Background: an optimization exercise with open tools, aiming at small area, a short achievable clock period and few clock cycles per item. Do not read the settings as production practice. At most, simulation tests tie the RTL to the original design; equivalence was not proved. Some runs may be left out. An edit can pass the tests and still lose a function that they never use. Function not checked in runs 1, 4, 5 and 10: the RTL went through the layout flow alone.

--- design/flow/config.mk ---
export PLATFORM = sky130hd
export DESIGN_NAME = ahb_lite_fir_filter
export DESIGN_NICKNAME = ahb_lite_fir_filter
export VERILOG_FILES = /design/flow/design.v
export SDC_FILE = /design/flow/constraint.sdc
export NUM_CORES = 4
export LEC_CHECK = 0
export ABC_CLOCK_PERIOD_IN_PS = 6000
export CAP_MARGIN = 20
export CORE_MARGIN = 2
export CORE_UTILIZATION = 40
export SETUP_SLACK_MARGIN = 5
export SLEW_MARGIN = 20
--- design/flow/constraint.sdc ---
create_clock -name core_clock -period 12.0 [get_ports {clk}]
set_input_delay 2.4000 -clock core_clock [delete_from_list [all_inputs] [get_ports {clk}]]
set_output_delay 2.4000 -clock core_clock [all_outputs]
set_load 0.01 [all_outputs]
--- design/flow/design.v ---
module ahb_lite_fir_filter(
    input clk,
          n_rst,
    input logic hsel,
    input logic [3:0] haddr,
    input logic hsize,
    input logic [1:0] htrans,
    input logic hwrite,
    input logic [15:0] hwdata,
    output logic [15:0] hrdata,
    output logic hresp
);
    localparam int K = 4;                   
    logic nonseq_wr, a15, ro, wr_req, rd_req;
    assign nonseq_wr = hwrite & (htrans == 2'b10);
    assign a15       = (haddr == 4'd15);
    assign ro        = (haddr[3:2] == 2'b00);
    assign hresp     = hsel & (a15 | (nonseq_wr & ro));
    assign wr_req    = hsel & nonseq_wr & ~ro & ~a15;
    assign rd_req    = hsel & ~nonseq_wr & ~a15;
    logic          wr_pend;
    logic [2:0]    wr_pair;
    logic [15:0]   smp, c0, c1, c2, c3;     
    logic [7:0]    r14, r15;                
    logic [15:0]   f0, f1, f2, f3;          
    logic [15:0]   h1, h2;                  
    logic          samp_pend;               
    logic [1:0]    seq;                     
    logic          k_t0, k_t2, k_t1, k_t3;  
    logic          s3_t0, s3_t2, s3_t1, s3_t3;  
    logic [15:0]   pl;                      
    logic [15-K:0] a2;                      
    logic [15:0]   b2;                      
    logic [15:0]   tq;                      
    logic [16:0]   acc_a;                   
    logic [17:0]   acc_b;                   
    logic [16:0]   res;                     
    logic          err;
    logic wr_smp, wr_c0, wr_c1, wr_c2, wr_c3, wr_r14;
    assign wr_smp = wr_pend & (wr_pair == 3'd2);
    assign wr_c0  = wr_pend & (wr_pair == 3'd3);
    assign wr_c1  = wr_pend & (wr_pair == 3'd4);
    assign wr_c2  = wr_pend & (wr_pair == 3'd5);
    assign wr_c3  = wr_pend & (wr_pair == 3'd6);
    assign wr_r14 = wr_pend & (wr_pair == 3'd7);
    logic s1_free, s1_hw, s1_sm, do_load;
    assign s1_free = (seq == 2'd0);
    assign s1_hw   = s1_free & wr_smp;                  
    assign s1_sm   = s1_free & ~wr_smp & samp_pend;     
    assign do_load = s1_free & ~wr_smp & ~samp_pend & r14[0];
    logic [15:0] a1, b1;
    always_comb begin
        case (seq)
            2'd0:    begin a1 = s1_hw ? hwdata : smp; b1 = f0; end
            2'd1:    begin a1 = h1;                   b1 = f2; end
            2'd2:    begin a1 = smp;                  b1 = f1; end
            default: begin a1 = h2;                   b1 = f3; end
        endcase
    end
    logic [15+K:0] p1;
    assign p1 = a1[K-1:0] * b1;
    logic [31-K:0] p2;
    logic [15:0]   t;
    assign p2 = a2 * b2 + {{(16-K){1'b0}}, pl};    
    assign t  = p2[30-K:15-K];                      
    logic [17:0] ad, rn, ad_x, ad_y;
    assign ad_x = s3_t2 ? 18'd0 : {acc_a[16], acc_a};
    assign ad_y = s3_t2 ? (18'd0 - {2'b00, tq}) : {2'b00, tq};
    assign ad   = ad_x + ad_y;
    assign rn   = acc_b - {2'b00, tq};
    logic [17:0] b_cmp;
    logic        err3, err4, err_new;
    assign b_cmp   = s3_t3 ? ad : acc_b;
    assign err3    = acc_a[16] & (acc_a[15:0] < t);
    assign err4    = (b_cmp[17:16] == 2'b01) & (b_cmp[15:0] >= t);
    assign err_new = err3 | err4;
    logic busy, err_bit;
    assign busy    = wr_pend | samp_pend | r14[0];
    assign err_bit = k_t0 ? err_new : err;
    logic [16:0] res_now;
    logic [15:0] mag, pdata, rdata;
    assign res_now = s3_t0 ? rn[16:0] : res;
    assign mag = res_now[16] ? (~res_now[15:0] + 16'd1) : res_now[15:0];
    always_comb begin
        case (haddr[3:1])
            3'd0:    pdata = {7'd0, err_bit, 7'd0, busy};
            3'd1:    pdata = mag;
            3'd2:    pdata = smp;
            3'd3:    pdata = c0;
            3'd4:    pdata = c1;
            3'd5:    pdata = c2;
            3'd6:    pdata = c3;
            default: pdata = {r15, r14};
        endcase
        if (hsize)
            rdata = pdata;
        else
            rdata = {8'd0, haddr[0] ? pdata[15:8] : pdata[7:0]};
    end
    always_ff @(posedge clk) begin
        pl <= p1[15+K:K];
        a2 <= a1[15:K];
        b2 <= b1;
        tq <= t;
    end
    always_ff @(posedge clk, negedge n_rst) begin
        if (!n_rst) begin
            hrdata    <= 16'd0;
            wr_pend   <= 1'b0;
            wr_pair   <= 3'd0;
            smp       <= 16'd0;
            c0        <= 16'd0;
            c1        <= 16'd0;
            c2        <= 16'd0;
            c3        <= 16'd0;
            r14       <= 8'd0;
            r15       <= 8'd0;
            f0        <= 16'd0;
            f1        <= 16'd0;
            f2        <= 16'd0;
            f3        <= 16'd0;
            h1        <= 16'd0;
            h2        <= 16'd0;
            samp_pend <= 1'b0;
            seq       <= 2'd0;
            k_t0      <= 1'b0;
            k_t2      <= 1'b0;
            k_t1      <= 1'b0;
            k_t3      <= 1'b0;
            s3_t0     <= 1'b0;
            s3_t2     <= 1'b0;
            s3_t1     <= 1'b0;
            s3_t3     <= 1'b0;
            acc_a     <= 17'd0;
            acc_b     <= 18'd0;
            res       <= 17'd0;
            err       <= 1'b0;
        end else begin
            hrdata  <= rd_req ? rdata : 16'd0;
            wr_pend <= wr_req;
            wr_pair <= haddr[3:1];
            if (wr_smp) begin
                smp <= hwdata;
                h1  <= smp;
                h2  <= h1;
            end
            if (wr_c0) c0 <= hwdata;
            if (wr_c1) c1 <= hwdata;
            if (wr_c2) c2 <= hwdata;
            if (wr_c3) c3 <= hwdata;
            if (wr_r14) begin
                r14 <= hwdata[7:0];
                r15 <= hwdata[15:8];
            end else if (do_load) begin
                r14 <= 8'd0;
            end
            if (do_load) begin
                f0 <= c0;
                f1 <= c1;
                f2 <= c2;
                f3 <= c3;
            end
            if (wr_smp & ~s1_hw)
                samp_pend <= 1'b1;
            else if (s1_sm)
                samp_pend <= 1'b0;
            seq   <= (s1_hw | s1_sm | do_load) ? 2'd1 : (seq + {1'b0, ~s1_free});
            k_t0  <= s1_hw | s1_sm;
            k_t2  <= (seq == 2'd1);
            k_t1  <= (seq == 2'd2);
            k_t3  <= (seq == 2'd3);
            s3_t0 <= k_t0;
            s3_t2 <= k_t2;
            s3_t1 <= k_t1;
            s3_t3 <= k_t3;
            if (k_t0)
                err <= err_new;
            else if (do_load)
                err <= 1'b0;
            if (s3_t0) res <= rn[16:0];
            if (s3_t2 | s3_t1) acc_a <= ad[16:0];
            if (s3_t3) acc_b <= ad;
        end
    end
endmodule
--- design/flow/run.sh ---
#!/bin/bash
# synth_recipe.tcl (not shown) runs the flow's synth.tcl, then flattens the netlist and writes it again
# the make line also repeats each setting of config.mk as NAME=value (left out here)
make -C /OpenROAD-flow-scripts/flow DESIGN_CONFIG=/design/flow/config.mk WORK_HOME=/design/flow/orfs CLKGATE_MAP_FILE= SYNTH_SCRIPT=/design/flow/synth_recipe.tcl finish
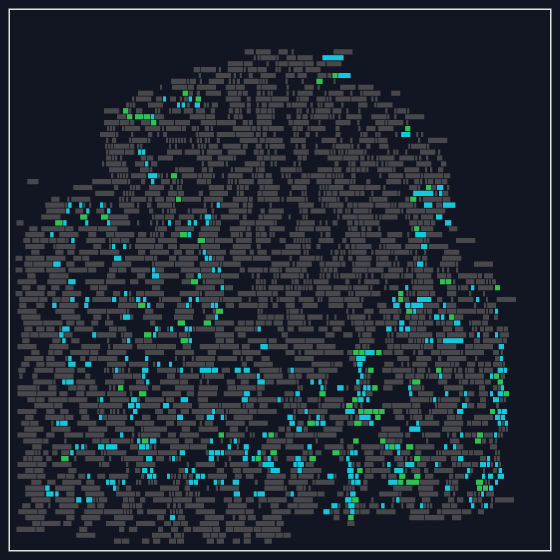
run_1/gates.png
legend:
  green:
    family: non-inverting ao/oa cells
    cells: 82
    where: spread over the die
  cyan:
    family: aoi and oai cells
    cells: 311
multi-input combinational area share: 53.8%
final std cells w/o fill: 3268
commonest non-fill, non-tap cell in the layout: inv_1

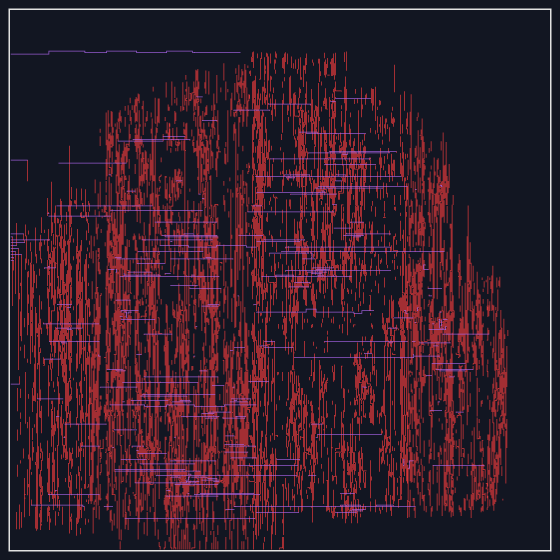
run_1/layers.png
Two of the layers only.
legend:
  red:
    layer: M2
    wire_length: 30.9 mm
  purple:
    layer: M3
    wire_length: 3320 um
overall routing resource usage: 20.6%
routed via count: 17545
final WL: 64.2 mm
Avg WL per Cell: 19.7 um

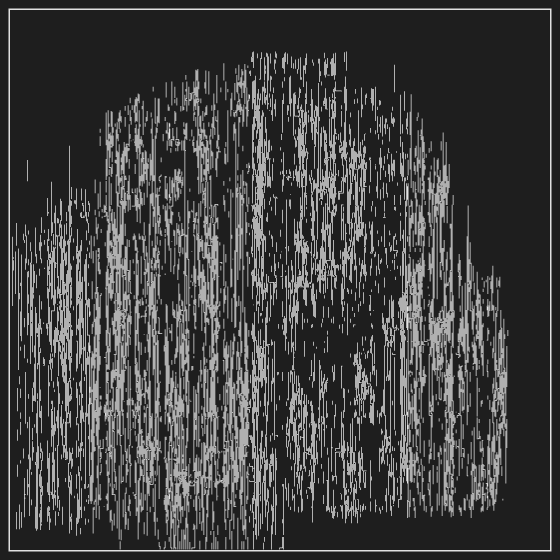
run_1/m2.png
main direction: vertical
wire length on this layer: 30.9 mm
share of all routed wire: 48%
routing usage on met2: 34.6%

==> results_dict.tcl, run 1 <==
set metrics [dict create \
    n_clock_buffer 57 \
    rsz0062_at_grt "true" \
    reg2reg_slack_ns 4.43 \
    io_buffers 43 \
    timing.critical_path.from "a2[0]" \
    synth_edf_count 0 \
    cts_setup_buffers 30 \
    antenna_found_initial 1 \
    ys_types 85 \
    synth.mux.area_fraction_pct 10.1 \
    overflow 0 \
    cts_max_level 2 \
    regToRegStartpoint "a2[0]" \
    cts.clk_slew.worst_paths_ns 0.06 \
    ys_async_sr_fraction_pct 82.1 \
    gp_congestion 0.869 \
    largest_reg_flops 18 \
    holdWs_ns 0.345 \
    use_met1_pct 27.7 \
    hold_path.class "reg -> reg" \
    vias_per_cell 5.37 \
    period_minus_slack_ns 7.57 \
    drt-initial-drc-count 1277 \
    hold_viol 0 \
    maxSlewViolCount 0 \
    crit_path_max_fanout 6 \
    synth_top_area_cell "dfrtp_1" \
    ant_nets 0 \
    die_h_um 249 \
    multi_input_area_mm2 0.0148 \
    cts_tree "done" \
    crit_top_cell "fa_1" \
    synth_seq_area_share_pct 33.7 \
    synth_top_family_by_area "adder cells" \
    final-seq-area_mm2 0.00820 \
    drc 0 \
    reg2reg_to "hrdata[0]" \
    cts_hold_buf 0 \
    die_area_mm2 0.0621 \
    num-nonclk-buffers 120 \
    busiest_layer "met2" \
    yosys-top-cells-area "dfrtp_1 (29%), fa_1 (15%), mux2_2 (9.2%), ha_1 (8.0%), dfxtp_1 (5.0%)" \
    worst_hold_path.endpoint "s3_t3" \
    outcome "timing/DRC/antenna clean" \
    path_buf_inv 7 \
    wl_met3_mm 3.32 \
    start_util_pct 40.6 \
    synth_compound_gate_area_share_pct 11.0 \
    grt_util_met3_pct 3.27 \
    die_x_um 249 \
    rows 89 \
    utilization_pct 46.5 \
    seq_share_pct 29.8 \
    wl_met2_mm 30.9 \
    signal_buffer_area_fraction_pct 3.78 \
    slew_headroom_pct 23.4 \
    top_layer "met4" \
    reg2reg_depth 35 \
    hold_path_startpoint "k_t3" \
    stdcell_area_mm2 0.0276 \
]
--- run 2: outline of the changes from run 1 ---
design/flow/design.v: 185 -> 683 lines; modules unchanged: 0
  ahb_lite_fir_filter: edited, 185 -> 683 lines
==> results_dict.tcl, run 2 <==
set metrics [dict create \
    overflow 0 \
    path_buf_inv 3 \
    rows 88 \
    reg2reg_depth 27 \
    multi_input_area_mm2 0.0139 \
    drc 0 \
    ys_async_sr_fraction_pct 83.5 \
    wl_met3_mm 3.14 \
    hold_path.class "reg -> reg" \
    final-seq-area_mm2 0.00796 \
    ys_types 72 \
    synth_edf_count 0 \
    ant_nets 0 \
    gp_congestion 0.900 \
    hold_path_startpoint "nb[9]" \
    synth_seq_area_share_pct 34.1 \
    wl_met2_mm 29.8 \
    num-nonclk-buffers 78 \
    reg2reg_to "hrdata[0]" \
    top_layer "met4" \
    start_util_pct 40.4 \
    period_minus_slack_ns 6.74 \
    grt_util_met3_pct 2.86 \
    antenna_found_initial 0 \
    cts_setup_buffers 0 \
    cts_tree "done" \
    maxSlewViolCount 0 \
    io_buffers 43 \
    crit_path_max_fanout 37 \
    outcome "timing/DRC/antenna clean" \
    worst_hold_path.endpoint "nb[9]" \
    utilization_pct 44.8 \
    cts_hold_buf 0 \
    synth_top_family_by_area "adder cells" \
    seq_share_pct 30.8 \
    crit_arrival_ns 4.34 \
    die_area_mm2 0.0600 \
    slew_headroom_pct 25.5 \
    die_x_um 245 \
    signal_buffer_area_fraction_pct 2.67 \
    vias_per_cell 5.31 \
    synth_compound_gate_area_share_pct 8.76 \
    rsz0062_at_grt "false" \
    synth.mux.area_fraction_pct 10.7 \
    die_h_um 245 \
    stdcell_area_mm2 0.0258 \
    drt-initial-drc-count 1101 \
    n_clock_buffer 52 \
    regToRegStartpoint "a2[1]" \
    cts.clk_slew.worst_paths_ns 0.06 \
    yosys-top-cells-area "dfrtp_1 (27%), fa_1 (20%), mux2_2 (9.0%), inv_1 (5.0%), ha_1 (4.8%)" \
    timing.critical_path.from "haddr[3]" \
    final_common_cell "inv_1" \
]
Testbench counts for the RTL of run 2, summed over its fixed seeds: cycles 2,064, samples 512.
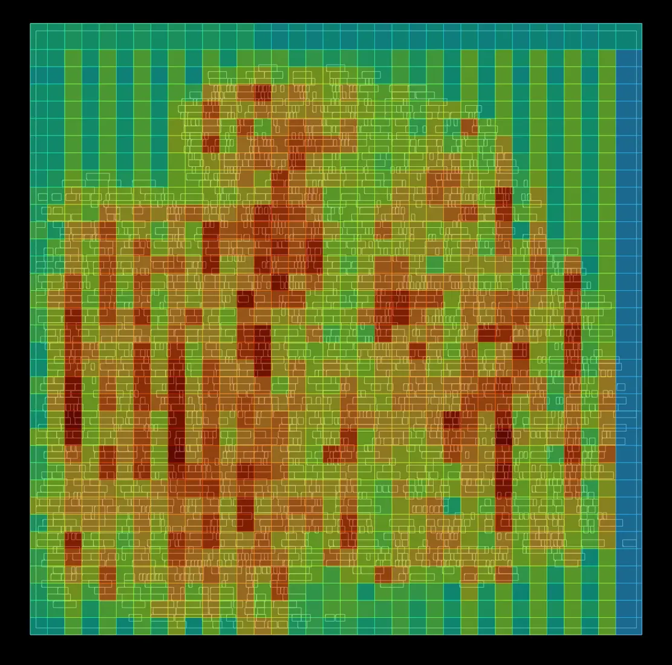
run_2/congestion_map.png
Avg WL per Cell: 20.1 um
layer with the highest usage: met2
routing usage on met2: 35.2%
overall routing resource usage: 21.2%
M1 GR Usage: 28.7%

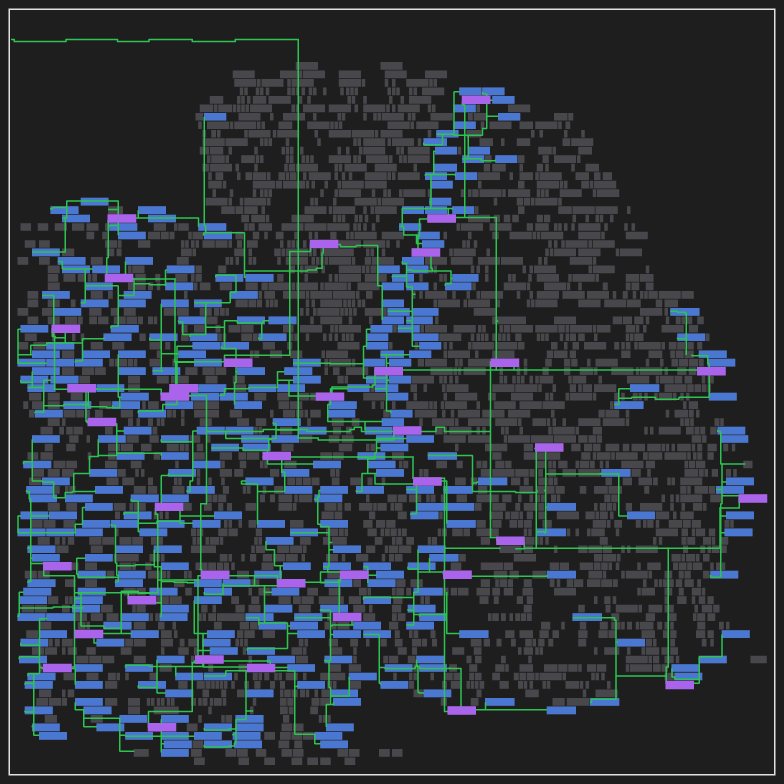
run_2/clock_wires.png
legend:
  green:
    item: clock wires
    length: 4670 um
  blue:
    item: flip-flops
    count: 327
  purple:
    item: clock-net drivers
    count: 37
routed clock nets: 38
clk latency of the worst-skew pair: 0.58 ns
Max Clock Skew: 0.0323 ns

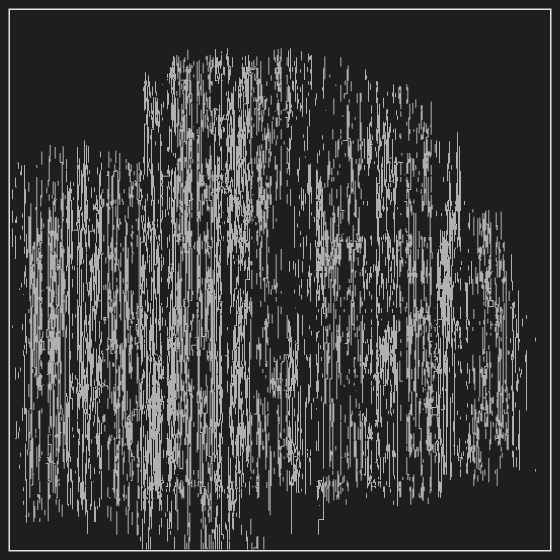
run_2/m2.png
nets with wire on the layer: 2274
longest straight run: 120 um
routed via count: 16535
final WL: 62.7 mm

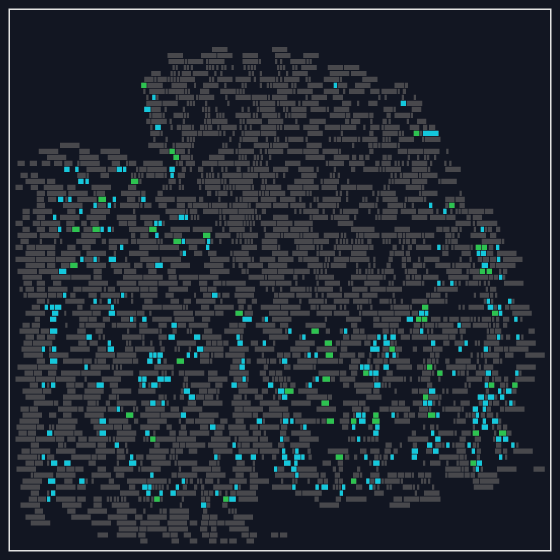
run_2/gates.png
legend:
  cyan:
    family: aoi and oai cells
    cells: 253
  green:
    family: non-inverting ao/oa cells
    cells: 50
multi-input combinational area share: 53.7%
final std cells w/o fill: 3114

==> run 2 -> run 3 <==
==> design/flow/flow/run.sh (new file) <==
#!/bin/bash
# The standard layout, with timing repair aimed at a setup slack margin
# (a shorter achieved period than the 12 ns constraint) and port buffers of a
# regular buffer cell. The clock and constraints are the standard flow's own.
set -euo pipefail
MARGIN=${MARGIN:-6.5}
bash standard.sh "SETUP_SLACK_MARGIN=$MARGIN" \
    "BUFFER_PORTS_ARGS=-buffer_cell sky130_fd_sc_hd__buf_2" finish > standard_flow.log 2>&1
==> design/flow/standard.sh (new file) <==
#!/bin/bash
# synth_recipe.tcl (not shown) runs the flow's synth.tcl, then flattens the netlist and writes it again
# the make line also repeats each setting of config.mk as NAME=value (left out here)
make -C /OpenROAD-flow-scripts/flow DESIGN_CONFIG=/design/flow/config.mk WORK_HOME=/design/flow/orfs CLKGATE_MAP_FILE= SYNTH_SCRIPT=/design/flow/synth_recipe.tcl "${@:-finish}"
--- a/design/flow/config.mk
+++ b/design/flow/config.mk
@@ -6,8 +6,7 @@
 export NUM_CORES = 4
 export LEC_CHECK = 0
-export ABC_CLOCK_PERIOD_IN_PS = 6000
+export ABC_CLOCK_PERIOD_IN_PS = 5500
 export CAP_MARGIN = 20
 export CORE_MARGIN = 2
 export CORE_UTILIZATION = 40
-export SETUP_SLACK_MARGIN = 5
 export SLEW_MARGIN = 20
removed: design/flow/run.sh
==> results_dict.tcl, run 3 <==
set metrics [dict create \
    ant_nets 0 \
    synth_top_family_by_area "adder cells" \
    drc 0 \
    slew_headroom_pct 21.7 \
    use_met1_pct 29.4 \
    outcome "timing/DRC/antenna clean" \
    worst_hold_path.endpoint "nb[9]" \
    multi_input_area_mm2 0.0144 \
    io_buffers 43 \
    hold_path_startpoint "nb[9]" \
    seq_share_pct 29.4 \
    wl_per_cell_um 20.8 \
    period_share_pct 50.6 \
    crit_path_max_fanout 6 \
    path_delay_family "adder cells" \
    n_clock_buffer 51 \
    synth.mux.area_fraction_pct 10.7 \
    signal_buffer_area_fraction_pct 4.96 \
    syn_inst 2296 \
    setup_ws_ns 5.93 \
    path_buf_inv 4 \
    cp_num_cells 27 \
    holdWs_ns 0.452 \
    cts_max_level 2 \
    start_util_pct 40.4 \
    die_x_um 245 \
    cts_setup_buffers 65 \
    syn-num-nets 2640 \
    grt_util_met3_pct 3.75 \
    cts_tree "done" \
    wl_met3_mm 3.95 \
    top_layer "met5" \
    ys_types 72 \
    n_all_inverters 312 \
    synthXorXnorAreaFrac_pct 2.86 \
    antenna_found_initial 5 \
    hold_path.class "reg -> reg" \
    maxSlewViolCount 0 \
    cts_hold_buf 0 \
    rsz0062_at_grt "true" \
    n_antenna_cell 2 \
    yosysMostFrequentCell "inv_1" \
    ys_async_sr_fraction_pct 83.5 \
    synth_seq_area_share_pct 34.1 \
    yosys-top-cells-area "dfrtp_1 (27%), fa_1 (20%), mux2_2 (9.0%), inv_1 (5.0%), ha_1 (4.8%)" \
    gp_congestion 0.893 \
    reg2reg_depth 27 \
    reg2reg_to "hrdata[0]" \
    timing.critical_path.from "a2[2]" \
    ys_top_cells_by_count "inv_1 (311), nand2_1 (292), dfrtp_1 (254)" \
    die_h_um 245 \
    tapCellCount 765 \
    synth_compound_gate_area_share_pct 8.76 \
    hold_viol 0 \
    cts_root_buffer "clkbuf_16" \
    period_minus_slack_ns 6.07 \
    regToRegStartpoint "a2[2]" \
    num-nonclk-buffers 160 \
    grt_max_degree 113 \
    synth_edf_count 0 \
    grt_usage_pct 22.5 \
    drt-initial-drc-count 1218 \
    vias_per_cell 5.37 \
    dpl.cell_count 3047 \
    crit_arrival_ns 6.59 \
    synth_top_area_cell "dfrtp_1" \
    busiest_layer "met2" \
    die_area_mm2 0.0600 \
    wl_met2_mm 31.7 \
    overflow 0 \
    reg2reg_slack_ns 5.93 \
    cts.repair.resized 76 \
    cts.clk_slew.worst_paths_ns 0.06 \
    yosys.area.top_type_share_pct 27.3 \
    largestRegisters "ap x18, nb x18, res x17" \
    whs_path_depth 2 \
    final-seq-area_mm2 0.00799 \
    final_common_cell "inv_1" \
    nets 2750 \
]
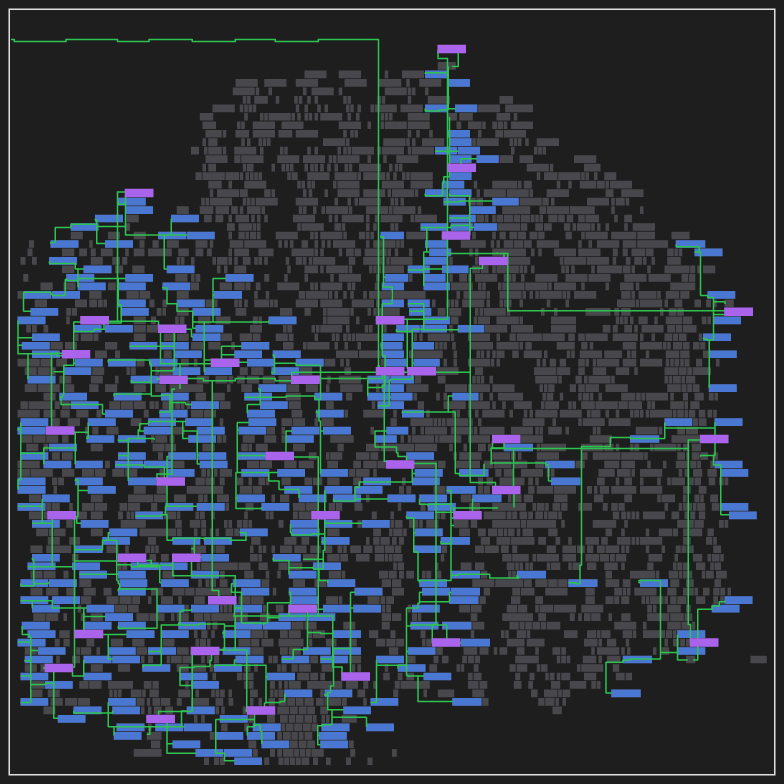
run_3/clock_wires.png
legend:
  purple:
    item: clock-net drivers
    count: 37
  green:
    item: clock wires
    length: 4560 um
  blue:
    item: flip-flops
    count: 327
routed clock nets: 38
clk latency of the worst-skew pair: 0.59 ns
Max Clock Skew: 0.0398 ns

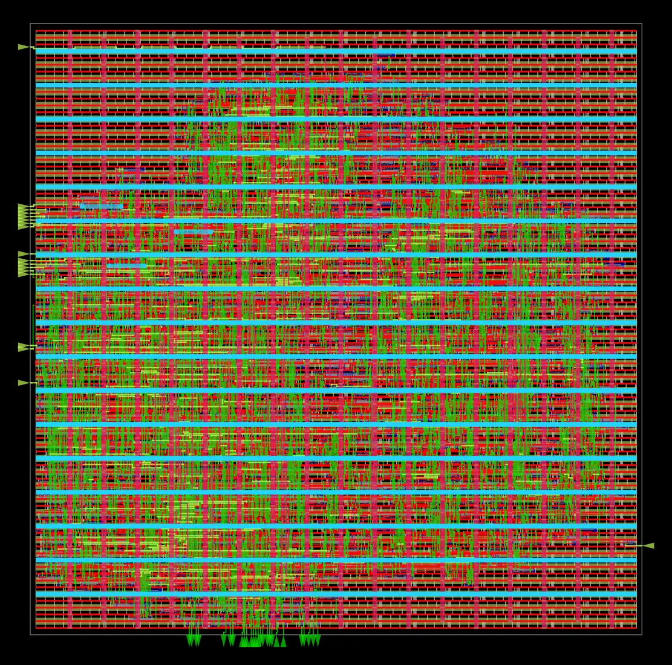
run_3/top_view.png
std cell rows: 88
Final Cell Area: 0.0272 mm2
Util after Layout: 47.2%
final WL: 66.5 mm

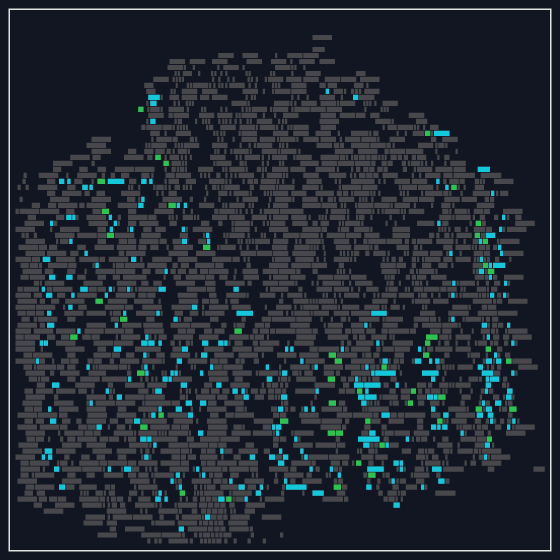
run_3/gates.png
legend:
  green:
    family: non-inverting ao/oa cells
    cells: 50
  cyan:
    family: aoi and oai cells
    cells: 253
final std cells w/o fill: 3201
multi-input combinational area share: 53.0%

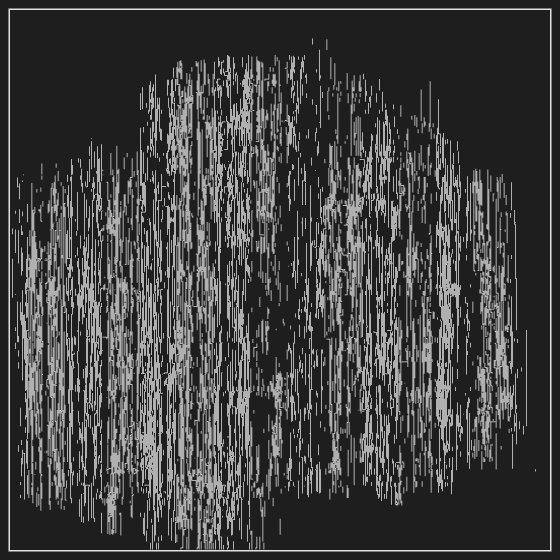
run_3/m2.png
longest straight run: 65.3 um
nets with wire on the layer: 2382
main direction: vertical
wire length on this layer: 31.7 mm
routing usage on met2: 37.3%
routed via count: 17195

==> run 3 -> run 4 <==
--- a/design/flow/design.v
+++ b/design/flow/design.v
@@ -556,37 +556,33 @@
     assign m2_r0 = {m2_w224, m2_w223, m2_w221, m2_w219, m2_w216, m2_w214, m2_w212, m2_w210, m2_w208, m2_w206, m2_w204, m2_w202, m2_w200, m2_w198, m2_w196, m2_w194, m2_w192, m2_w190, m2_w188, m2_w186, m2_w184, m2_w182, s1c[0]};
     assign m2_r1 = {1'b0, m2_w222, m2_w220, m2_w218, m2_w217, m2_w215, m2_w213, m2_w211, m2_w209, m2_w207, m2_w205, m2_w203, m2_w201, m2_w199, m2_w197, m2_w195, m2_w193, m2_w191, m2_w189, m2_w187, m2_w185, m2_w183, m2_w181};
-    logic [L:0]  m2_lo;
-    logic [15:0] s16, c16;
-    logic        c_lo;
-    assign m2_lo = {1'b0, m2_r0[L-1:0]} + {1'b0, m2_r1[L-1:0]} + {{L{1'b0}}, s1k};
-    assign c_lo  = m2_lo[L];
-    assign s16   = m2_r0[L+15:L];
-    assign c16   = m2_r1[L+15:L];
-    logic [16:0] wsum;
-    logic        w;                         
-    assign wsum  = {1'b0, s16} + {1'b0, c16} + {16'd0, c_lo};
-    assign w     = wsum[16];
-    logic [17:0] nb_x, ap_y, s18, c18, v1, v2, u1, u2;
-    logic        sub;
+    logic [31-K:0] r;
+    logic          w;
+    assign r = m2_r0 + m2_r1 + {{(31-K){1'b0}}, s1k};
+    assign w = r[31-K];
+    logic [17:0]   nb_x, ap_y, v1, v2, u1, u2;
+    logic [17+L:0] z1, z2;
+    logic          sub;
     assign sub  = k_t1 | k_t3;
     assign nb_x = k_t2 ? 18'h3FFFF : nb;
     assign ap_y = k_t2 ? 18'd1 : ap;
-    assign s18  = {2'b00, s16} ^ {18{sub}};
-    assign c18  = {2'b00, c16} ^ {18{sub}};
-    assign v1   = nb_x + s18 + c18 + {17'd0, sub} + {17'd0, c_lo ^ sub};    
-    assign v2   = {2'b00, s16} + {2'b00, c16} + {17'd0, c_lo} + ~ap_y + 18'd1;   
-    assign u1   = {v1[17:16] + (sub ? {1'b0, w} : -{1'b0, w}), v1[15:0]};
+    assign z1   = {nb_x ^ {18{sub}}, {L{1'b0}}} + m2_r0 + m2_r1 + {{(17+L){1'b0}}, s1k};
+    assign z2   = {~ap_y, {L{1'b1}}} + m2_r0 + m2_r1 + {{(17+L){1'b0}}, s1k} + {{(17+L){1'b0}}, 1'b1};
+    assign v1   = z1[17+L:L];
+    assign v2   = z2[17+L:L];
+    assign u1   = sub ? {~v1[17:16] + {1'b0, w}, ~v1[15:0]} : {v1[17:16] - {1'b0, w}, v1[15:0]};
     assign u2   = {v2[17:16] - {1'b0, w}, v2[15:0]};
     logic err_new;
-    assign err_new = (w ? (v2[17:16] == 2'b10) : (v2[17:16] == 2'b01)) |
-                     (w ? (v1[17:16] == 2'b11) : (v1[17:16] == 2'b10));
+    assign err_new = (v1[17] & ~(v1[16] ^ w)) | ((v2[17] ^ v2[16]) & ~(v2[17] ^ w));
     logic busy, err_bit;
     assign busy    = wr_pend | samp_pend | r14[0];
     assign err_bit = k_t0 ? err_new : err;
     logic [15:0] mag, pdata, rdata;
+    logic        st_hw, st_b1;
     assign mag = res[16] ? (~res[15:0] + 16'd1) : res[15:0];
+    assign st_hw = rd_req & (haddr[3:1] == 3'd0) & hsize;
+    assign st_b1 = rd_req & (haddr == 4'd1) & ~hsize;
     always_comb begin
         case (haddr[3:1])
-            3'd0:    pdata = {7'd0, err_bit, 7'd0, busy};
+            3'd0:    pdata = {15'd0, busy};
             3'd1:    pdata = mag;
             3'd2:    pdata = smp;
@@ -597,8 +593,12 @@
             default: pdata = {r15, r14};
         endcase
-        if (hsize)
+        if (!rd_req)
+            rdata = 16'd0;
+        else if (hsize)
             rdata = pdata;
         else
             rdata = {8'd0, haddr[0] ? pdata[15:8] : pdata[7:0]};
+        rdata[8] = rdata[8] | (st_hw & err_bit);
+        rdata[0] = rdata[0] | (st_b1 & err_bit);
     end
     always_ff @(posedge clk) begin
@@ -638,5 +638,5 @@
             err       <= 1'b0;
         end else begin
-            hrdata  <= rd_req ? rdata : 16'd0;
+            hrdata  <= rdata;
             wr_pend <= wr_req;
             wr_pair <= haddr[3:1];
--- a/design/flow/flow/run.sh
+++ b/design/flow/flow/run.sh
@@ -4,5 +4,5 @@
 # regular buffer cell. The clock and constraints are the standard flow's own.
 set -euo pipefail
-MARGIN=${MARGIN:-6.5}
+MARGIN=${MARGIN:-7.0}
 bash standard.sh "SETUP_SLACK_MARGIN=$MARGIN" \
     "BUFFER_PORTS_ARGS=-buffer_cell sky130_fd_sc_hd__buf_2" finish > standard_flow.log 2>&1
==> results_dict.tcl, run 4 <==
set metrics [dict create \
    drt-initial-drc-count 1545 \
    n_all_inverters 351 \
    syn-num-nets 2815 \
    cts_hold_buf 0 \
    grt_util_met3_pct 3.06 \
    multi_input_area_mm2 0.0161 \
    crit_top_cell "fa_2" \
    max_freq_mhz 162 \
    nFillCells 5506 \
    ys_async_sr_fraction_pct 83.5 \
    n_antenna_cell 0 \
    path_delay_family "adder cells" \
    io_buffers 43 \
    synthXorXnorAreaFrac_pct 2.91 \
    crit_arrival_ns 6.65 \
    hold_viol 0 \
    synth_seq_area_share_pct 32.7 \
    worstSkewPairLatency_ns 0.57 \
    path_buf_inv 2 \
    outcome "timing/DRC/antenna clean" \
    period_minus_slack_ns 6.16 \
    nets 2973 \
    synth_compound_gate_area_share_pct 9.65 \
    regToRegStartpoint "b2[3]" \
    antenna_found_initial 2 \
    syn_inst 2437 \
    syn_area_mm2 0.0243 \
    cts_max_level 2 \
    dpl.cell_count 3200 \
    gp_congestion 0.882 \
    synth_edf_count 0 \
    cp_num_cells 23 \
    ys_seq_elements 327 \
    cts_setup_buffers 95 \
    worst_hold_path.endpoint "r15[5]" \
    cp_slowest_cell "fa_1" \
    cts_root_buffer "clkbuf_16" \
    cts_tree "done" \
    n_clock_buffer 51 \
    num-nonclk-buffers 209 \
    crit_path_max_fanout 7 \
    final-seq-area_mm2 0.00800 \
    busiest_layer "met2" \
    overflow 0 \
    grt_max_degree 84 \
    use_met1_pct 30.3 \
    signal_buffer_area_fraction_pct 6.28 \
    cts.repair.resized 203 \
    cap_violations 0 \
    holdWs_ns 0.480 \
    seq_share_pct 27.1 \
    reg2reg_depth 23 \
    start_util_pct 40.4 \
    ys_top_cells_by_count "inv_1 (350), nand2_1 (301), dfrtp_1 (254)" \
    hold_path.class "reg -> reg" \
    synth_top_family_by_area "adder cells" \
    utilization_pct 49.1 \
    yosys-top-cells-area "dfrtp_1 (26%), fa_1 (19%), mux2_2 (9.0%), ha_1 (6.2%), inv_1 (5.4%)" \
    ys_types 80 \
    wl_met2_mm 34.8 \
    setup_ws_ns 5.84 \
    top_layer "met5" \
    stdcell_area_mm2 0.0296 \
    vias_per_cell 5.45 \
    clock_skew_ns 0.0241 \
    synth_top_area_cell "dfrtp_1" \
    ant_nets 0 \
    reg2reg_to "hrdata[0]" \
    crit_chain "and2_4 -> fa_1 -> fa_2 -> fa_2 -> inv_2 -> fa_2 -> fa_1 -> inv_2 -> ha_4 -> o21ai_2 -> a32oi_2 -> a21oi_2 -> o31a_1 -> o211ai_1 -> a211oi_2 -> nor3_2 -> xnor2_1 -> ha_2 -> nand2b_1 -> or4_1 -> nand4_1 -> a211oi_2 -> o21ai_1" \
    timing.critical_path.from "b2[3]" \
    whs_path_depth 2 \
    yosys.area.top_type_share_pct 26.2 \
    largestRegisters "ap x18, nb x18, res x17" \
    nFlopsAndLatches 327 \
    hold_path_startpoint "r15[5]" \
    synth.mux.area_fraction_pct 10.5 \
    final_common_cell "inv_1" \
    reg2reg_slack_ns 5.84 \
    crit_path_start_kind "flip-flop" \
    tapCellCount 782 \
    drc 0 \
    wl_met3_mm 3.90 \
    slew_headroom_pct 25.9 \
    place_area_mm2 0.0257 \
    period_share_pct 51.3 \
    maxSlewViolCount 0 \
    rsz0062_at_grt "true" \
    yosysMostFrequentCell "inv_1" \
]
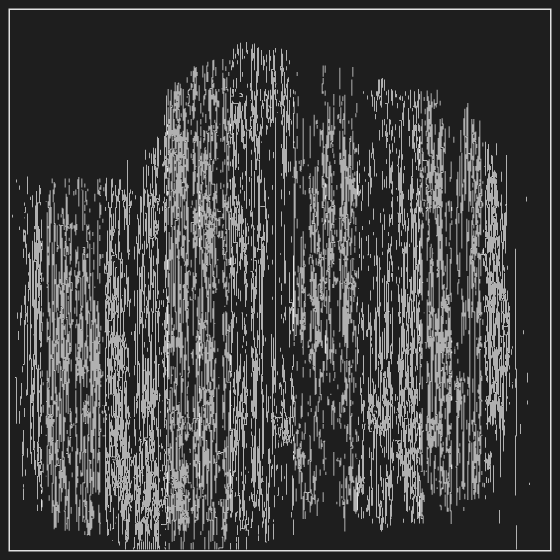
run_4/m2.png
longest straight run: 128 um
nets with wire on the layer: 2567
main direction: vertical
wire length on this layer: 34.8 mm
share of all routed wire: 49%
routing usage on met2: 38.2%
final WL: 71.6 mm
routed via count: 18556

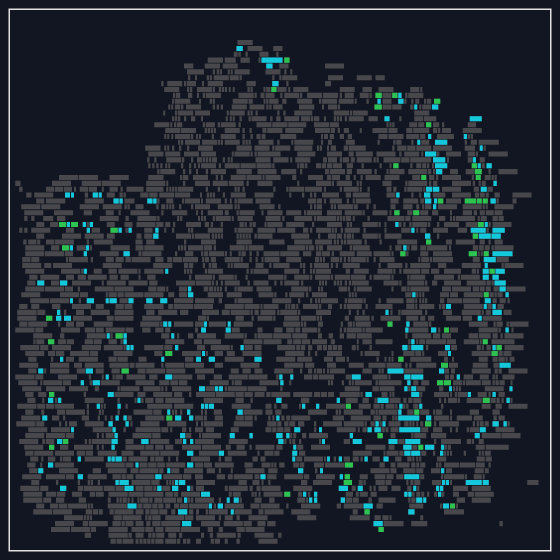
run_4/gates.png
legend:
  green:
    family: non-inverting ao/oa cells
    cells: 61
    where: spread over the die
  cyan:
    family: aoi and oai cells
    cells: 290
final std cells w/o fill: 3407
multi-input combinational area share: 54.5%

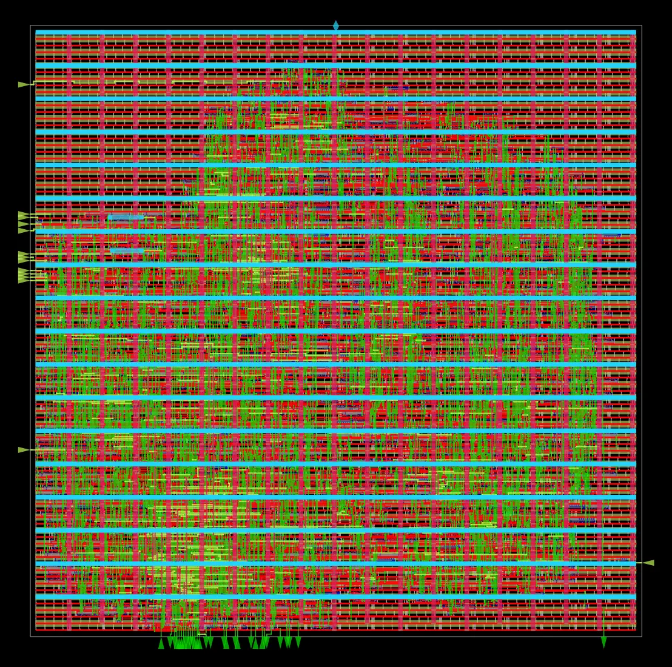
run_4/top_view.png
IO Pins: 44
Die X: 250 um
Die Ht: 250 um
DIE AREA: 0.0627 mm2
std cell rows: 90

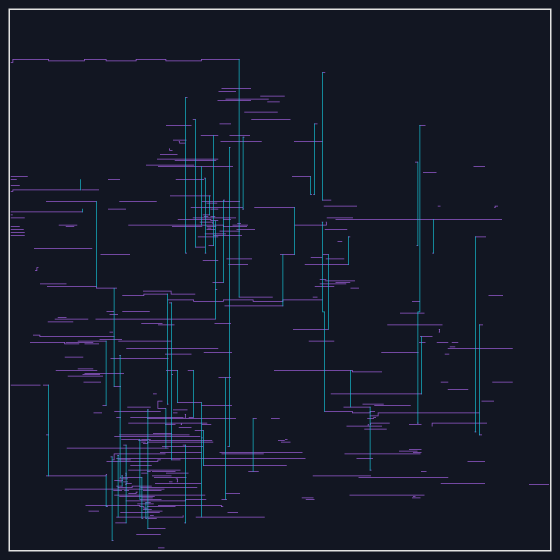
run_4/layers.png
Two of the layers only.
legend:
  cyan:
    layer: M4
    wire_length: 2120 um
  purple:
    layer: M3
    wire_length: 3900 um
overall routing resource usage: 22.7%
Avg WL per Cell: 21.0 um

==> run 4 -> run 5 <==
--- a/design/flow/flow/run.sh
+++ b/design/flow/flow/run.sh
@@ -4,5 +4,5 @@
 # regular buffer cell. The clock and constraints are the standard flow's own.
 set -euo pipefail
-MARGIN=${MARGIN:-7.0}
+MARGIN=${MARGIN:-6.5}
 bash standard.sh "SETUP_SLACK_MARGIN=$MARGIN" \
     "BUFFER_PORTS_ARGS=-buffer_cell sky130_fd_sc_hd__buf_2" finish > standard_flow.log 2>&1
==> results_dict.tcl, run 5 <==
set metrics [dict create \
    outcome "timing/DRC/antenna clean" \
    die_x_um 250 \
    top_layer "met5" \
    ys_top_cells_by_count "inv_1 (350), nand2_1 (301), dfrtp_1 (254)" \
    stdcell_area_mm2 0.0285 \
    nets 2928 \
    die_h_um 250 \
    reg2reg_depth 28 \
    slew_headroom_pct 24.9 \
    synth_seq_area_share_pct 32.7 \
    max_freq_mhz 161 \
    cts_setup_buffers 73 \
    ant_nets 0 \
    reg2reg_slack_ns 5.78 \
    tapCellCount 782 \
    period_share_pct 51.8 \
    die_area_mm2 0.0627 \
    cts_tree "done" \
    gp_congestion 0.891 \
    nFlopsAndLatches 327 \
    multi_input_area_share_pct 54.6 \
    seq_share_pct 28.0 \
    crit_top_cell "inv_2" \
    wl_met2_mm 33.7 \
    synth_compound_gate_area_share_pct 9.65 \
    syn_area_mm2 0.0243 \
    synthXorXnorAreaFrac_pct 2.91 \
    hold_viol 0 \
    grt_util_met3_pct 3.69 \
    rows 90 \
    cts.clk_slew.worst_paths_ns 0.06 \
    reg2reg_to "hrdata[8]" \
    busiest_layer "met2" \
    crit_path_max_fanout 6 \
    signal_buffer_area_fraction_pct 4.73 \
    syn-num-nets 2815 \
    cap_violations 0 \
]
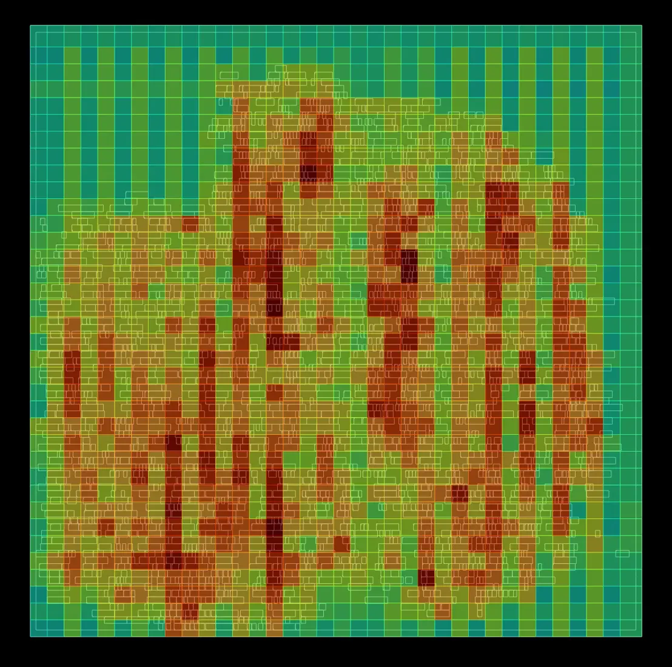
run_5/congestion_map.png
M1 GR Usage: 29.2%
Util after Layout: 47.4%

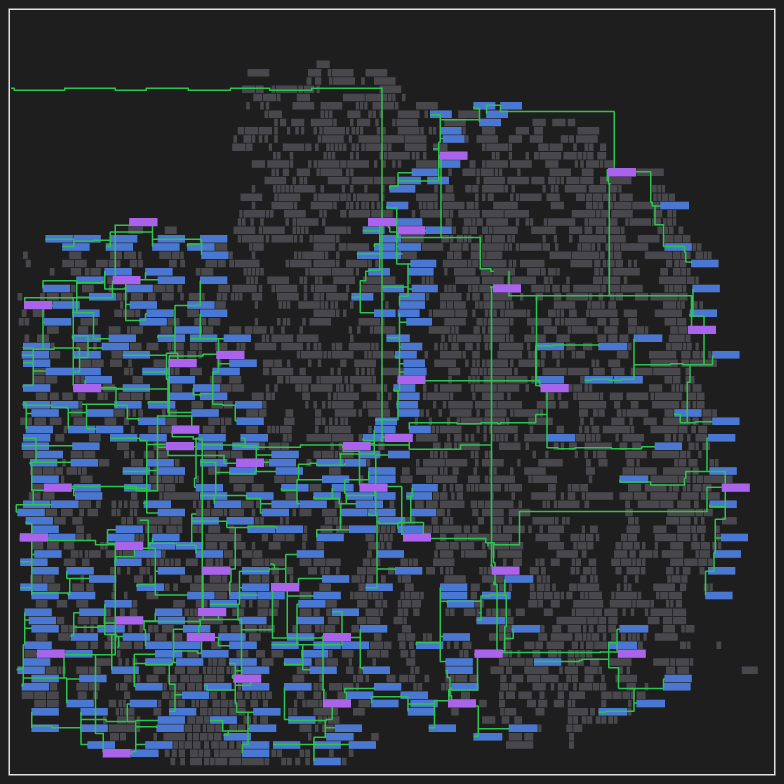
run_5/clock_wires.png
legend:
  green:
    item: clock wires
    length: 4730 um
  blue:
    item: flip-flops
    count: 327
  purple:
    item: clock-net drivers
    count: 39
routed clock nets: 40
Max Clock Skew: 0.0154 ns
clk latency of the worst-skew pair: 0.57 ns

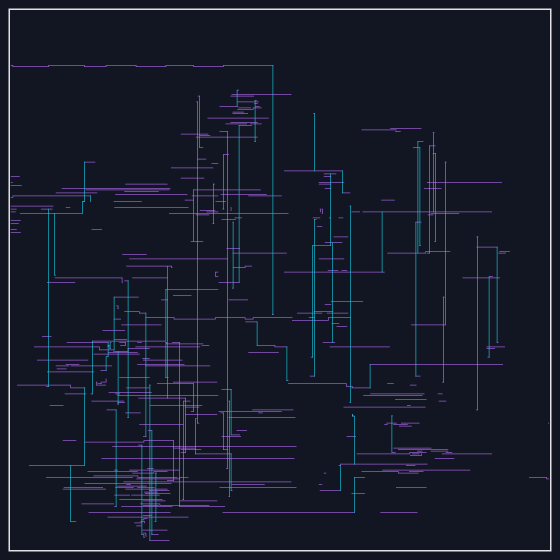
run_5/layers.png
Two of the layers only.
legend:
  purple:
    layer: M3
    wire_length: 4310 um
  cyan:
    layer: M4
    wire_length: 2720 um
Avg WL per Cell: 21.0 um
routed via count: 18342

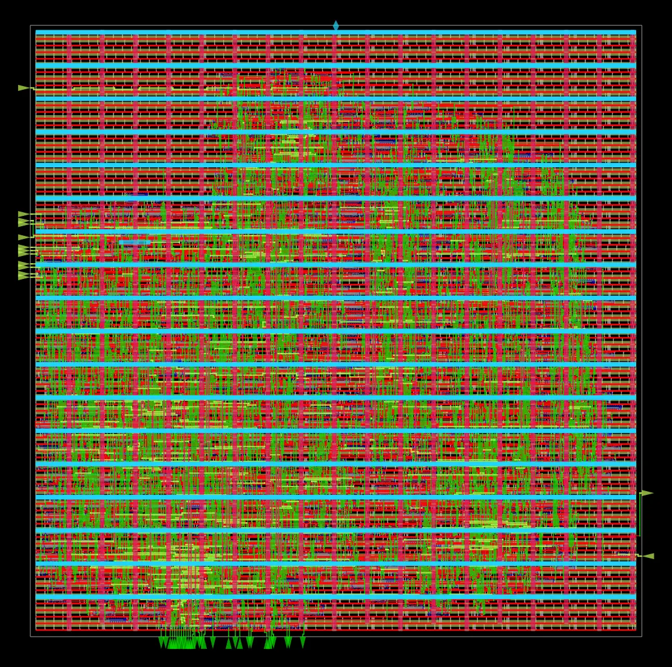
run_5/top_view.png
final std cells w/o fill: 3359
final WL: 70.4 mm

## Run 6: large edit since run 5, in outline
design/flow/design.v: 683 -> 609 lines; modules unchanged: 0
  ahb_lite_fir_filter: edited, 683 -> 609 lines
==> design/flow/flow/run.sh (replaced) <==
#!/bin/bash
# The standard layout (its synthesis script, registers unchanged), with:
#  - adders mapped by ABC like the rest of the logic (no fixed full/half-adder cells),
#  - timing repair aimed at a setup slack margin (a shorter achieved period than
#    the 12 ns constraint), and
#  - port buffers of a regular buffer cell.
# The clock and constraints are the standard flow's own.
set -euo pipefail
MARGIN=${MARGIN:-6.5}
bash standard.sh "ADDER_MAP_FILE=" "SETUP_SLACK_MARGIN=$MARGIN" \
    "BUFFER_PORTS_ARGS=-buffer_cell sky130_fd_sc_hd__buf_2" finish > standard_flow.log 2>&1
==> results_dict.tcl, run 6 <==
set metrics [dict create \
    outcome "timing/DRC/antenna clean" \
    num-nonclk-buffers 95 \
    crit_chain "buf_6 -> nand3b_1 -> or3_4 -> a21boi_2 -> buf_2" \
    synth.mux.area_fraction_pct 9.96 \
    seq_share_pct 28.6 \
    whs_path_depth 2 \
    cts_root_buffer "clkbuf_16" \
    synth_top_area_cell "dfrtp_1" \
    cts.clk_slew.worst_paths_ns 0.06 \
    io_buffers 43 \
    nFlopsAndLatches 331 \
    hold_viol 0 \
    stdcell_area_mm2 0.0282 \
    syn_area_mm2 0.0253 \
    cts_max_level 2 \
    vias_per_cell 5.63 \
    rsz0062_at_grt "true" \
    synth_compound_gate_area_share_pct 13.6 \
    reg2reg_depth 18 \
    regToRegStartpoint "bo_one[3]" \
    gp_congestion 0.943 \
    die_x_um 256 \
    slew_headroom_pct 32.9 \
    reg2reg_slack_ns 6.65 \
    setup_ws_ns 6.29 \
    hold_path_startpoint "ap[12]" \
    ios 44 \
    overflow 0 \
    cts_tree "done" \
    signal_buffer_area_fraction_pct 2.70 \
    crit_path_max_fanout 2 \
    die_area_mm2 0.0654 \
    ant_nets 0 \
    ys_async_sr_fraction_pct 82.5 \
    cap_violations 0 \
    reg2reg_to "hrdata[0]" \
    place_area_mm2 0.0262 \
    nFillCells 6102 \
    grt_max_degree 81 \
    hold_path.class "reg -> reg" \
    multi_input_area_mm2 0.0169 \
    tapCellCount 846 \
    worstSkewPairLatency_ns 0.57 \
    synth_top_family_by_area "XOR/XNOR gates" \
    synthXorXnorAreaFrac_pct 19.1 \
    max_freq_mhz 175 \
    holdWs_ns 0.457 \
    n_clock_buffer 51 \
    yosysMostFrequentCell "nand2_1" \
    syn_inst 2808 \
    crit_arrival_ns 3.31 \
    utilization_pct 44.9 \
    synth_seq_area_share_pct 31.6 \
    use_met1_pct 29.3 \
    cts_hold_buf 0 \
    dpl.cell_count 3573 \
    start_util_pct 40.3 \
    yosys.area.top_type_share_pct 25.1 \
    worst_hold_path.endpoint "ap[12]" \
    final-seq-area_mm2 0.00806 \
    path_delay_family "simple AND/OR/NAND/NOR gates" \
    die_h_um 256 \
    drc 0 \
    period_share_pct 47.6 \
    cts.repair.resized 52 \
    top_layer "met5" \
    grt_util_met3_pct 2.49 \
    maxSlewViolCount 0 \
    yosys-top-cells-area "dfrtp_1 (25%), xnor2_1 (11%), nand2_1 (7.7%), mux2_2 (6.4%), maj3_1 (5.3%)" \
    n_antenna_cell 1 \
    wl_met2_mm 35.6 \
    n_all_inverters 45 \
    nets 2820 \
    rows 92 \
    antenna_found_initial 4 \
    syn-num-nets 2835 \
    wl_met3_mm 3.55 \
    largestRegisters "ap x18, nb x18, res x17" \
]
Testbench counts for the RTL of run 6, summed over its fixed seeds: cycles 2,064, samples 512.
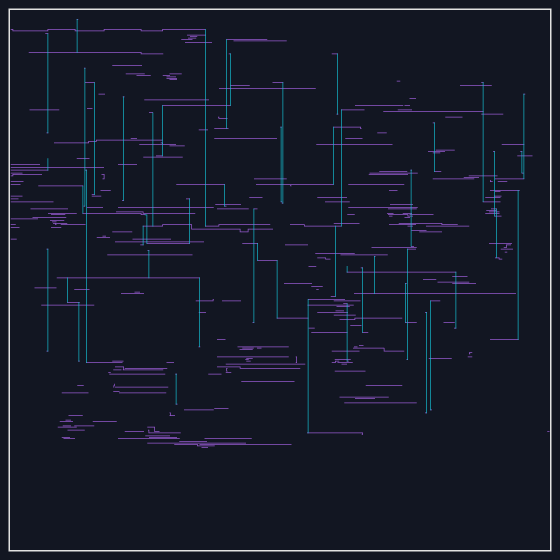
run_6/layers.png
Two of the layers only.
legend:
  purple:
    layer: M3
    wire_length: 3550 um
  cyan:
    layer: M4
    wire_length: 1730 um
routed via count: 20658
overall routing resource usage: 21.9%

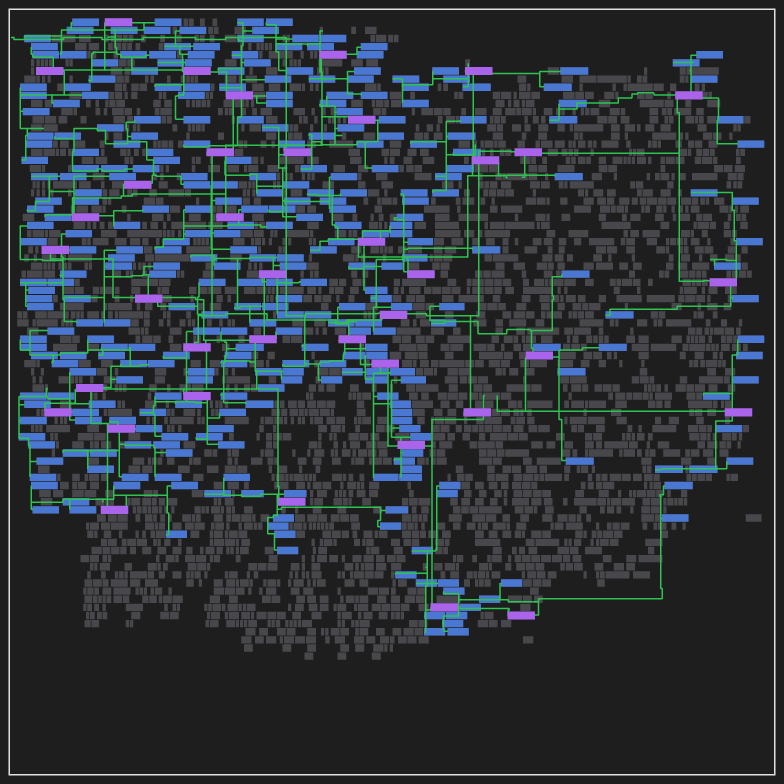
run_6/clock_wires.png
legend:
  green:
    item: clock wires
    length: 4870 um
  blue:
    item: flip-flops
    count: 331
  purple:
    item: clock-net drivers
    count: 38
routed clock nets: 39
Max Clock Skew: 0.0266 ns

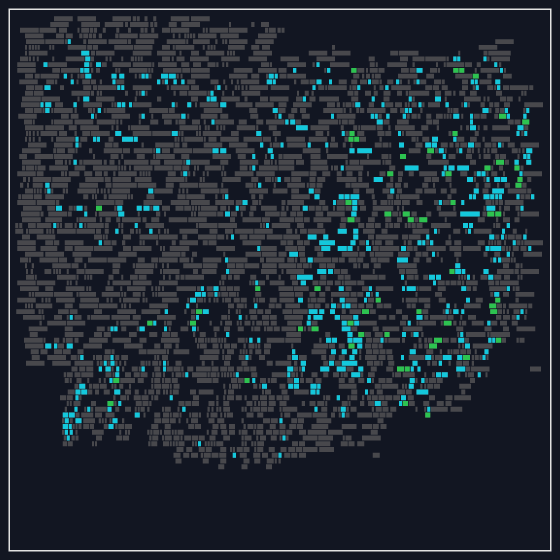
run_6/gates.png
legend:
  cyan:
    family: aoi and oai cells
    cells: 440
  green:
    family: non-inverting ao/oa cells
    cells: 59
commonest non-fill, non-tap cell in the layout: nand2_1
multi-input combinational area share: 59.9%
final std cells w/o fill: 3668

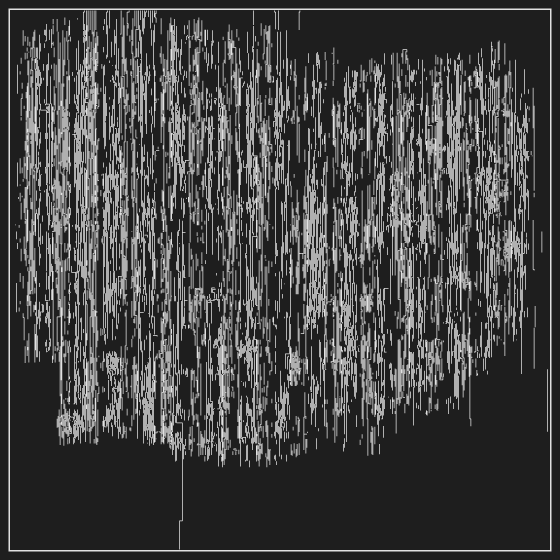
run_6/m2.png
main direction: vertical
wire length on this layer: 35.6 mm
share of all routed wire: 48%
final WL: 73.8 mm
routing usage on met2: 37.2%

==> run 6 -> run 7 <==
==> design/flow/flow/run.sh (replaced) <==
#!/bin/bash
# The standard layout, with timing repair aimed at a setup slack margin
# (a shorter achieved period than the 12 ns constraint) and port buffers of a
# regular buffer cell. The clock and constraints are the standard flow's own.
set -euo pipefail
MARGIN=${MARGIN:-6.0}
bash standard.sh "SETUP_SLACK_MARGIN=$MARGIN" \
    "BUFFER_PORTS_ARGS=-buffer_cell sky130_fd_sc_hd__buf_2" finish > standard_flow.log 2>&1
==> results_dict.tcl, run 7 <==
set metrics [dict create \
    place_area_mm2 0.0238 \
    synth_seq_area_share_pct 35.1 \
    n_all_inverters 242 \
    outcome "timing/DRC/antenna clean" \
    gp_congestion 0.872 \
    signal_buffer_area_fraction_pct 3.22 \
    ys_seq_elements 331 \
    die_area_mm2 0.0590 \
    io_buffers 43 \
    cap_violations 0 \
    holdWs_ns 0.450 \
    cts.clk_slew.worst_paths_ns 0.06 \
    wl_met1_mm 26.7 \
    dpl.cell_count 2899 \
    drt-initial-drc-count 1173 \
    ys_types 87 \
    synth_compound_gate_area_share_pct 10.8 \
    period_share_pct 49.4 \
    largestRegisters "ap x18, nb x18, res x17" \
    num-nonclk-buffers 109 \
    synth.mux.area_fraction_pct 11.7 \
    final_cell_mix "dfrtp_1 (253), inv_1 (236), nand2_1 (208)" \
    syn_inst 2186 \
    syn-num-nets 2490 \
    period_minus_slack_ns 5.93 \
    rsz0062_at_grt "true" \
    hold_viol 0 \
    crit_arrival_ns 6.38 \
    hold_path_startpoint "nb[9]" \
    die_h_um 243 \
    final-seq-area_mm2 0.00805 \
    regToRegStartpoint "bo_one[0]" \
    yosys.area.top_type_share_pct 27.8 \
    whs_path_depth 2 \
    rows 87 \
    cts_max_level 2 \
    dr.pass1.iters 5 \
    crit_path_max_fanout 5 \
    cp_num_cells 27 \
    maxSlewViolCount 0 \
    clock_skew_ns 0.0199 \
    crit_path_start_kind "flip-flop" \
    path_delay_family "adder cells" \
    nFlopsAndLatches 331 \
    synth_edf_count 0 \
    reg2reg_depth 27 \
    cts.repair.resized 60 \
    tapCellCount 756 \
    nets 2522 \
    max_freq_mhz 169 \
    worst_hold_path.endpoint "nb[9]" \
    path_buf_inv 5 \
    syn_area_mm2 0.0228 \
    stdcell_area_mm2 0.0259 \
    wl_met3_mm 3.59 \
    slew_headroom_pct 25.7 \
    die_x_um 243 \
    wl_met2_mm 29.5 \
    reg2reg_slack_ns 6.07 \
    grt_max_degree 82 \
    yosys-top-cells-area "dfrtp_1 (28%), fa_1 (17%), mux2_2 (9.7%), dfxtp_1 (5.1%), ha_1 (4.8%)" \
    overflow 0 \
    seq_share_pct 31.1 \
    ios 44 \
    ys_async_sr_fraction_pct 82.5 \
    synth_top_area_cell "dfrtp_1" \
    nFillCells 5257 \
    top_layer "met5" \
    cts_tree "done" \
    n_clock_buffer 54 \
    drc 0 \
    multi_input_area_mm2 0.0138 \
    yosysMostFrequentCell "dfrtp_1" \
    worstSkewPairLatency_ns 0.56 \
    n_antenna_cell 0 \
    busiest_layer "met2" \
    ys_top_cells_by_count "dfrtp_1 (254), inv_1 (242), nand2_1 (208)" \
    reg2reg_to "nb[17]" \
    timing.critical_path.from "bo_one[0]" \
    worst_path_largest_cell_delay_ns 0.55 \
    hold_path.class "reg -> reg" \
    cts_root_buffer "clkbuf_16" \
    synth_top_family_by_area "adder cells" \
    setup_ws_ns 6.07 \
    final_cells 3002 \
    cts_setup_buffers 25 \
    cts_hold_buf 0 \
]
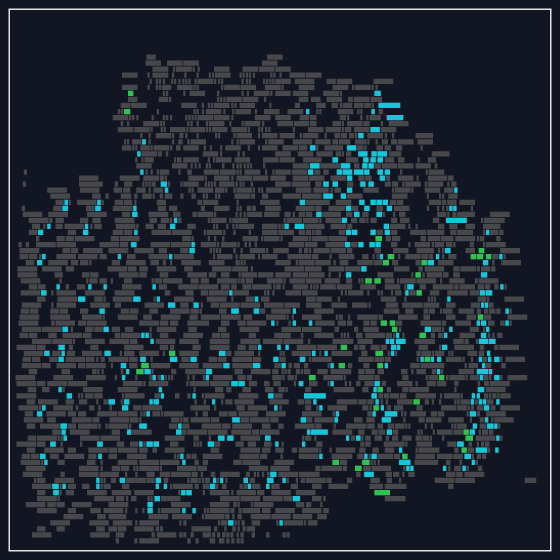
run_7/gates.png
legend:
  cyan:
    family: aoi and oai cells
    cells: 312
  green:
    family: non-inverting ao/oa cells
    cells: 40
multi-input combinational area share: 53.2%
commonest non-fill, non-tap cell in the layout: dfrtp_1

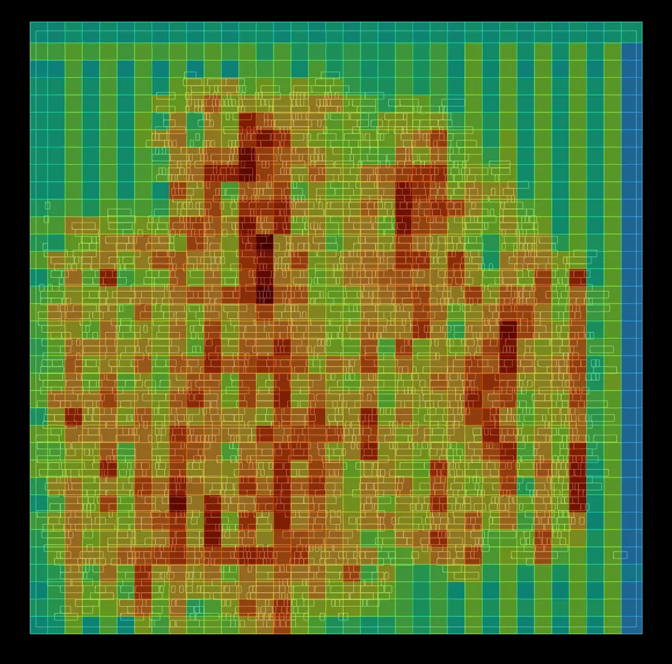
run_7/congestion_map.png
M3 GR Usage: 4.27%
Util after Layout: 45.9%
routing usage on met2: 34.7%
overall routing resource usage: 21.1%
M1 GR Usage: 27.5%

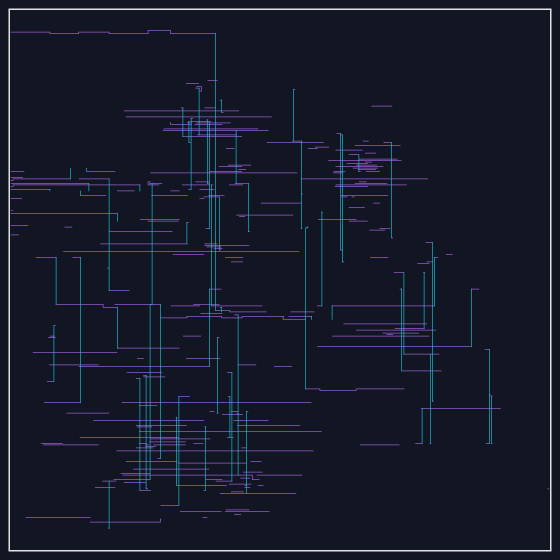
run_7/layers.png
Two of the layers only.
legend:
  purple:
    layer: M3
    wire_length: 3590 um
  cyan:
    layer: M4
    wire_length: 1980 um
Avg WL per Cell: 20.6 um
final WL: 61.8 mm
routed via count: 16171

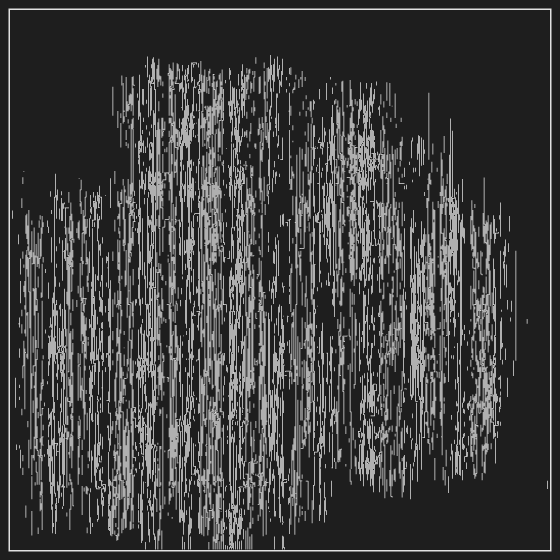
run_7/m2.png
main direction: vertical
wire length on this layer: 29.5 mm
nets with wire on the layer: 2148
share of all routed wire: 48%

==> run 7 -> run 8 <==
--- a/design/flow/flow/run.sh
+++ b/design/flow/flow/run.sh
@@ -4,5 +4,5 @@
 # regular buffer cell. The clock and constraints are the standard flow's own.
 set -euo pipefail
-MARGIN=${MARGIN:-6.0}
+MARGIN=${MARGIN:-7.0}
 bash standard.sh "SETUP_SLACK_MARGIN=$MARGIN" \
     "BUFFER_PORTS_ARGS=-buffer_cell sky130_fd_sc_hd__buf_2" finish > standard_flow.log 2>&1
==> results_dict.tcl, run 8 <==
set metrics [dict create \
    cts_hold_buf 0 \
    cp_num_cells 26 \
    num-nonclk-buffers 158 \
    place_area_mm2 0.0239 \
    gp_congestion 0.883 \
    drt-initial-drc-count 1240 \
    crit_path_start_kind "flip-flop" \
    yosys-top-cells-area "dfrtp_1 (28%), fa_1 (17%), mux2_2 (9.7%), dfxtp_1 (5.1%), ha_1 (4.8%)" \
    seq_share_pct 30.1 \
    synth_top_area_cell "dfrtp_1" \
    cts_tree "done" \
    cts.repair.resized 159 \
    wl_met3_mm 4.18 \
    period_share_pct 48.2 \
    n_antenna_cell 0 \
    final_common_cell "dfrtp_1" \
    top_layer "met5" \
    ant_nets 0 \
    synth_seq_area_share_pct 35.1 \
    tapCellCount 756 \
    holdWs_ns 0.459 \
    die_area_mm2 0.0590 \
    overflow 0 \
    hold_path.class "reg -> reg" \
    vias_per_cell 5.42 \
    wl_met1_mm 27.1 \
    crit_arrival_ns 6.29 \
    setup_ws_ns 6.21 \
    dpl.cell_count 2898 \
    io_buffers 43 \
    regToRegStartpoint "b2[1]" \
    synth_edf_count 0 \
    cp_slowest_cell "fa_1" \
    outcome "timing/DRC/antenna clean" \
    die_x_um 243 \
    nets 2570 \
    timing.critical_path.from "b2[1]" \
    largestRegisters "ap x18, nb x18, res x17" \
    synth_top_family_by_area "adder cells" \
    yosysMostFrequentCell "dfrtp_1" \
    yosys.area.top_type_share_pct 27.8 \
    syn_inst 2186 \
    start_util_pct 40.5 \
    ys_types 87 \
    reg2reg_depth 26 \
    worstSkewPairLatency_ns 0.59 \
    nFillCells 5157 \
    path_delay_family "adder cells" \
    cts_setup_buffers 57 \
    reg2reg_slack_ns 6.21 \
    multi_input_area_mm2 0.0142 \
    busiest_layer "met2" \
    grt_max_degree 163 \
    cap_violations 0 \
    whs_path_depth 2 \
    n_clock_buffer 57 \
    n_all_inverters 242 \
    final_cell_mix "dfrtp_1 (253), inv_1 (231), nand2_1 (206)" \
    maxSlewViolCount 0 \
    syn_area_mm2 0.0228 \
    period_minus_slack_ns 5.79 \
]
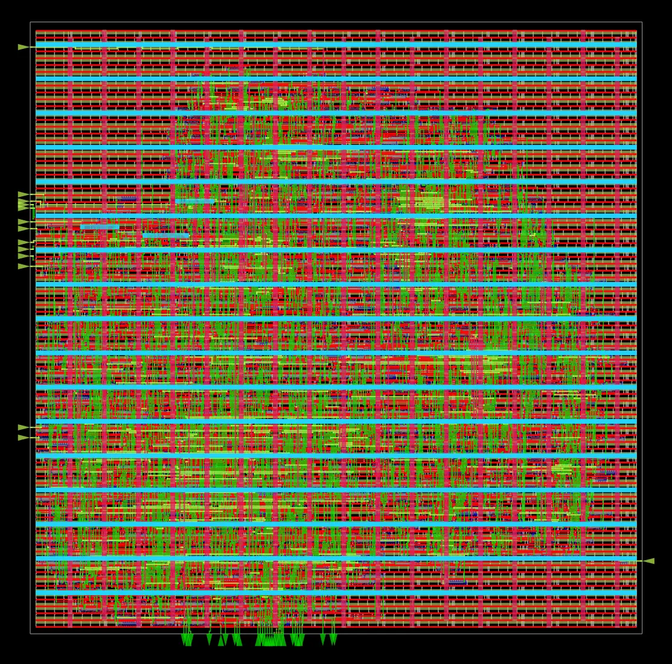
run_8/top_view.png
final std cells w/o fill: 3050
Die Ht: 243 um
Final Cell Area: 0.0268 mm2
std cell rows: 87
Util after Layout: 47.5%

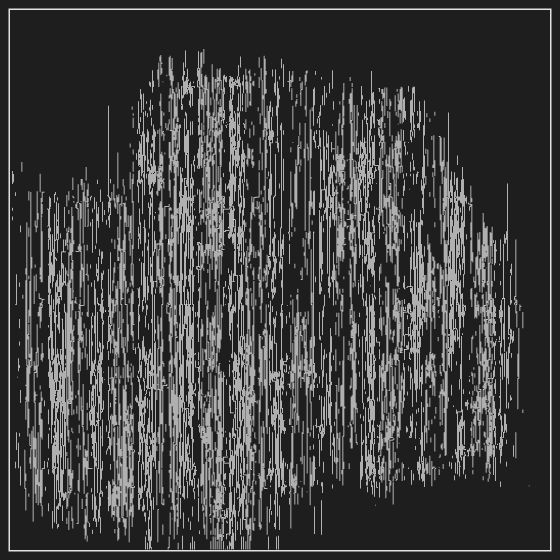
run_8/m2.png
nets with wire on the layer: 2216
wire length on this layer: 30.7 mm
main direction: vertical
longest straight run: 122 um
routing usage on met2: 35.8%
final WL: 64.3 mm
routed via count: 16522

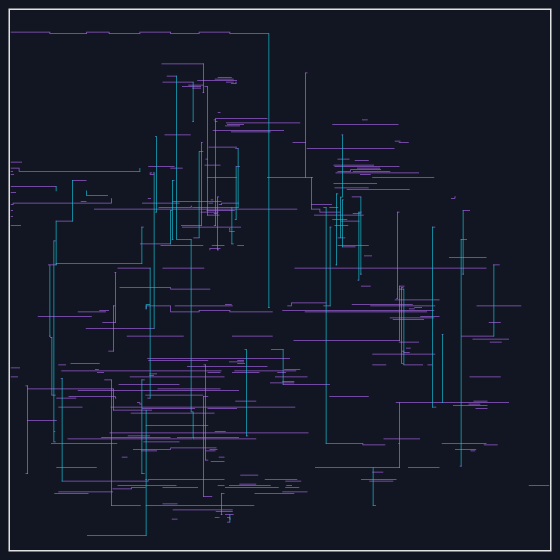
run_8/layers.png
Two of the layers only.
legend:
  cyan:
    layer: M4
    wire_length: 2280 um
  purple:
    layer: M3
    wire_length: 4180 um
Avg WL per Cell: 21.1 um
overall routing resource usage: 21.8%

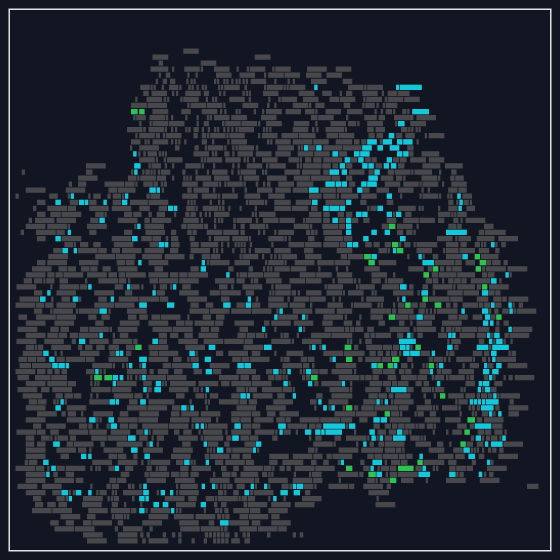
run_8/gates.png
legend:
  cyan:
    family: aoi and oai cells
    cells: 312
  green:
    family: non-inverting ao/oa cells
    cells: 40
multi-input combinational area share: 53.0%

==> run 8 -> run 9 <==
--- a/design/flow/flow/run.sh
+++ b/design/flow/flow/run.sh
@@ -4,5 +4,5 @@
 # regular buffer cell. The clock and constraints are the standard flow's own.
 set -euo pipefail
-MARGIN=${MARGIN:-7.0}
+MARGIN=${MARGIN:-6.5}
 bash standard.sh "SETUP_SLACK_MARGIN=$MARGIN" \
     "BUFFER_PORTS_ARGS=-buffer_cell sky130_fd_sc_hd__buf_2" finish > standard_flow.log 2>&1
==> results_dict.tcl, run 9 <==
set metrics [dict create \
    place_area_mm2 0.0239 \
    final-seq-area_mm2 0.00805 \
    cts_setup_buffers 25 \
    reg2reg_slack_ns 6.11 \
    wl_met2_mm 30.1 \
    utilization_pct 46.2 \
    multi_input_area_mm2 0.0138 \
    hold_path.class "reg -> reg" \
    outcome "timing/DRC/antenna clean" \
    start_util_pct 40.5 \
    syn-num-nets 2490 \
    crit_arrival_ns 6.35 \
    final_cells 3011 \
    reg2reg_depth 23 \
    cts.repair.resized 72 \
    yosys-top-cells-area "dfrtp_1 (28%), fa_1 (17%), mux2_2 (9.7%), dfxtp_1 (5.1%), ha_1 (4.8%)" \
    n_clock_buffer 52 \
    ios 44 \
    cap_violations 0 \
    cts_root_buffer "clkbuf_16" \
    final_cell_mix "dfrtp_1 (253), inv_1 (237), nand2_1 (207)" \
    cts_tree "done" \
    synth_edf_count 0 \
    period_minus_slack_ns 5.89 \
    signal_buffer_area_fraction_pct 3.96 \
    worst_hold_path.endpoint "nb[6]" \
    hold_viol 0 \
    synth_seq_area_share_pct 35.1 \
    synth_top_area_cell "dfrtp_1" \
    max_freq_mhz 170 \
    crit_path_start_kind "flip-flop" \
    worst_path_largest_cell_delay_ns 0.58 \
    maxSlewViolCount 0 \
    busiest_layer "met2" \
    final_common_cell "dfrtp_1" \
    cts_sinks 331 \
    nFillCells 5242 \
    cts.clk_slew.worst_paths_ns 0.06 \
    synth.mux.area_fraction_pct 11.7 \
    crit_path_max_fanout 9 \
    cts_hold_buf 0 \
    path_delay_family "adder cells" \
    ant_nets 0 \
    die_area_mm2 0.0590 \
    syn_inst 2186 \
    antenna_found_initial 1 \
    n_antenna_cell 1 \
    multi_input_area_share_pct 53.1 \
    n_all_inverters 242 \
    timing.critical_path.from "bo_two[0]" \
    yosysMostFrequentCell "dfrtp_1" \
    wl_met3_mm 3.17 \
    hold_path_startpoint "nb[6]" \
    period_share_pct 49.1 \
    cp_num_cells 23 \
    gp_congestion 0.868 \
    grt_max_degree 85 \
    yosys.area.top_type_share_pct 27.8 \
    tapCellCount 756 \
    crit_chain "buf_8 -> buf_4 -> a22oi_1 -> xnor2_1 -> fa_1 -> fa_1 -> inv_1 -> fa_1 -> inv_1 -> xnor2_2 -> fa_1 -> ha_4 -> o21a_1 -> o21ai_1 -> a31oi_2 -> o31a_2 -> a21oi_4 -> or4_4 -> nand3_4 -> ha_4 -> xor2_2 -> o21a_1 -> a311oi_2" \
    dpl.cell_count 2900 \
    io_buffers 43 \
    cp_slowest_cell "fa_1" \
    worstSkewPairLatency_ns 0.57 \
    num-nonclk-buffers 119 \
    rows 87 \
    whs_path_depth 2 \
    nFlopsAndLatches 331 \
    stdcell_area_mm2 0.0261 \
    seq_share_pct 30.9 \
    top_layer "met5" \
    syn_area_mm2 0.0228 \
    overflow 0 \
    largestRegisters "ap x18, nb x18, res x17" \
    holdWs_ns 0.454 \
    drt-initial-drc-count 1017 \
    use_met1_pct 29.0 \
    wl_met1_mm 27.5 \
    synth_top_family_by_area "adder cells" \
    path_buf_inv 4 \
    crit_top_cell "fa_1" \
    ys_seq_elements 331 \
    rsz0062_at_grt "true" \
    vias_per_cell 5.44 \
    synthXorXnorAreaFrac_pct 4.87 \
    regToRegStartpoint "bo_two[0]" \
    reg2reg_to "nb[17]" \
]
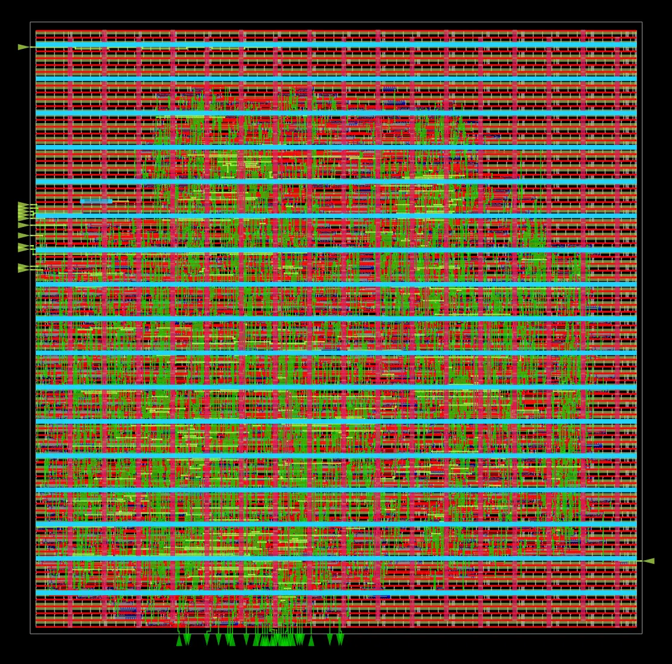
run_9/top_view.png
Die X: 243 um
final WL: 62.2 mm

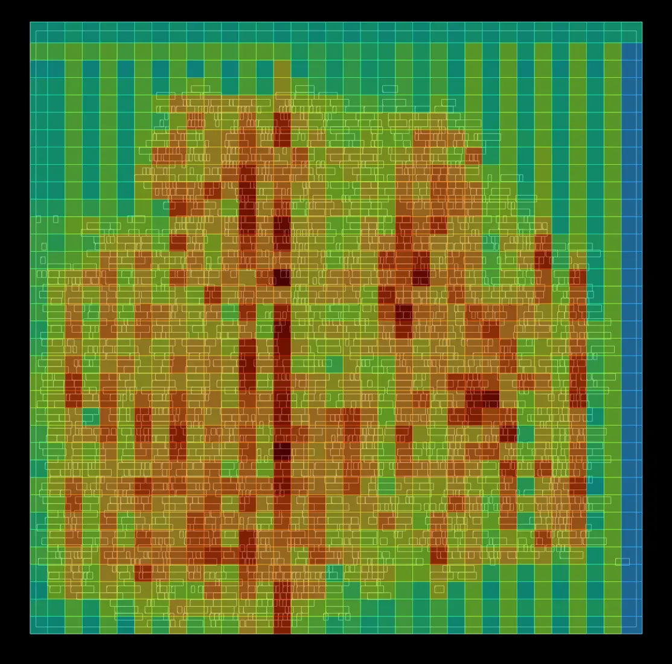
run_9/congestion_map.png
Avg WL per Cell: 20.6 um
routing usage on met2: 35.5%
M3 GR Usage: 2.70%

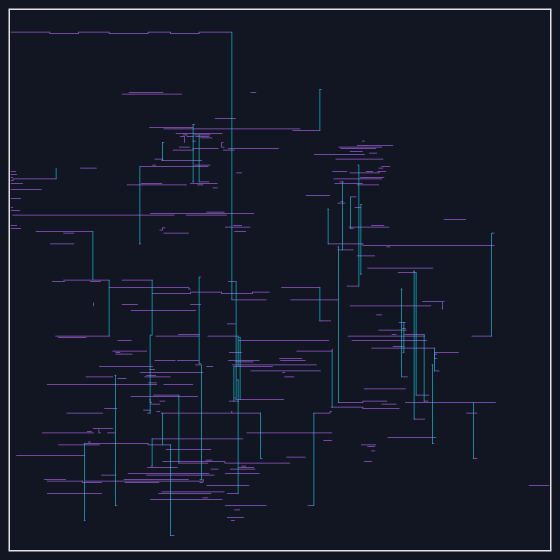
run_9/layers.png
Two of the layers only.
legend:
  purple:
    layer: M3
    wire_length: 3170 um
  cyan:
    layer: M4
    wire_length: 1420 um
overall routing resource usage: 21.2%
routed via count: 16390

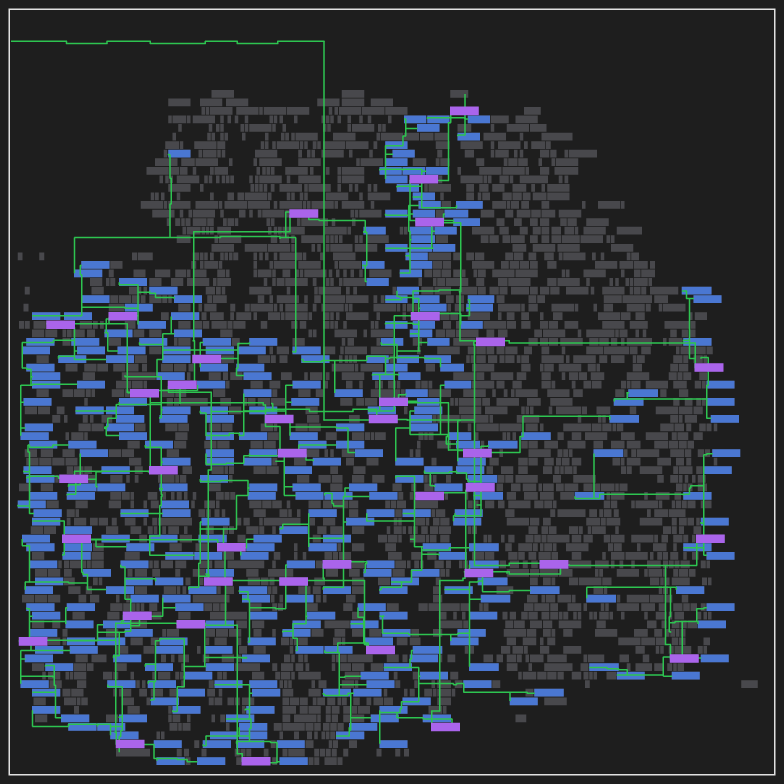
run_9/clock_wires.png
legend:
  green:
    item: clock wires
    length: 4740 um
  purple:
    item: clock-net drivers
    count: 37
  blue:
    item: flip-flops
    count: 331
routed clock nets: 38
Max Clock Skew: 0.0288 ns

==> run 9 -> run 10 <==
--- a/design/flow/design.v
+++ b/design/flow/design.v
@@ -480,29 +480,40 @@
     assign m2_r0 = {m2_w145, m2_w142, m2_w141, m2_w138, m2_w136, m2_w134, m2_w132, m2_w130, m2_w128, m2_w126, m2_w124, m2_w122, m2_w120, m2_w118, m2_w116, m2_w114, m2_w112, m2_w110, m2_w108, m2_w106, m2_w104, m2_w102, (((bo_one[0] & b2[0])) ^ bo_neg[0])};
     assign m2_r1 = {m2_w144, m2_w143, m2_w140, m2_w139, m2_w137, m2_w135, m2_w133, m2_w131, m2_w129, m2_w127, m2_w125, m2_w123, m2_w121, m2_w119, m2_w117, m2_w115, m2_w113, m2_w111, m2_w109, m2_w107, m2_w105, m2_w103, m2_w101};
-    logic [L:0]  m2_lo;
-    logic [15:0] s16, c16;
-    logic        c_lo;
-    assign m2_lo = {1'b0, m2_r0[L-1:0]} + {1'b0, m2_r1[L-1:0]} + {{L{1'b0}}, s1k};
-    assign c_lo  = m2_lo[L];
+    logic [L+1:0] m2_lo;
+    logic [15:0]  s16, c16;
+    logic         c_lo;
+    assign m2_lo = {1'b0, m2_r0[L-1:0], 1'b1} + {1'b0, m2_r1[L-1:0], s1k};
+    assign c_lo  = m2_lo[L+1];
     assign s16   = m2_r0[L+15:L];
     assign c16   = m2_r1[L+15:L];
-    logic [16:0] wsum;
+    logic [17:0] wsum;
     logic        w;                         
-    assign wsum  = {1'b0, s16} + {1'b0, c16} + {16'd0, c_lo};
-    assign w     = wsum[16];
-    logic [17:0] nb_x, ap_y, s18, c18, v1, v2, u1, u2;
+    assign wsum  = {1'b0, s16, 1'b1} + {1'b0, c16, c_lo};
+    assign w     = wsum[17];
+    logic [17:0] nb_x, ap_y, ra, rb, x1, y1, x2, y2, v1, v2, u1, u2;
+    logic [18:0] v2c;
     logic        sub;
     assign sub  = k_t1 | k_t3;
     assign nb_x = k_t2 ? 18'h3FFFF : nb;
     assign ap_y = k_t2 ? 18'd1 : ap;
-    assign s18  = {2'b00, s16} ^ {18{sub}};
-    assign c18  = {2'b00, c16} ^ {18{sub}};
-    assign v1   = nb_x + s18 + c18 + {17'd0, sub} + {17'd0, c_lo ^ sub};    
-    assign v2   = {2'b00, s16} + {2'b00, c16} + {17'd0, c_lo} + ~ap_y + 18'd1;   
-    assign u1   = {v1[17:16] + (sub ? {1'b0, w} : -{1'b0, w}), v1[15:0]};
+    assign ra   = {2'b00, s16};
+    assign rb   = {2'b00, c16};
+    logic [17:0] a1x, a2x;
+    assign a1x  = nb_x ^ {18{sub}};
+    assign a2x  = ~ap_y;
+    logic [17:0] q1, q2;
+    assign x1   = a1x ^ ra ^ rb;
+    assign q1   = (a1x & ra) | (rb & (a1x ^ ra));
+    assign y1   = {q1[16:0], c_lo};
+    assign x2   = a2x ^ ra ^ rb;
+    assign q2   = (a2x & ra) | (rb & (a2x ^ ra));
+    assign y2   = {q2[16:0], 1'b1};
+    assign v1   = x1 + y1;
+    assign v2c  = {x2, 1'b1} + {y2, c_lo};
+    assign v2   = v2c[18:1];
+    assign u1   = sub ? {~v1[17:16] + {1'b0, w}, ~v1[15:0]} : {v1[17:16] - {1'b0, w}, v1[15:0]};
     assign u2   = {v2[17:16] - {1'b0, w}, v2[15:0]};
     logic err_new;
-    assign err_new = (w ? (v2[17:16] == 2'b10) : (v2[17:16] == 2'b01)) |
-                     (w ? (v1[17:16] == 2'b11) : (v1[17:16] == 2'b10));
+    assign err_new = (v1[17] & ~(v1[16] ^ w)) | ((v2[17] ^ v2[16]) & ~(v2[17] ^ w));
     logic busy, err_bit;
     assign busy    = wr_pend | samp_pend | r14[0];
==> results_dict.tcl, run 10 <==
set metrics [dict create \
    place_area_mm2 0.0241 \
    crit_arrival_ns 6.30 \
    path_buf_inv 5 \
    outcome "timing/DRC/antenna clean" \
    period_minus_slack_ns 5.82 \
    ys_seq_elements 331 \
    holdWs_ns 0.475 \
    reg2reg_slack_ns 6.18 \
    n_antenna_cell 0 \
    start_util_pct 40.6 \
    hold_path.class "reg -> reg" \
    final_cell_mix "dfrtp_1 (254), inv_1 (243), mux2_2 (195)" \
    grt_max_degree 79 \
    syn-num-nets 2580 \
    stdcell_area_mm2 0.0266 \
    yosys-top-cells-area "dfrtp_1 (28%), fa_1 (15%), mux2_2 (9.6%), ha_1 (5.5%), dfxtp_1 (5.0%)" \
    regToRegStartpoint "bo_two[0]" \
    crit_path_max_fanout 5 \
    cp_num_cells 26 \
    slew_headroom_pct 24.4 \
    synth.mux.area_fraction_pct 11.0 \
    syn_inst 2275 \
    final-seq-area_mm2 0.00808 \
    hold_path_startpoint "r15[5]" \
    synth_top_family_by_area "adder cells" \
    busiest_layer "met2" \
    vias 17044 \
    whs_path_depth 2 \
    wl_met1_mm 28.2 \
    clock_skew_ns 0.0322 \
    synth_edf_count 0 \
    worst_hold_path.endpoint "r15[5]" \
    ant_nets 0 \
    ios 44 \
    rows 87 \
    yosysMostFrequentCell "dfrtp_1" \
    path_delay_family "adder cells" \
    gp_congestion 0.898 \
    nets 2652 \
    wl_met2_mm 30.5 \
    ys_async_sr_fraction_pct 82.5 \
    maxSlewViolCount 0 \
]
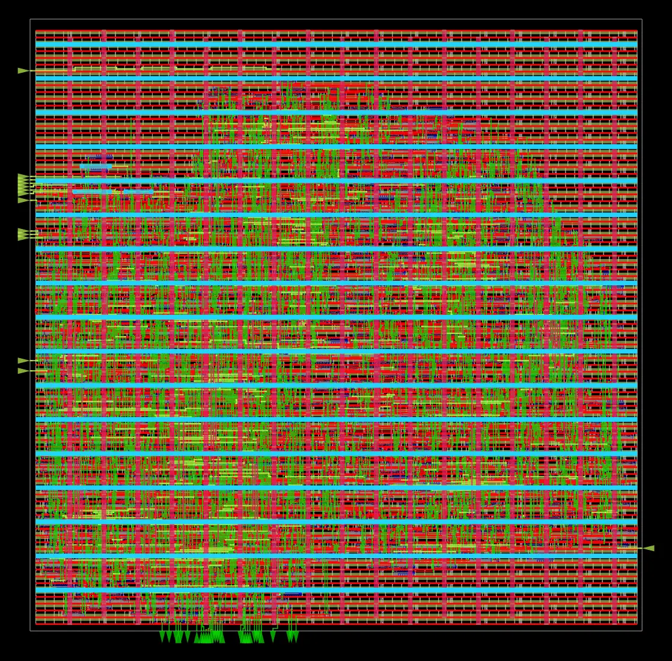
run_10/top_view.png
DIE AREA: 0.0595 mm2
Util after Layout: 46.8%

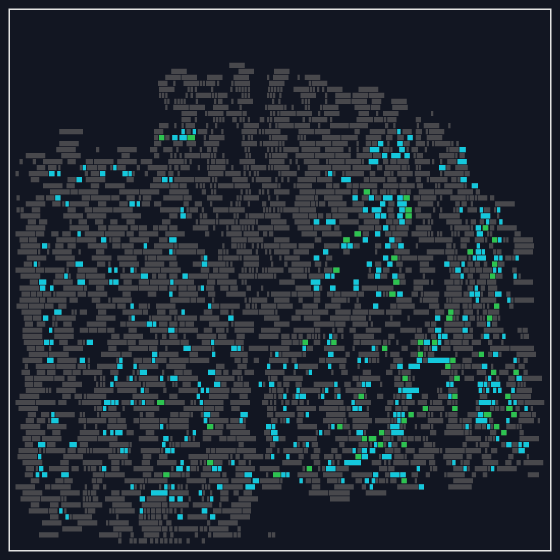
run_10/gates.png
legend:
  cyan:
    family: aoi and oai cells
    cells: 354
  green:
    family: non-inverting ao/oa cells
    cells: 60
final std cells w/o fill: 3129
multi-input combinational area share: 52.9%

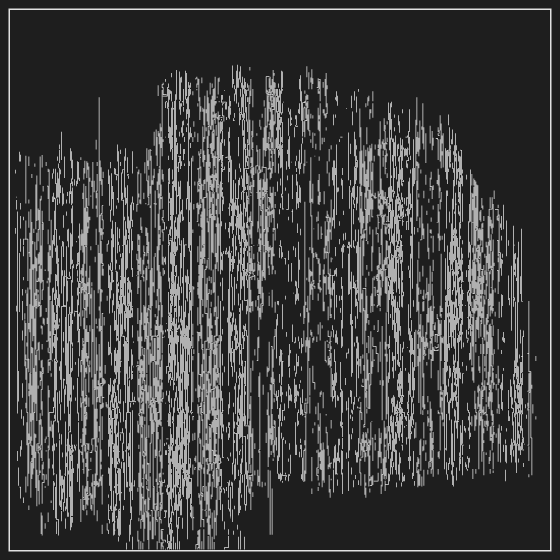
run_10/m2.png
longest straight run: 91.1 um
main direction: vertical
wire length on this layer: 30.5 mm
routing usage on met2: 35.7%
final WL: 64.5 mm

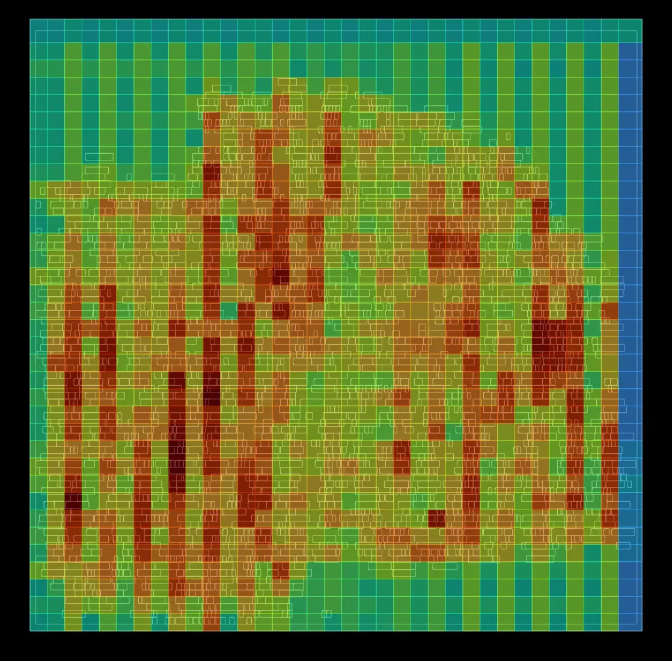
run_10/congestion_map.png
overall routing resource usage: 21.9%
Avg WL per Cell: 20.6 um
M1 GR Usage: 29.6%
M3 GR Usage: 3.33%

==> run 10 -> run 11 <==
--- a/design/flow/design.v
+++ b/design/flow/design.v
@@ -35,6 +35,9 @@
     logic [15:0]   b2;                      
     logic [17:0]   ap;                      
+    logic          apw;
     logic [17:0]   nb;                      
+    logic [1:0]    nbc;
     logic [16:0]   res;                     
+    logic          resw;
     logic          err;
     logic wr_smp, wr_c0, wr_c1, wr_c2, wr_c3, wr_r14;
@@ -491,10 +494,10 @@
     assign wsum  = {1'b0, s16, 1'b1} + {1'b0, c16, c_lo};
     assign w     = wsum[17];
-    logic [17:0] nb_x, ap_y, ra, rb, x1, y1, x2, y2, v1, v2, u1, u2;
+    logic [17:0] nb_x, ap_y, ra, rb, x1, y1, x2, y2, v1, v2;
     logic [18:0] v2c;
     logic        sub;
     assign sub  = k_t1 | k_t3;
-    assign nb_x = k_t2 ? 18'h3FFFF : nb;
-    assign ap_y = k_t2 ? 18'd1 : ap;
+    assign nb_x = k_t2 ? 18'h3FFFF : {nb[17:16] + nbc, nb[15:0]};
+    assign ap_y = k_t2 ? 18'd1 : {ap[17:16] - {1'b0, apw}, ap[15:0]};
     assign ra   = {2'b00, s16};
     assign rb   = {2'b00, c16};
@@ -512,16 +515,21 @@
     assign v2c  = {x2, 1'b1} + {y2, c_lo};
     assign v2   = v2c[18:1];
-    assign u1   = sub ? {~v1[17:16] + {1'b0, w}, ~v1[15:0]} : {v1[17:16] - {1'b0, w}, v1[15:0]};
-    assign u2   = {v2[17:16] - {1'b0, w}, v2[15:0]};
-    logic err_new;
-    assign err_new = (v1[17] & ~(v1[16] ^ w)) | ((v2[17] ^ v2[16]) & ~(v2[17] ^ w));
+    logic err_new, err3, err4;
+    assign err4    = w ? (v1[17] & v1[16]) : (v1[17] & ~v1[16]);
+    assign err3    = w ? (v2[17] & ~v2[16]) : (~v2[17] & v2[16]);
+    assign err_new = err3 | err4;
     logic busy, err_bit;
     assign busy    = wr_pend | samp_pend | r14[0];
     assign err_bit = k_t0 ? err_new : err;
+    logic [16:0] res_c;
     logic [15:0] mag, pdata, rdata;
-    assign mag = res[16] ? (~res[15:0] + 16'd1) : res[15:0];
+    logic        st_hw, st_b1;
+    assign res_c = {res[16] ^ resw, res[15:0]};
+    assign mag   = res_c[16] ? (~res_c[15:0] + 16'd1) : res_c[15:0];
+    assign st_hw = rd_req & (haddr[3:1] == 3'd0) & hsize;
+    assign st_b1 = rd_req & (haddr == 4'd1) & ~hsize;
     always_comb begin
         case (haddr[3:1])
-            3'd0:    pdata = {7'd0, err_bit, 7'd0, busy};
+            3'd0:    pdata = {15'd0, busy};
             3'd1:    pdata = mag;
             3'd2:    pdata = smp;
@@ -532,8 +540,12 @@
             default: pdata = {r15, r14};
         endcase
-        if (hsize)
+        if (!rd_req)
+            rdata = 16'd0;
+        else if (hsize)
             rdata = pdata;
         else
             rdata = {8'd0, haddr[0] ? pdata[15:8] : pdata[7:0]};
+        rdata[8] = rdata[8] | (st_hw & err_bit);
+        rdata[0] = rdata[0] | (st_b1 & err_bit);
     end
     always_ff @(posedge clk) begin
@@ -571,9 +583,12 @@
             k_t3      <= 1'b0;
             ap        <= 18'd1;
+            apw       <= 1'b0;
             nb        <= 18'h3FFFF;
+            nbc       <= 2'd0;
             res       <= 17'd0;
+            resw      <= 1'b0;
             err       <= 1'b0;
         end else begin
-            hrdata  <= rd_req ? rdata : 16'd0;
+            hrdata  <= rdata;
             wr_pend <= wr_req;
             wr_pair <= haddr[3:1];
@@ -609,11 +624,18 @@
             k_t3 <= (seq == 2'd3);
             if (k_t0) begin
-                res <= ~u1[16:0];
-                err <= err_new;
+                res  <= ~v1[16:0];
+                resw <= w;
+                err  <= err_new;
             end else if (do_load) begin
                 err <= 1'b0;
             end
-            if (k_t2 | k_t1 | k_t3) nb <= u1;
-            if (k_t2 | k_t1) ap <= u2;
+            if (k_t2 | k_t1 | k_t3) begin
+                nb  <= sub ? ~v1 : v1;
+                nbc <= sub ? {1'b0, w} : {w, w};
+            end
+            if (k_t2 | k_t1) begin
+                ap  <= v2;
+                apw <= w;
+            end
         end
     end
--- a/design/flow/flow/run.sh
+++ b/design/flow/flow/run.sh
@@ -4,5 +4,5 @@
 # regular buffer cell. The clock and constraints are the standard flow's own.
 set -euo pipefail
-MARGIN=${MARGIN:-6.5}
+MARGIN=${MARGIN:-7.2}
 bash standard.sh "SETUP_SLACK_MARGIN=$MARGIN" \
     "BUFFER_PORTS_ARGS=-buffer_cell sky130_fd_sc_hd__buf_2" finish > standard_flow.log 2>&1
==> results_dict.tcl, run 11 <==
set metrics [dict create \
    top_layer "met5" \
    crit_path_max_fanout 3 \
    whs_path_depth 2 \
    rsz0062_at_grt "true" \
    seq_share_pct 29.5 \
    reg2reg_depth 20 \
    holdWs_ns 0.470 \
    worst_hold_path.endpoint "ap[7]" \
    cp-endpoint "hresp" \
    cts_setup_buffers 75 \
    rows 87 \
    synth.mux.area_fraction_pct 11.6 \
    synth_top_area_cell "dfrtp_1" \
    signal_buffer_area_fraction_pct 5.77 \
    stdcell_area_mm2 0.0277 \
    use_met1_pct 29.7 \
    hold_path.class "reg -> reg" \
    syn_area_mm2 0.0230 \
    cp_slowest_cell "a21boi_2" \
    synthXorXnorAreaFrac_pct 4.90 \
    cts_max_level 2 \
    dpl.cell_count 2959 \
    drc 0 \
    syn_inst 2246 \
    start_util_pct 40.6 \
    gp_congestion 0.873 \
    nets 2662 \
    antenna_found_initial 4 \
    grt_util_met3_pct 3.98 \
    cts_sinks 335 \
    multi_input_area_mm2 0.0147 \
    period_minus_slack_ns 5.42 \
    yosysMostFrequentCell "dfrtp_1" \
    busiest_layer "met2" \
    num-nonclk-buffers 185 \
    final-seq-area_mm2 0.00818 \
    largestRegisters "ap x18, nb x18, res x17" \
    timing.critical_path.from "haddr[1]" \
    crit_arrival_ns 3.02 \
    die_area_mm2 0.0596 \
    cts_tree "done" \
    n_all_inverters 255 \
    slew_headroom_pct 25.3 \
    regToRegStartpoint "b2[6]" \
    nFlopsAndLatches 335 \
    ys_async_sr_fraction_pct 82.7 \
    path_buf_inv 3 \
    cp_num_cells 5 \
    synth_top_family_by_area "adder cells" \
    hold_viol 0 \
    die_x_um 244 \
    tapCellCount 756 \
    wl_met1_mm 28.4 \
    cts_root_buffer "clkbuf_16" \
    outcome "timing/DRC/antenna clean" \
    wl_met2_mm 32.6 \
    worst_path_largest_cell_delay_ns 0.16 \
    dr.pass1.iters 8 \
    cts.clk_slew.worst_paths_ns 0.07 \
    cts.repair.resized 186 \
    crit_path_start_kind "primary input" \
    reg2reg_slack_ns 6.69 \
    synthAdderAreaFrac_pct 20.8 \
    ys_types 81 \
    max_freq_mhz 184 \
    ant_nets 0 \
    synth_compound_gate_area_share_pct 11.8 \
    setup_ws_ns 6.58 \
    crit_chain "buf_8 -> buf_12 -> nand4_1 -> a21boi_2 -> buf_2" \
    place_area_mm2 0.0242 \
    n_clock_buffer 57 \
    path_delay_family "buffers and inverters" \
    synth_seq_area_share_pct 35.2 \
    synth_edf_count 0 \
    yosys.area.top_type_share_pct 28.0 \
    cap_violations 0 \
    wl_met3_mm 4.04 \
    period_share_pct 45.2 \
    ys_top_cells_by_count "dfrtp_1 (258), inv_1 (254), nand2_1 (207)" \
    vias_per_cell 5.49 \
    io_buffers 43 \
    cts_hold_buf 0 \
    reg2reg_to "hrdata[0]" \
    drt-initial-drc-count 1133 \
    overflow 0 \
    nFillCells 5093 \
    ys_seq_elements 335 \
    utilization_pct 48.8 \
    grt_max_degree 84 \
    die_h_um 244 \
    syn-num-nets 2550 \
    maxSlewViolCount 0 \
    n_antenna_cell 1 \
    ios 44 \
    final_cell_mix "dfrtp_1 (258), inv_1 (232), nand2_1 (203)" \
]
Testbench counts for the RTL of run 11, summed over its fixed seeds: cycles 2,064, samples 512.
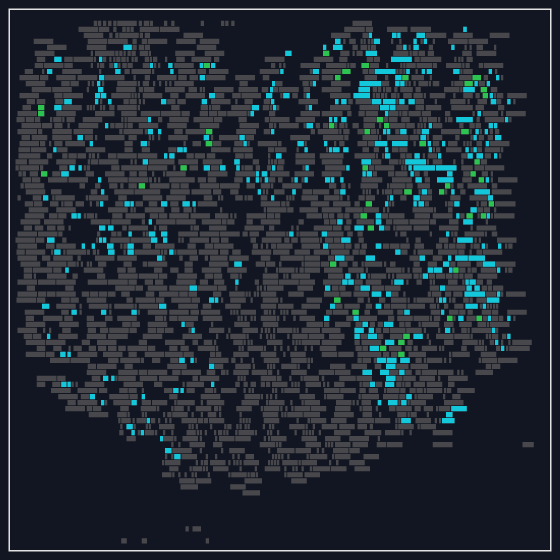
run_11/gates.png
legend:
  green:
    family: non-inverting ao/oa cells
    cells: 46
  cyan:
    family: aoi and oai cells
    cells: 348
final std cells w/o fill: 3143
multi-input combinational area share: 53.2%

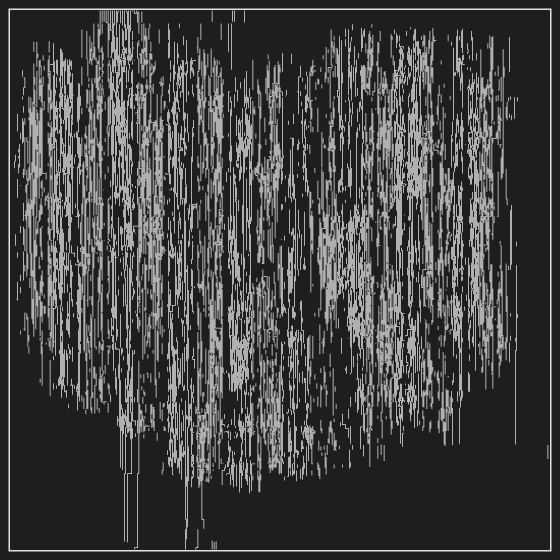
run_11/m2.png
nets with wire on the layer: 2309
longest straight run: 75.5 um
final WL: 67.8 mm
routed via count: 17256
routing usage on met2: 38.1%

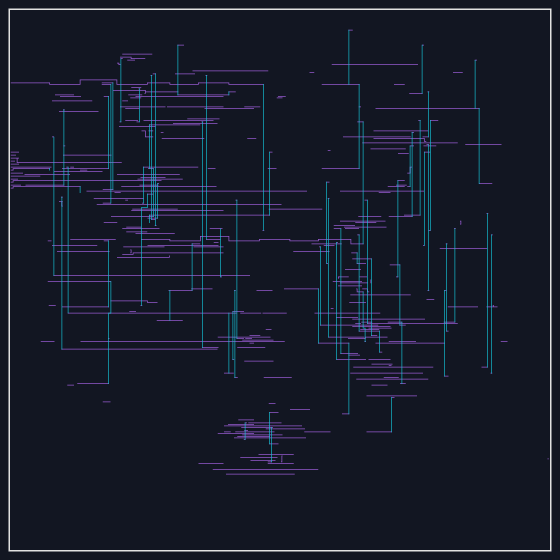
run_11/layers.png
Two of the layers only.
legend:
  purple:
    layer: M3
    wire_length: 4040 um
  cyan:
    layer: M4
    wire_length: 2600 um
overall routing resource usage: 22.8%
Avg WL per Cell: 21.6 um

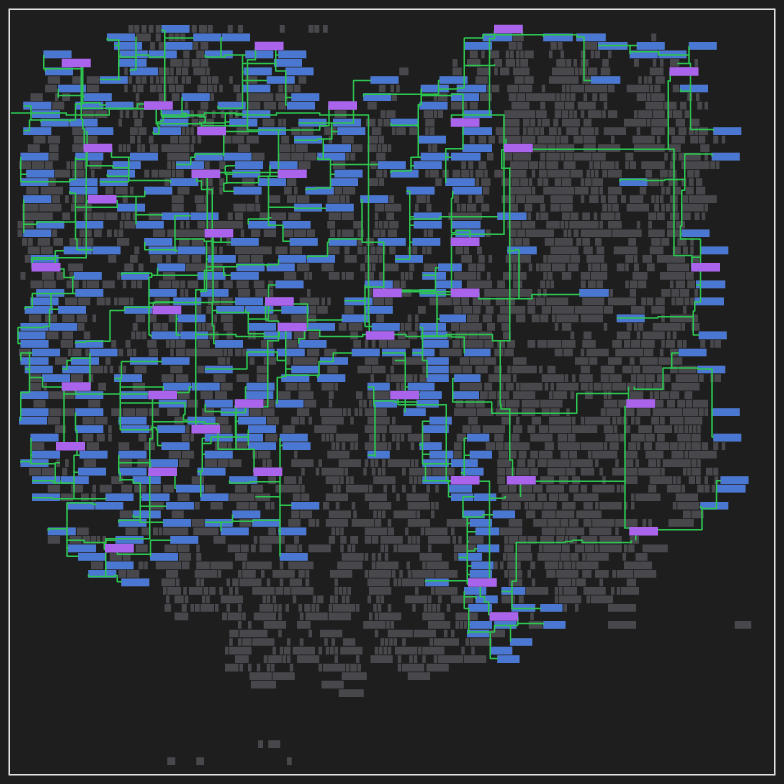
run_11/clock_wires.png
legend:
  purple:
    item: clock-net drivers
    count: 38
  green:
    item: clock wires
    length: 4770 um
  blue:
    item: flip-flops
    count: 335
routed clock nets: 39
clk latency of the worst-skew pair: 0.59 ns
Max Clock Skew: 0.0355 ns

==> run 11 -> run 12 <==
--- a/design/flow/flow/run.sh
+++ b/design/flow/flow/run.sh
@@ -4,5 +4,5 @@
 # regular buffer cell. The clock and constraints are the standard flow's own.
 set -euo pipefail
-MARGIN=${MARGIN:-7.2}
+MARGIN=${MARGIN:-6.8}
 bash standard.sh "SETUP_SLACK_MARGIN=$MARGIN" \
     "BUFFER_PORTS_ARGS=-buffer_cell sky130_fd_sc_hd__buf_2" finish > standard_flow.log 2>&1
==> results_dict.tcl, run 12 <==
set metrics [dict create \
    busiest_layer "met2" \
    synth_edf_count 0 \
    tapCellCount 756 \
    start_util_pct 40.6 \
    cts_sinks 335 \
    crit_path_max_fanout 4 \
    cp_num_cells 20 \
    period_minus_slack_ns 5.47 \
    cts_max_level 2 \
    reg2reg_to "hrdata[8]" \
    ys_top_cells_by_count "dfrtp_1 (258), inv_1 (254), nand2_1 (207)" \
    place_area_mm2 0.0241 \
    gp_congestion 0.879 \
    holdWs_ns 0.472 \
    ys_types 81 \
    synth.mux.area_fraction_pct 11.6 \
    slew_headroom_pct 23.5 \
    ant_nets 0 \
    nFillCells 5163 \
    crit_path_start_kind "flip-flop" \
    final_common_cell "dfrtp_1" \
    syn_area_mm2 0.0230 \
    synth_top_family_by_area "adder cells" \
    outcome "timing/DRC/antenna clean" \
    cts_root_buffer "clkbuf_16" \
    top_layer "met4" \
    synthXorXnorAreaFrac_pct 4.90 \
    setup_ws_ns 6.53 \
    drc 0 \
    period_share_pct 45.6 \
    whs_path_depth 2 \
    yosys.area.top_type_share_pct 28.0 \
    ys_async_sr_fraction_pct 82.7 \
    seq_share_pct 30.6 \
    dr.pass1.iters 5 \
    path_buf_inv 4 \
    final-seq-area_mm2 0.00818 \
    wl_met1_mm 28.8 \
    cts_setup_buffers 43 \
    io_buffers 43 \
    cp-endpoint "hrdata[8]" \
    n_all_inverters 255 \
    cp_slowest_cell "fa_1" \
    signal_buffer_area_fraction_pct 4.76 \
    utilization_pct 47.1 \
    nets 2631 \
    cts.clk_slew.worst_paths_ns 0.06 \
    yosysMostFrequentCell "dfrtp_1" \
    maxSlewViolCount 0 \
    worst_path_largest_cell_delay_ns 0.58 \
    largestRegisters "ap x18, nb x18, res x17" \
    rows 87 \
    synth_top_area_cell "dfrtp_1" \
    path_delay_family "adder cells" \
    synth_compound_gate_area_share_pct 11.8 \
    crit_arrival_ns 5.91 \
    n_antenna_cell 0 \
    hold_path.class "reg -> reg" \
    vias 16978 \
    hold_path_startpoint "ap[1]" \
    crit_chain "a22oi_2 -> xnor2_2 -> fa_1 -> fa_1 -> inv_1 -> fa_1 -> inv_2 -> fa_1 -> ha_4 -> inv_2 -> fa_2 -> nor2b_4 -> o31ai_4 -> a221oi_4 -> buf_4 -> a211oi_4 -> a2111oi_4 -> o221ai_2 -> a31oi_4 -> o22ai_2" \
    wl_met3_mm 3.38 \
    vias_per_cell 5.45 \
    dpl.cell_count 2960 \
    cts_tree "done" \
    drt-initial-drc-count 1081 \
    regToRegStartpoint "b2[6]" \
    reg2reg_depth 20 \
    overflow 0 \
    ios 44 \
    yosys-top-cells-area "dfrtp_1 (28%), fa_1 (15%), mux2_2 (9.7%), ha_1 (5.4%), dfxtp_1 (5.0%)" \
    wl_met2_mm 31.4 \
    reg2reg_slack_ns 6.53 \
]
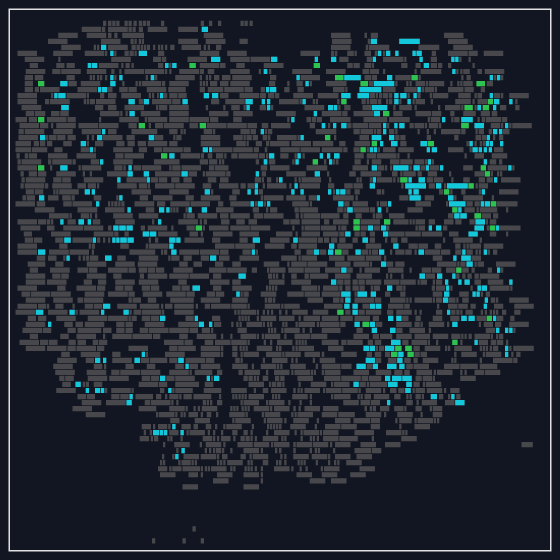
run_12/gates.png
legend:
  green:
    family: non-inverting ao/oa cells
    cells: 46
  cyan:
    family: aoi and oai cells
    cells: 348
multi-input combinational area share: 52.7%
final std cells w/o fill: 3113

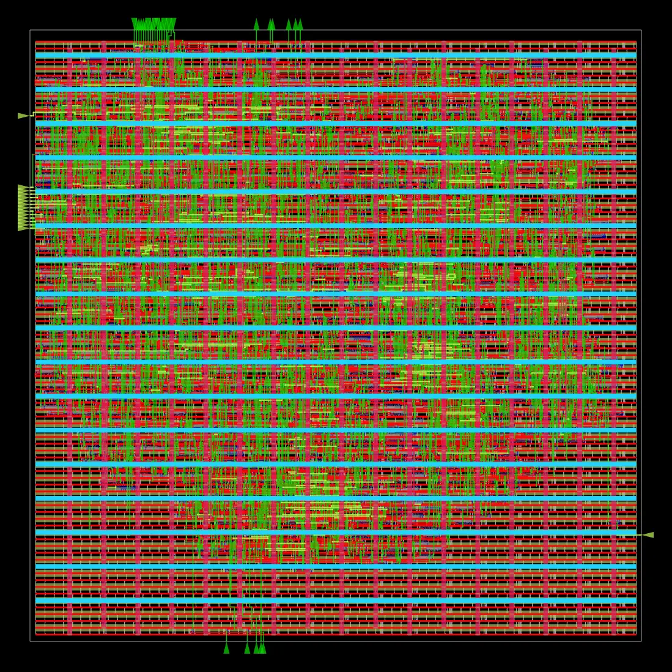
run_12/top_view.png
Die X: 244 um
final WL: 65.3 mm
Final Cell Area: 0.0267 mm2

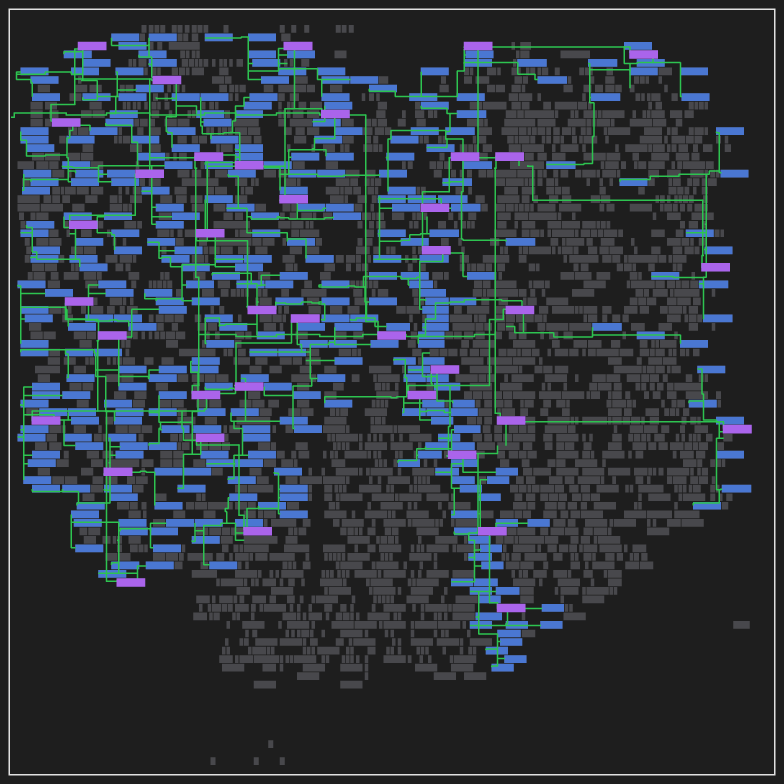
run_12/clock_wires.png
legend:
  green:
    item: clock wires
    length: 4670 um
  blue:
    item: flip-flops
    count: 335
  purple:
    item: clock-net drivers
    count: 38
routed clock nets: 39
Max Clock Skew: 0.0240 ns
clk latency of the worst-skew pair: 0.57 ns

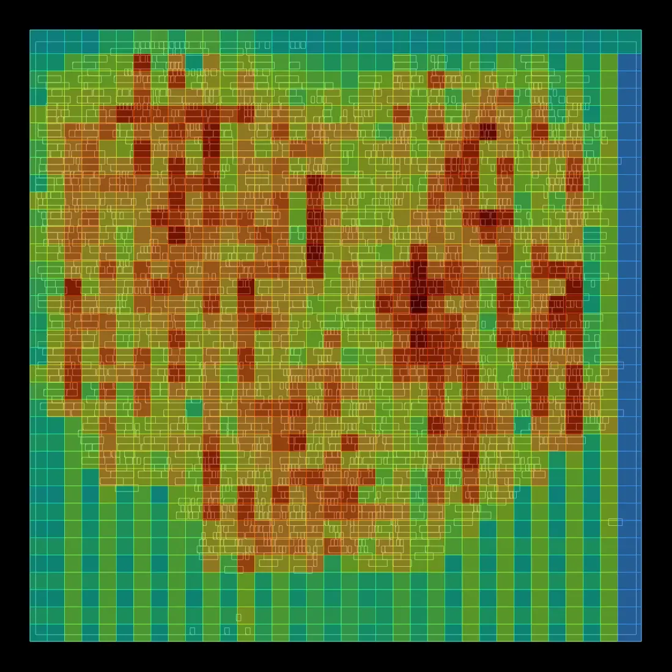
run_12/congestion_map.png
overall routing resource usage: 22.0%
routing usage on met2: 36.6%
M1 GR Usage: 30.1%
M3 GR Usage: 2.92%
Avg WL per Cell: 21.0 um


==> layout pictures side by side <==
Routed clock nets over the placement.
picture 1
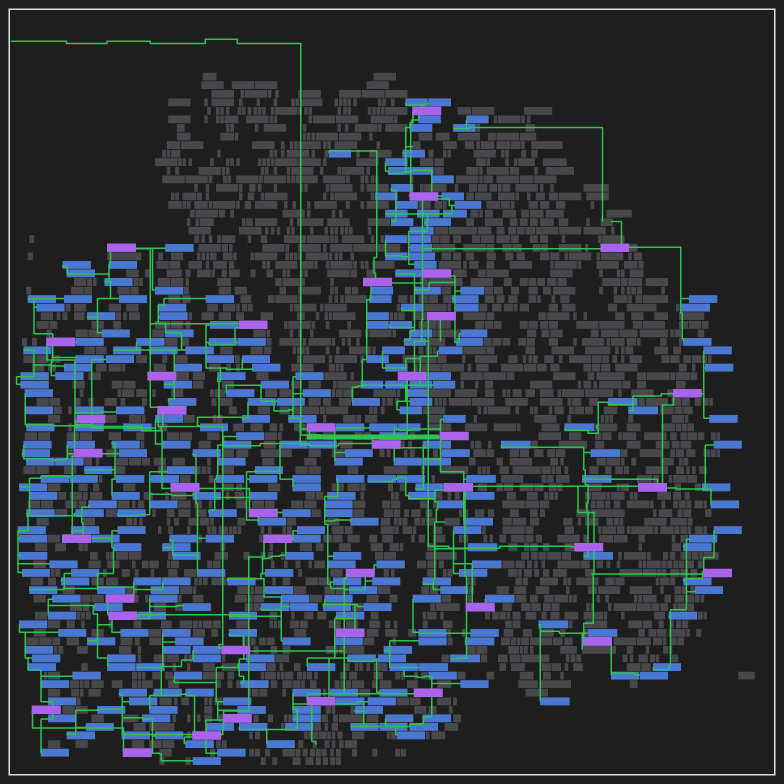
picture 2
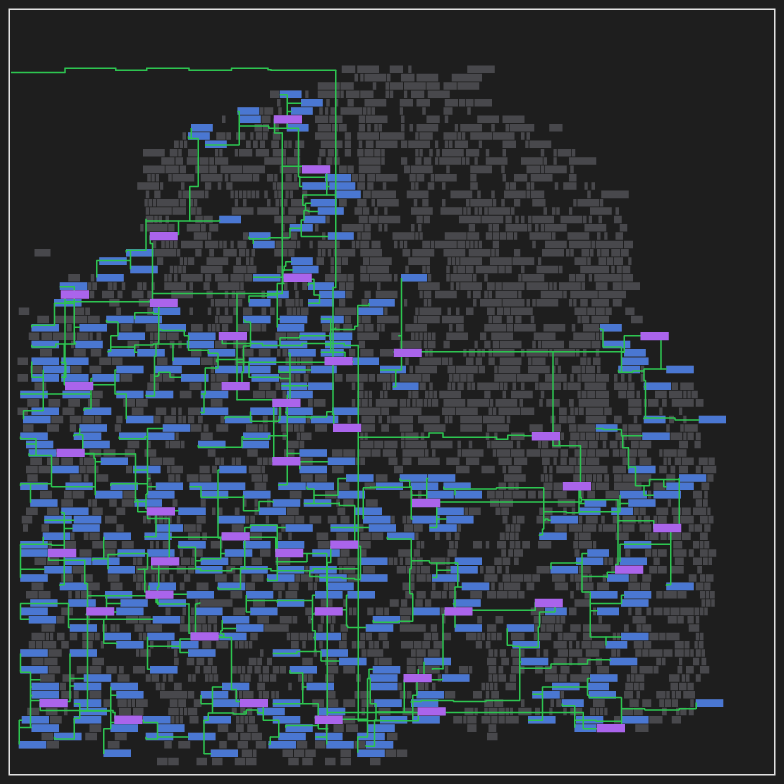
Picture 2 is run 1.
Picture 1 is run 7.

-- separate check: timing with driven ports --
In the flow no input, the clock included, has a driving cell. The finished layouts below were timed again as built, in two steps. Step 1 (the two cells are an assumption about what drives the block):
set clk [get_ports {clk}]
set_driving_cell -lib_cell sky130_fd_sc_hd__clkbuf_16 $clk
set_driving_cell -lib_cell sky130_fd_sc_hd__buf_2 [delete_from_list [all_inputs] $clk]
Step 2 moves the port delays by t, midway between the first and last clock arrival at a register: inputs arrive t later, outputs are due t later. That takes back most of the time a late clock gives input paths. a / b / c = ideal ports / drivers / drivers and shift; a / b = the first two.
run | shift t [ns] | slack for setup (ns) | hold slack, ns
run 1 | 0.624 | 4.431 / 4.431 / 4.431 | 0.345 / 0.345 / 0.345
run 2 | 0.621 | 5.261 / 5.238 / 5.238 | 0.452 / 0.452 / 0.452
run 3 | 0.628 | 5.925 / 5.925 / 5.925 | 0.452 / 0.452 / 0.452
run 4 | 0.616 | 5.841 / 5.841 / 5.841 | 0.480 / 0.480 / 0.480
run 5 | 0.625 | 5.785 / 5.785 / 5.785 | 0.469 / 0.469 / 0.469
run 6 | 0.615 | 6.291 / 6.258 / 6.077 | 0.457 / 0.457 / 0.457
run 7 | 0.616 | 6.069 / 6.069 / 5.895 | 0.450 / 0.450 / 0.450
run 8 | 0.633 | 6.211 / 6.211 / 6.211 | 0.459 / 0.459 / 0.459
run 9 | 0.612 | 6.113 / 6.113 / 6.091 | 0.454 / 0.454 / 0.454
run 10 | 0.617 | 6.180 / 6.180 / 6.073 | 0.475 / 0.475 / 0.475
run 11 | 0.631 | 6.576 / 6.465 / 6.460 | 0.470 / 0.470 / 0.470
run 12 | 0.617 | 6.526 / 6.442 / 6.273 | 0.472 / 0.472 / 0.472
After both steps every run listed still meets setup and hold. For run 12, which loses most, drivers alone change the setup slack by -0.084 ns; drivers and shift together by -0.253 ns.
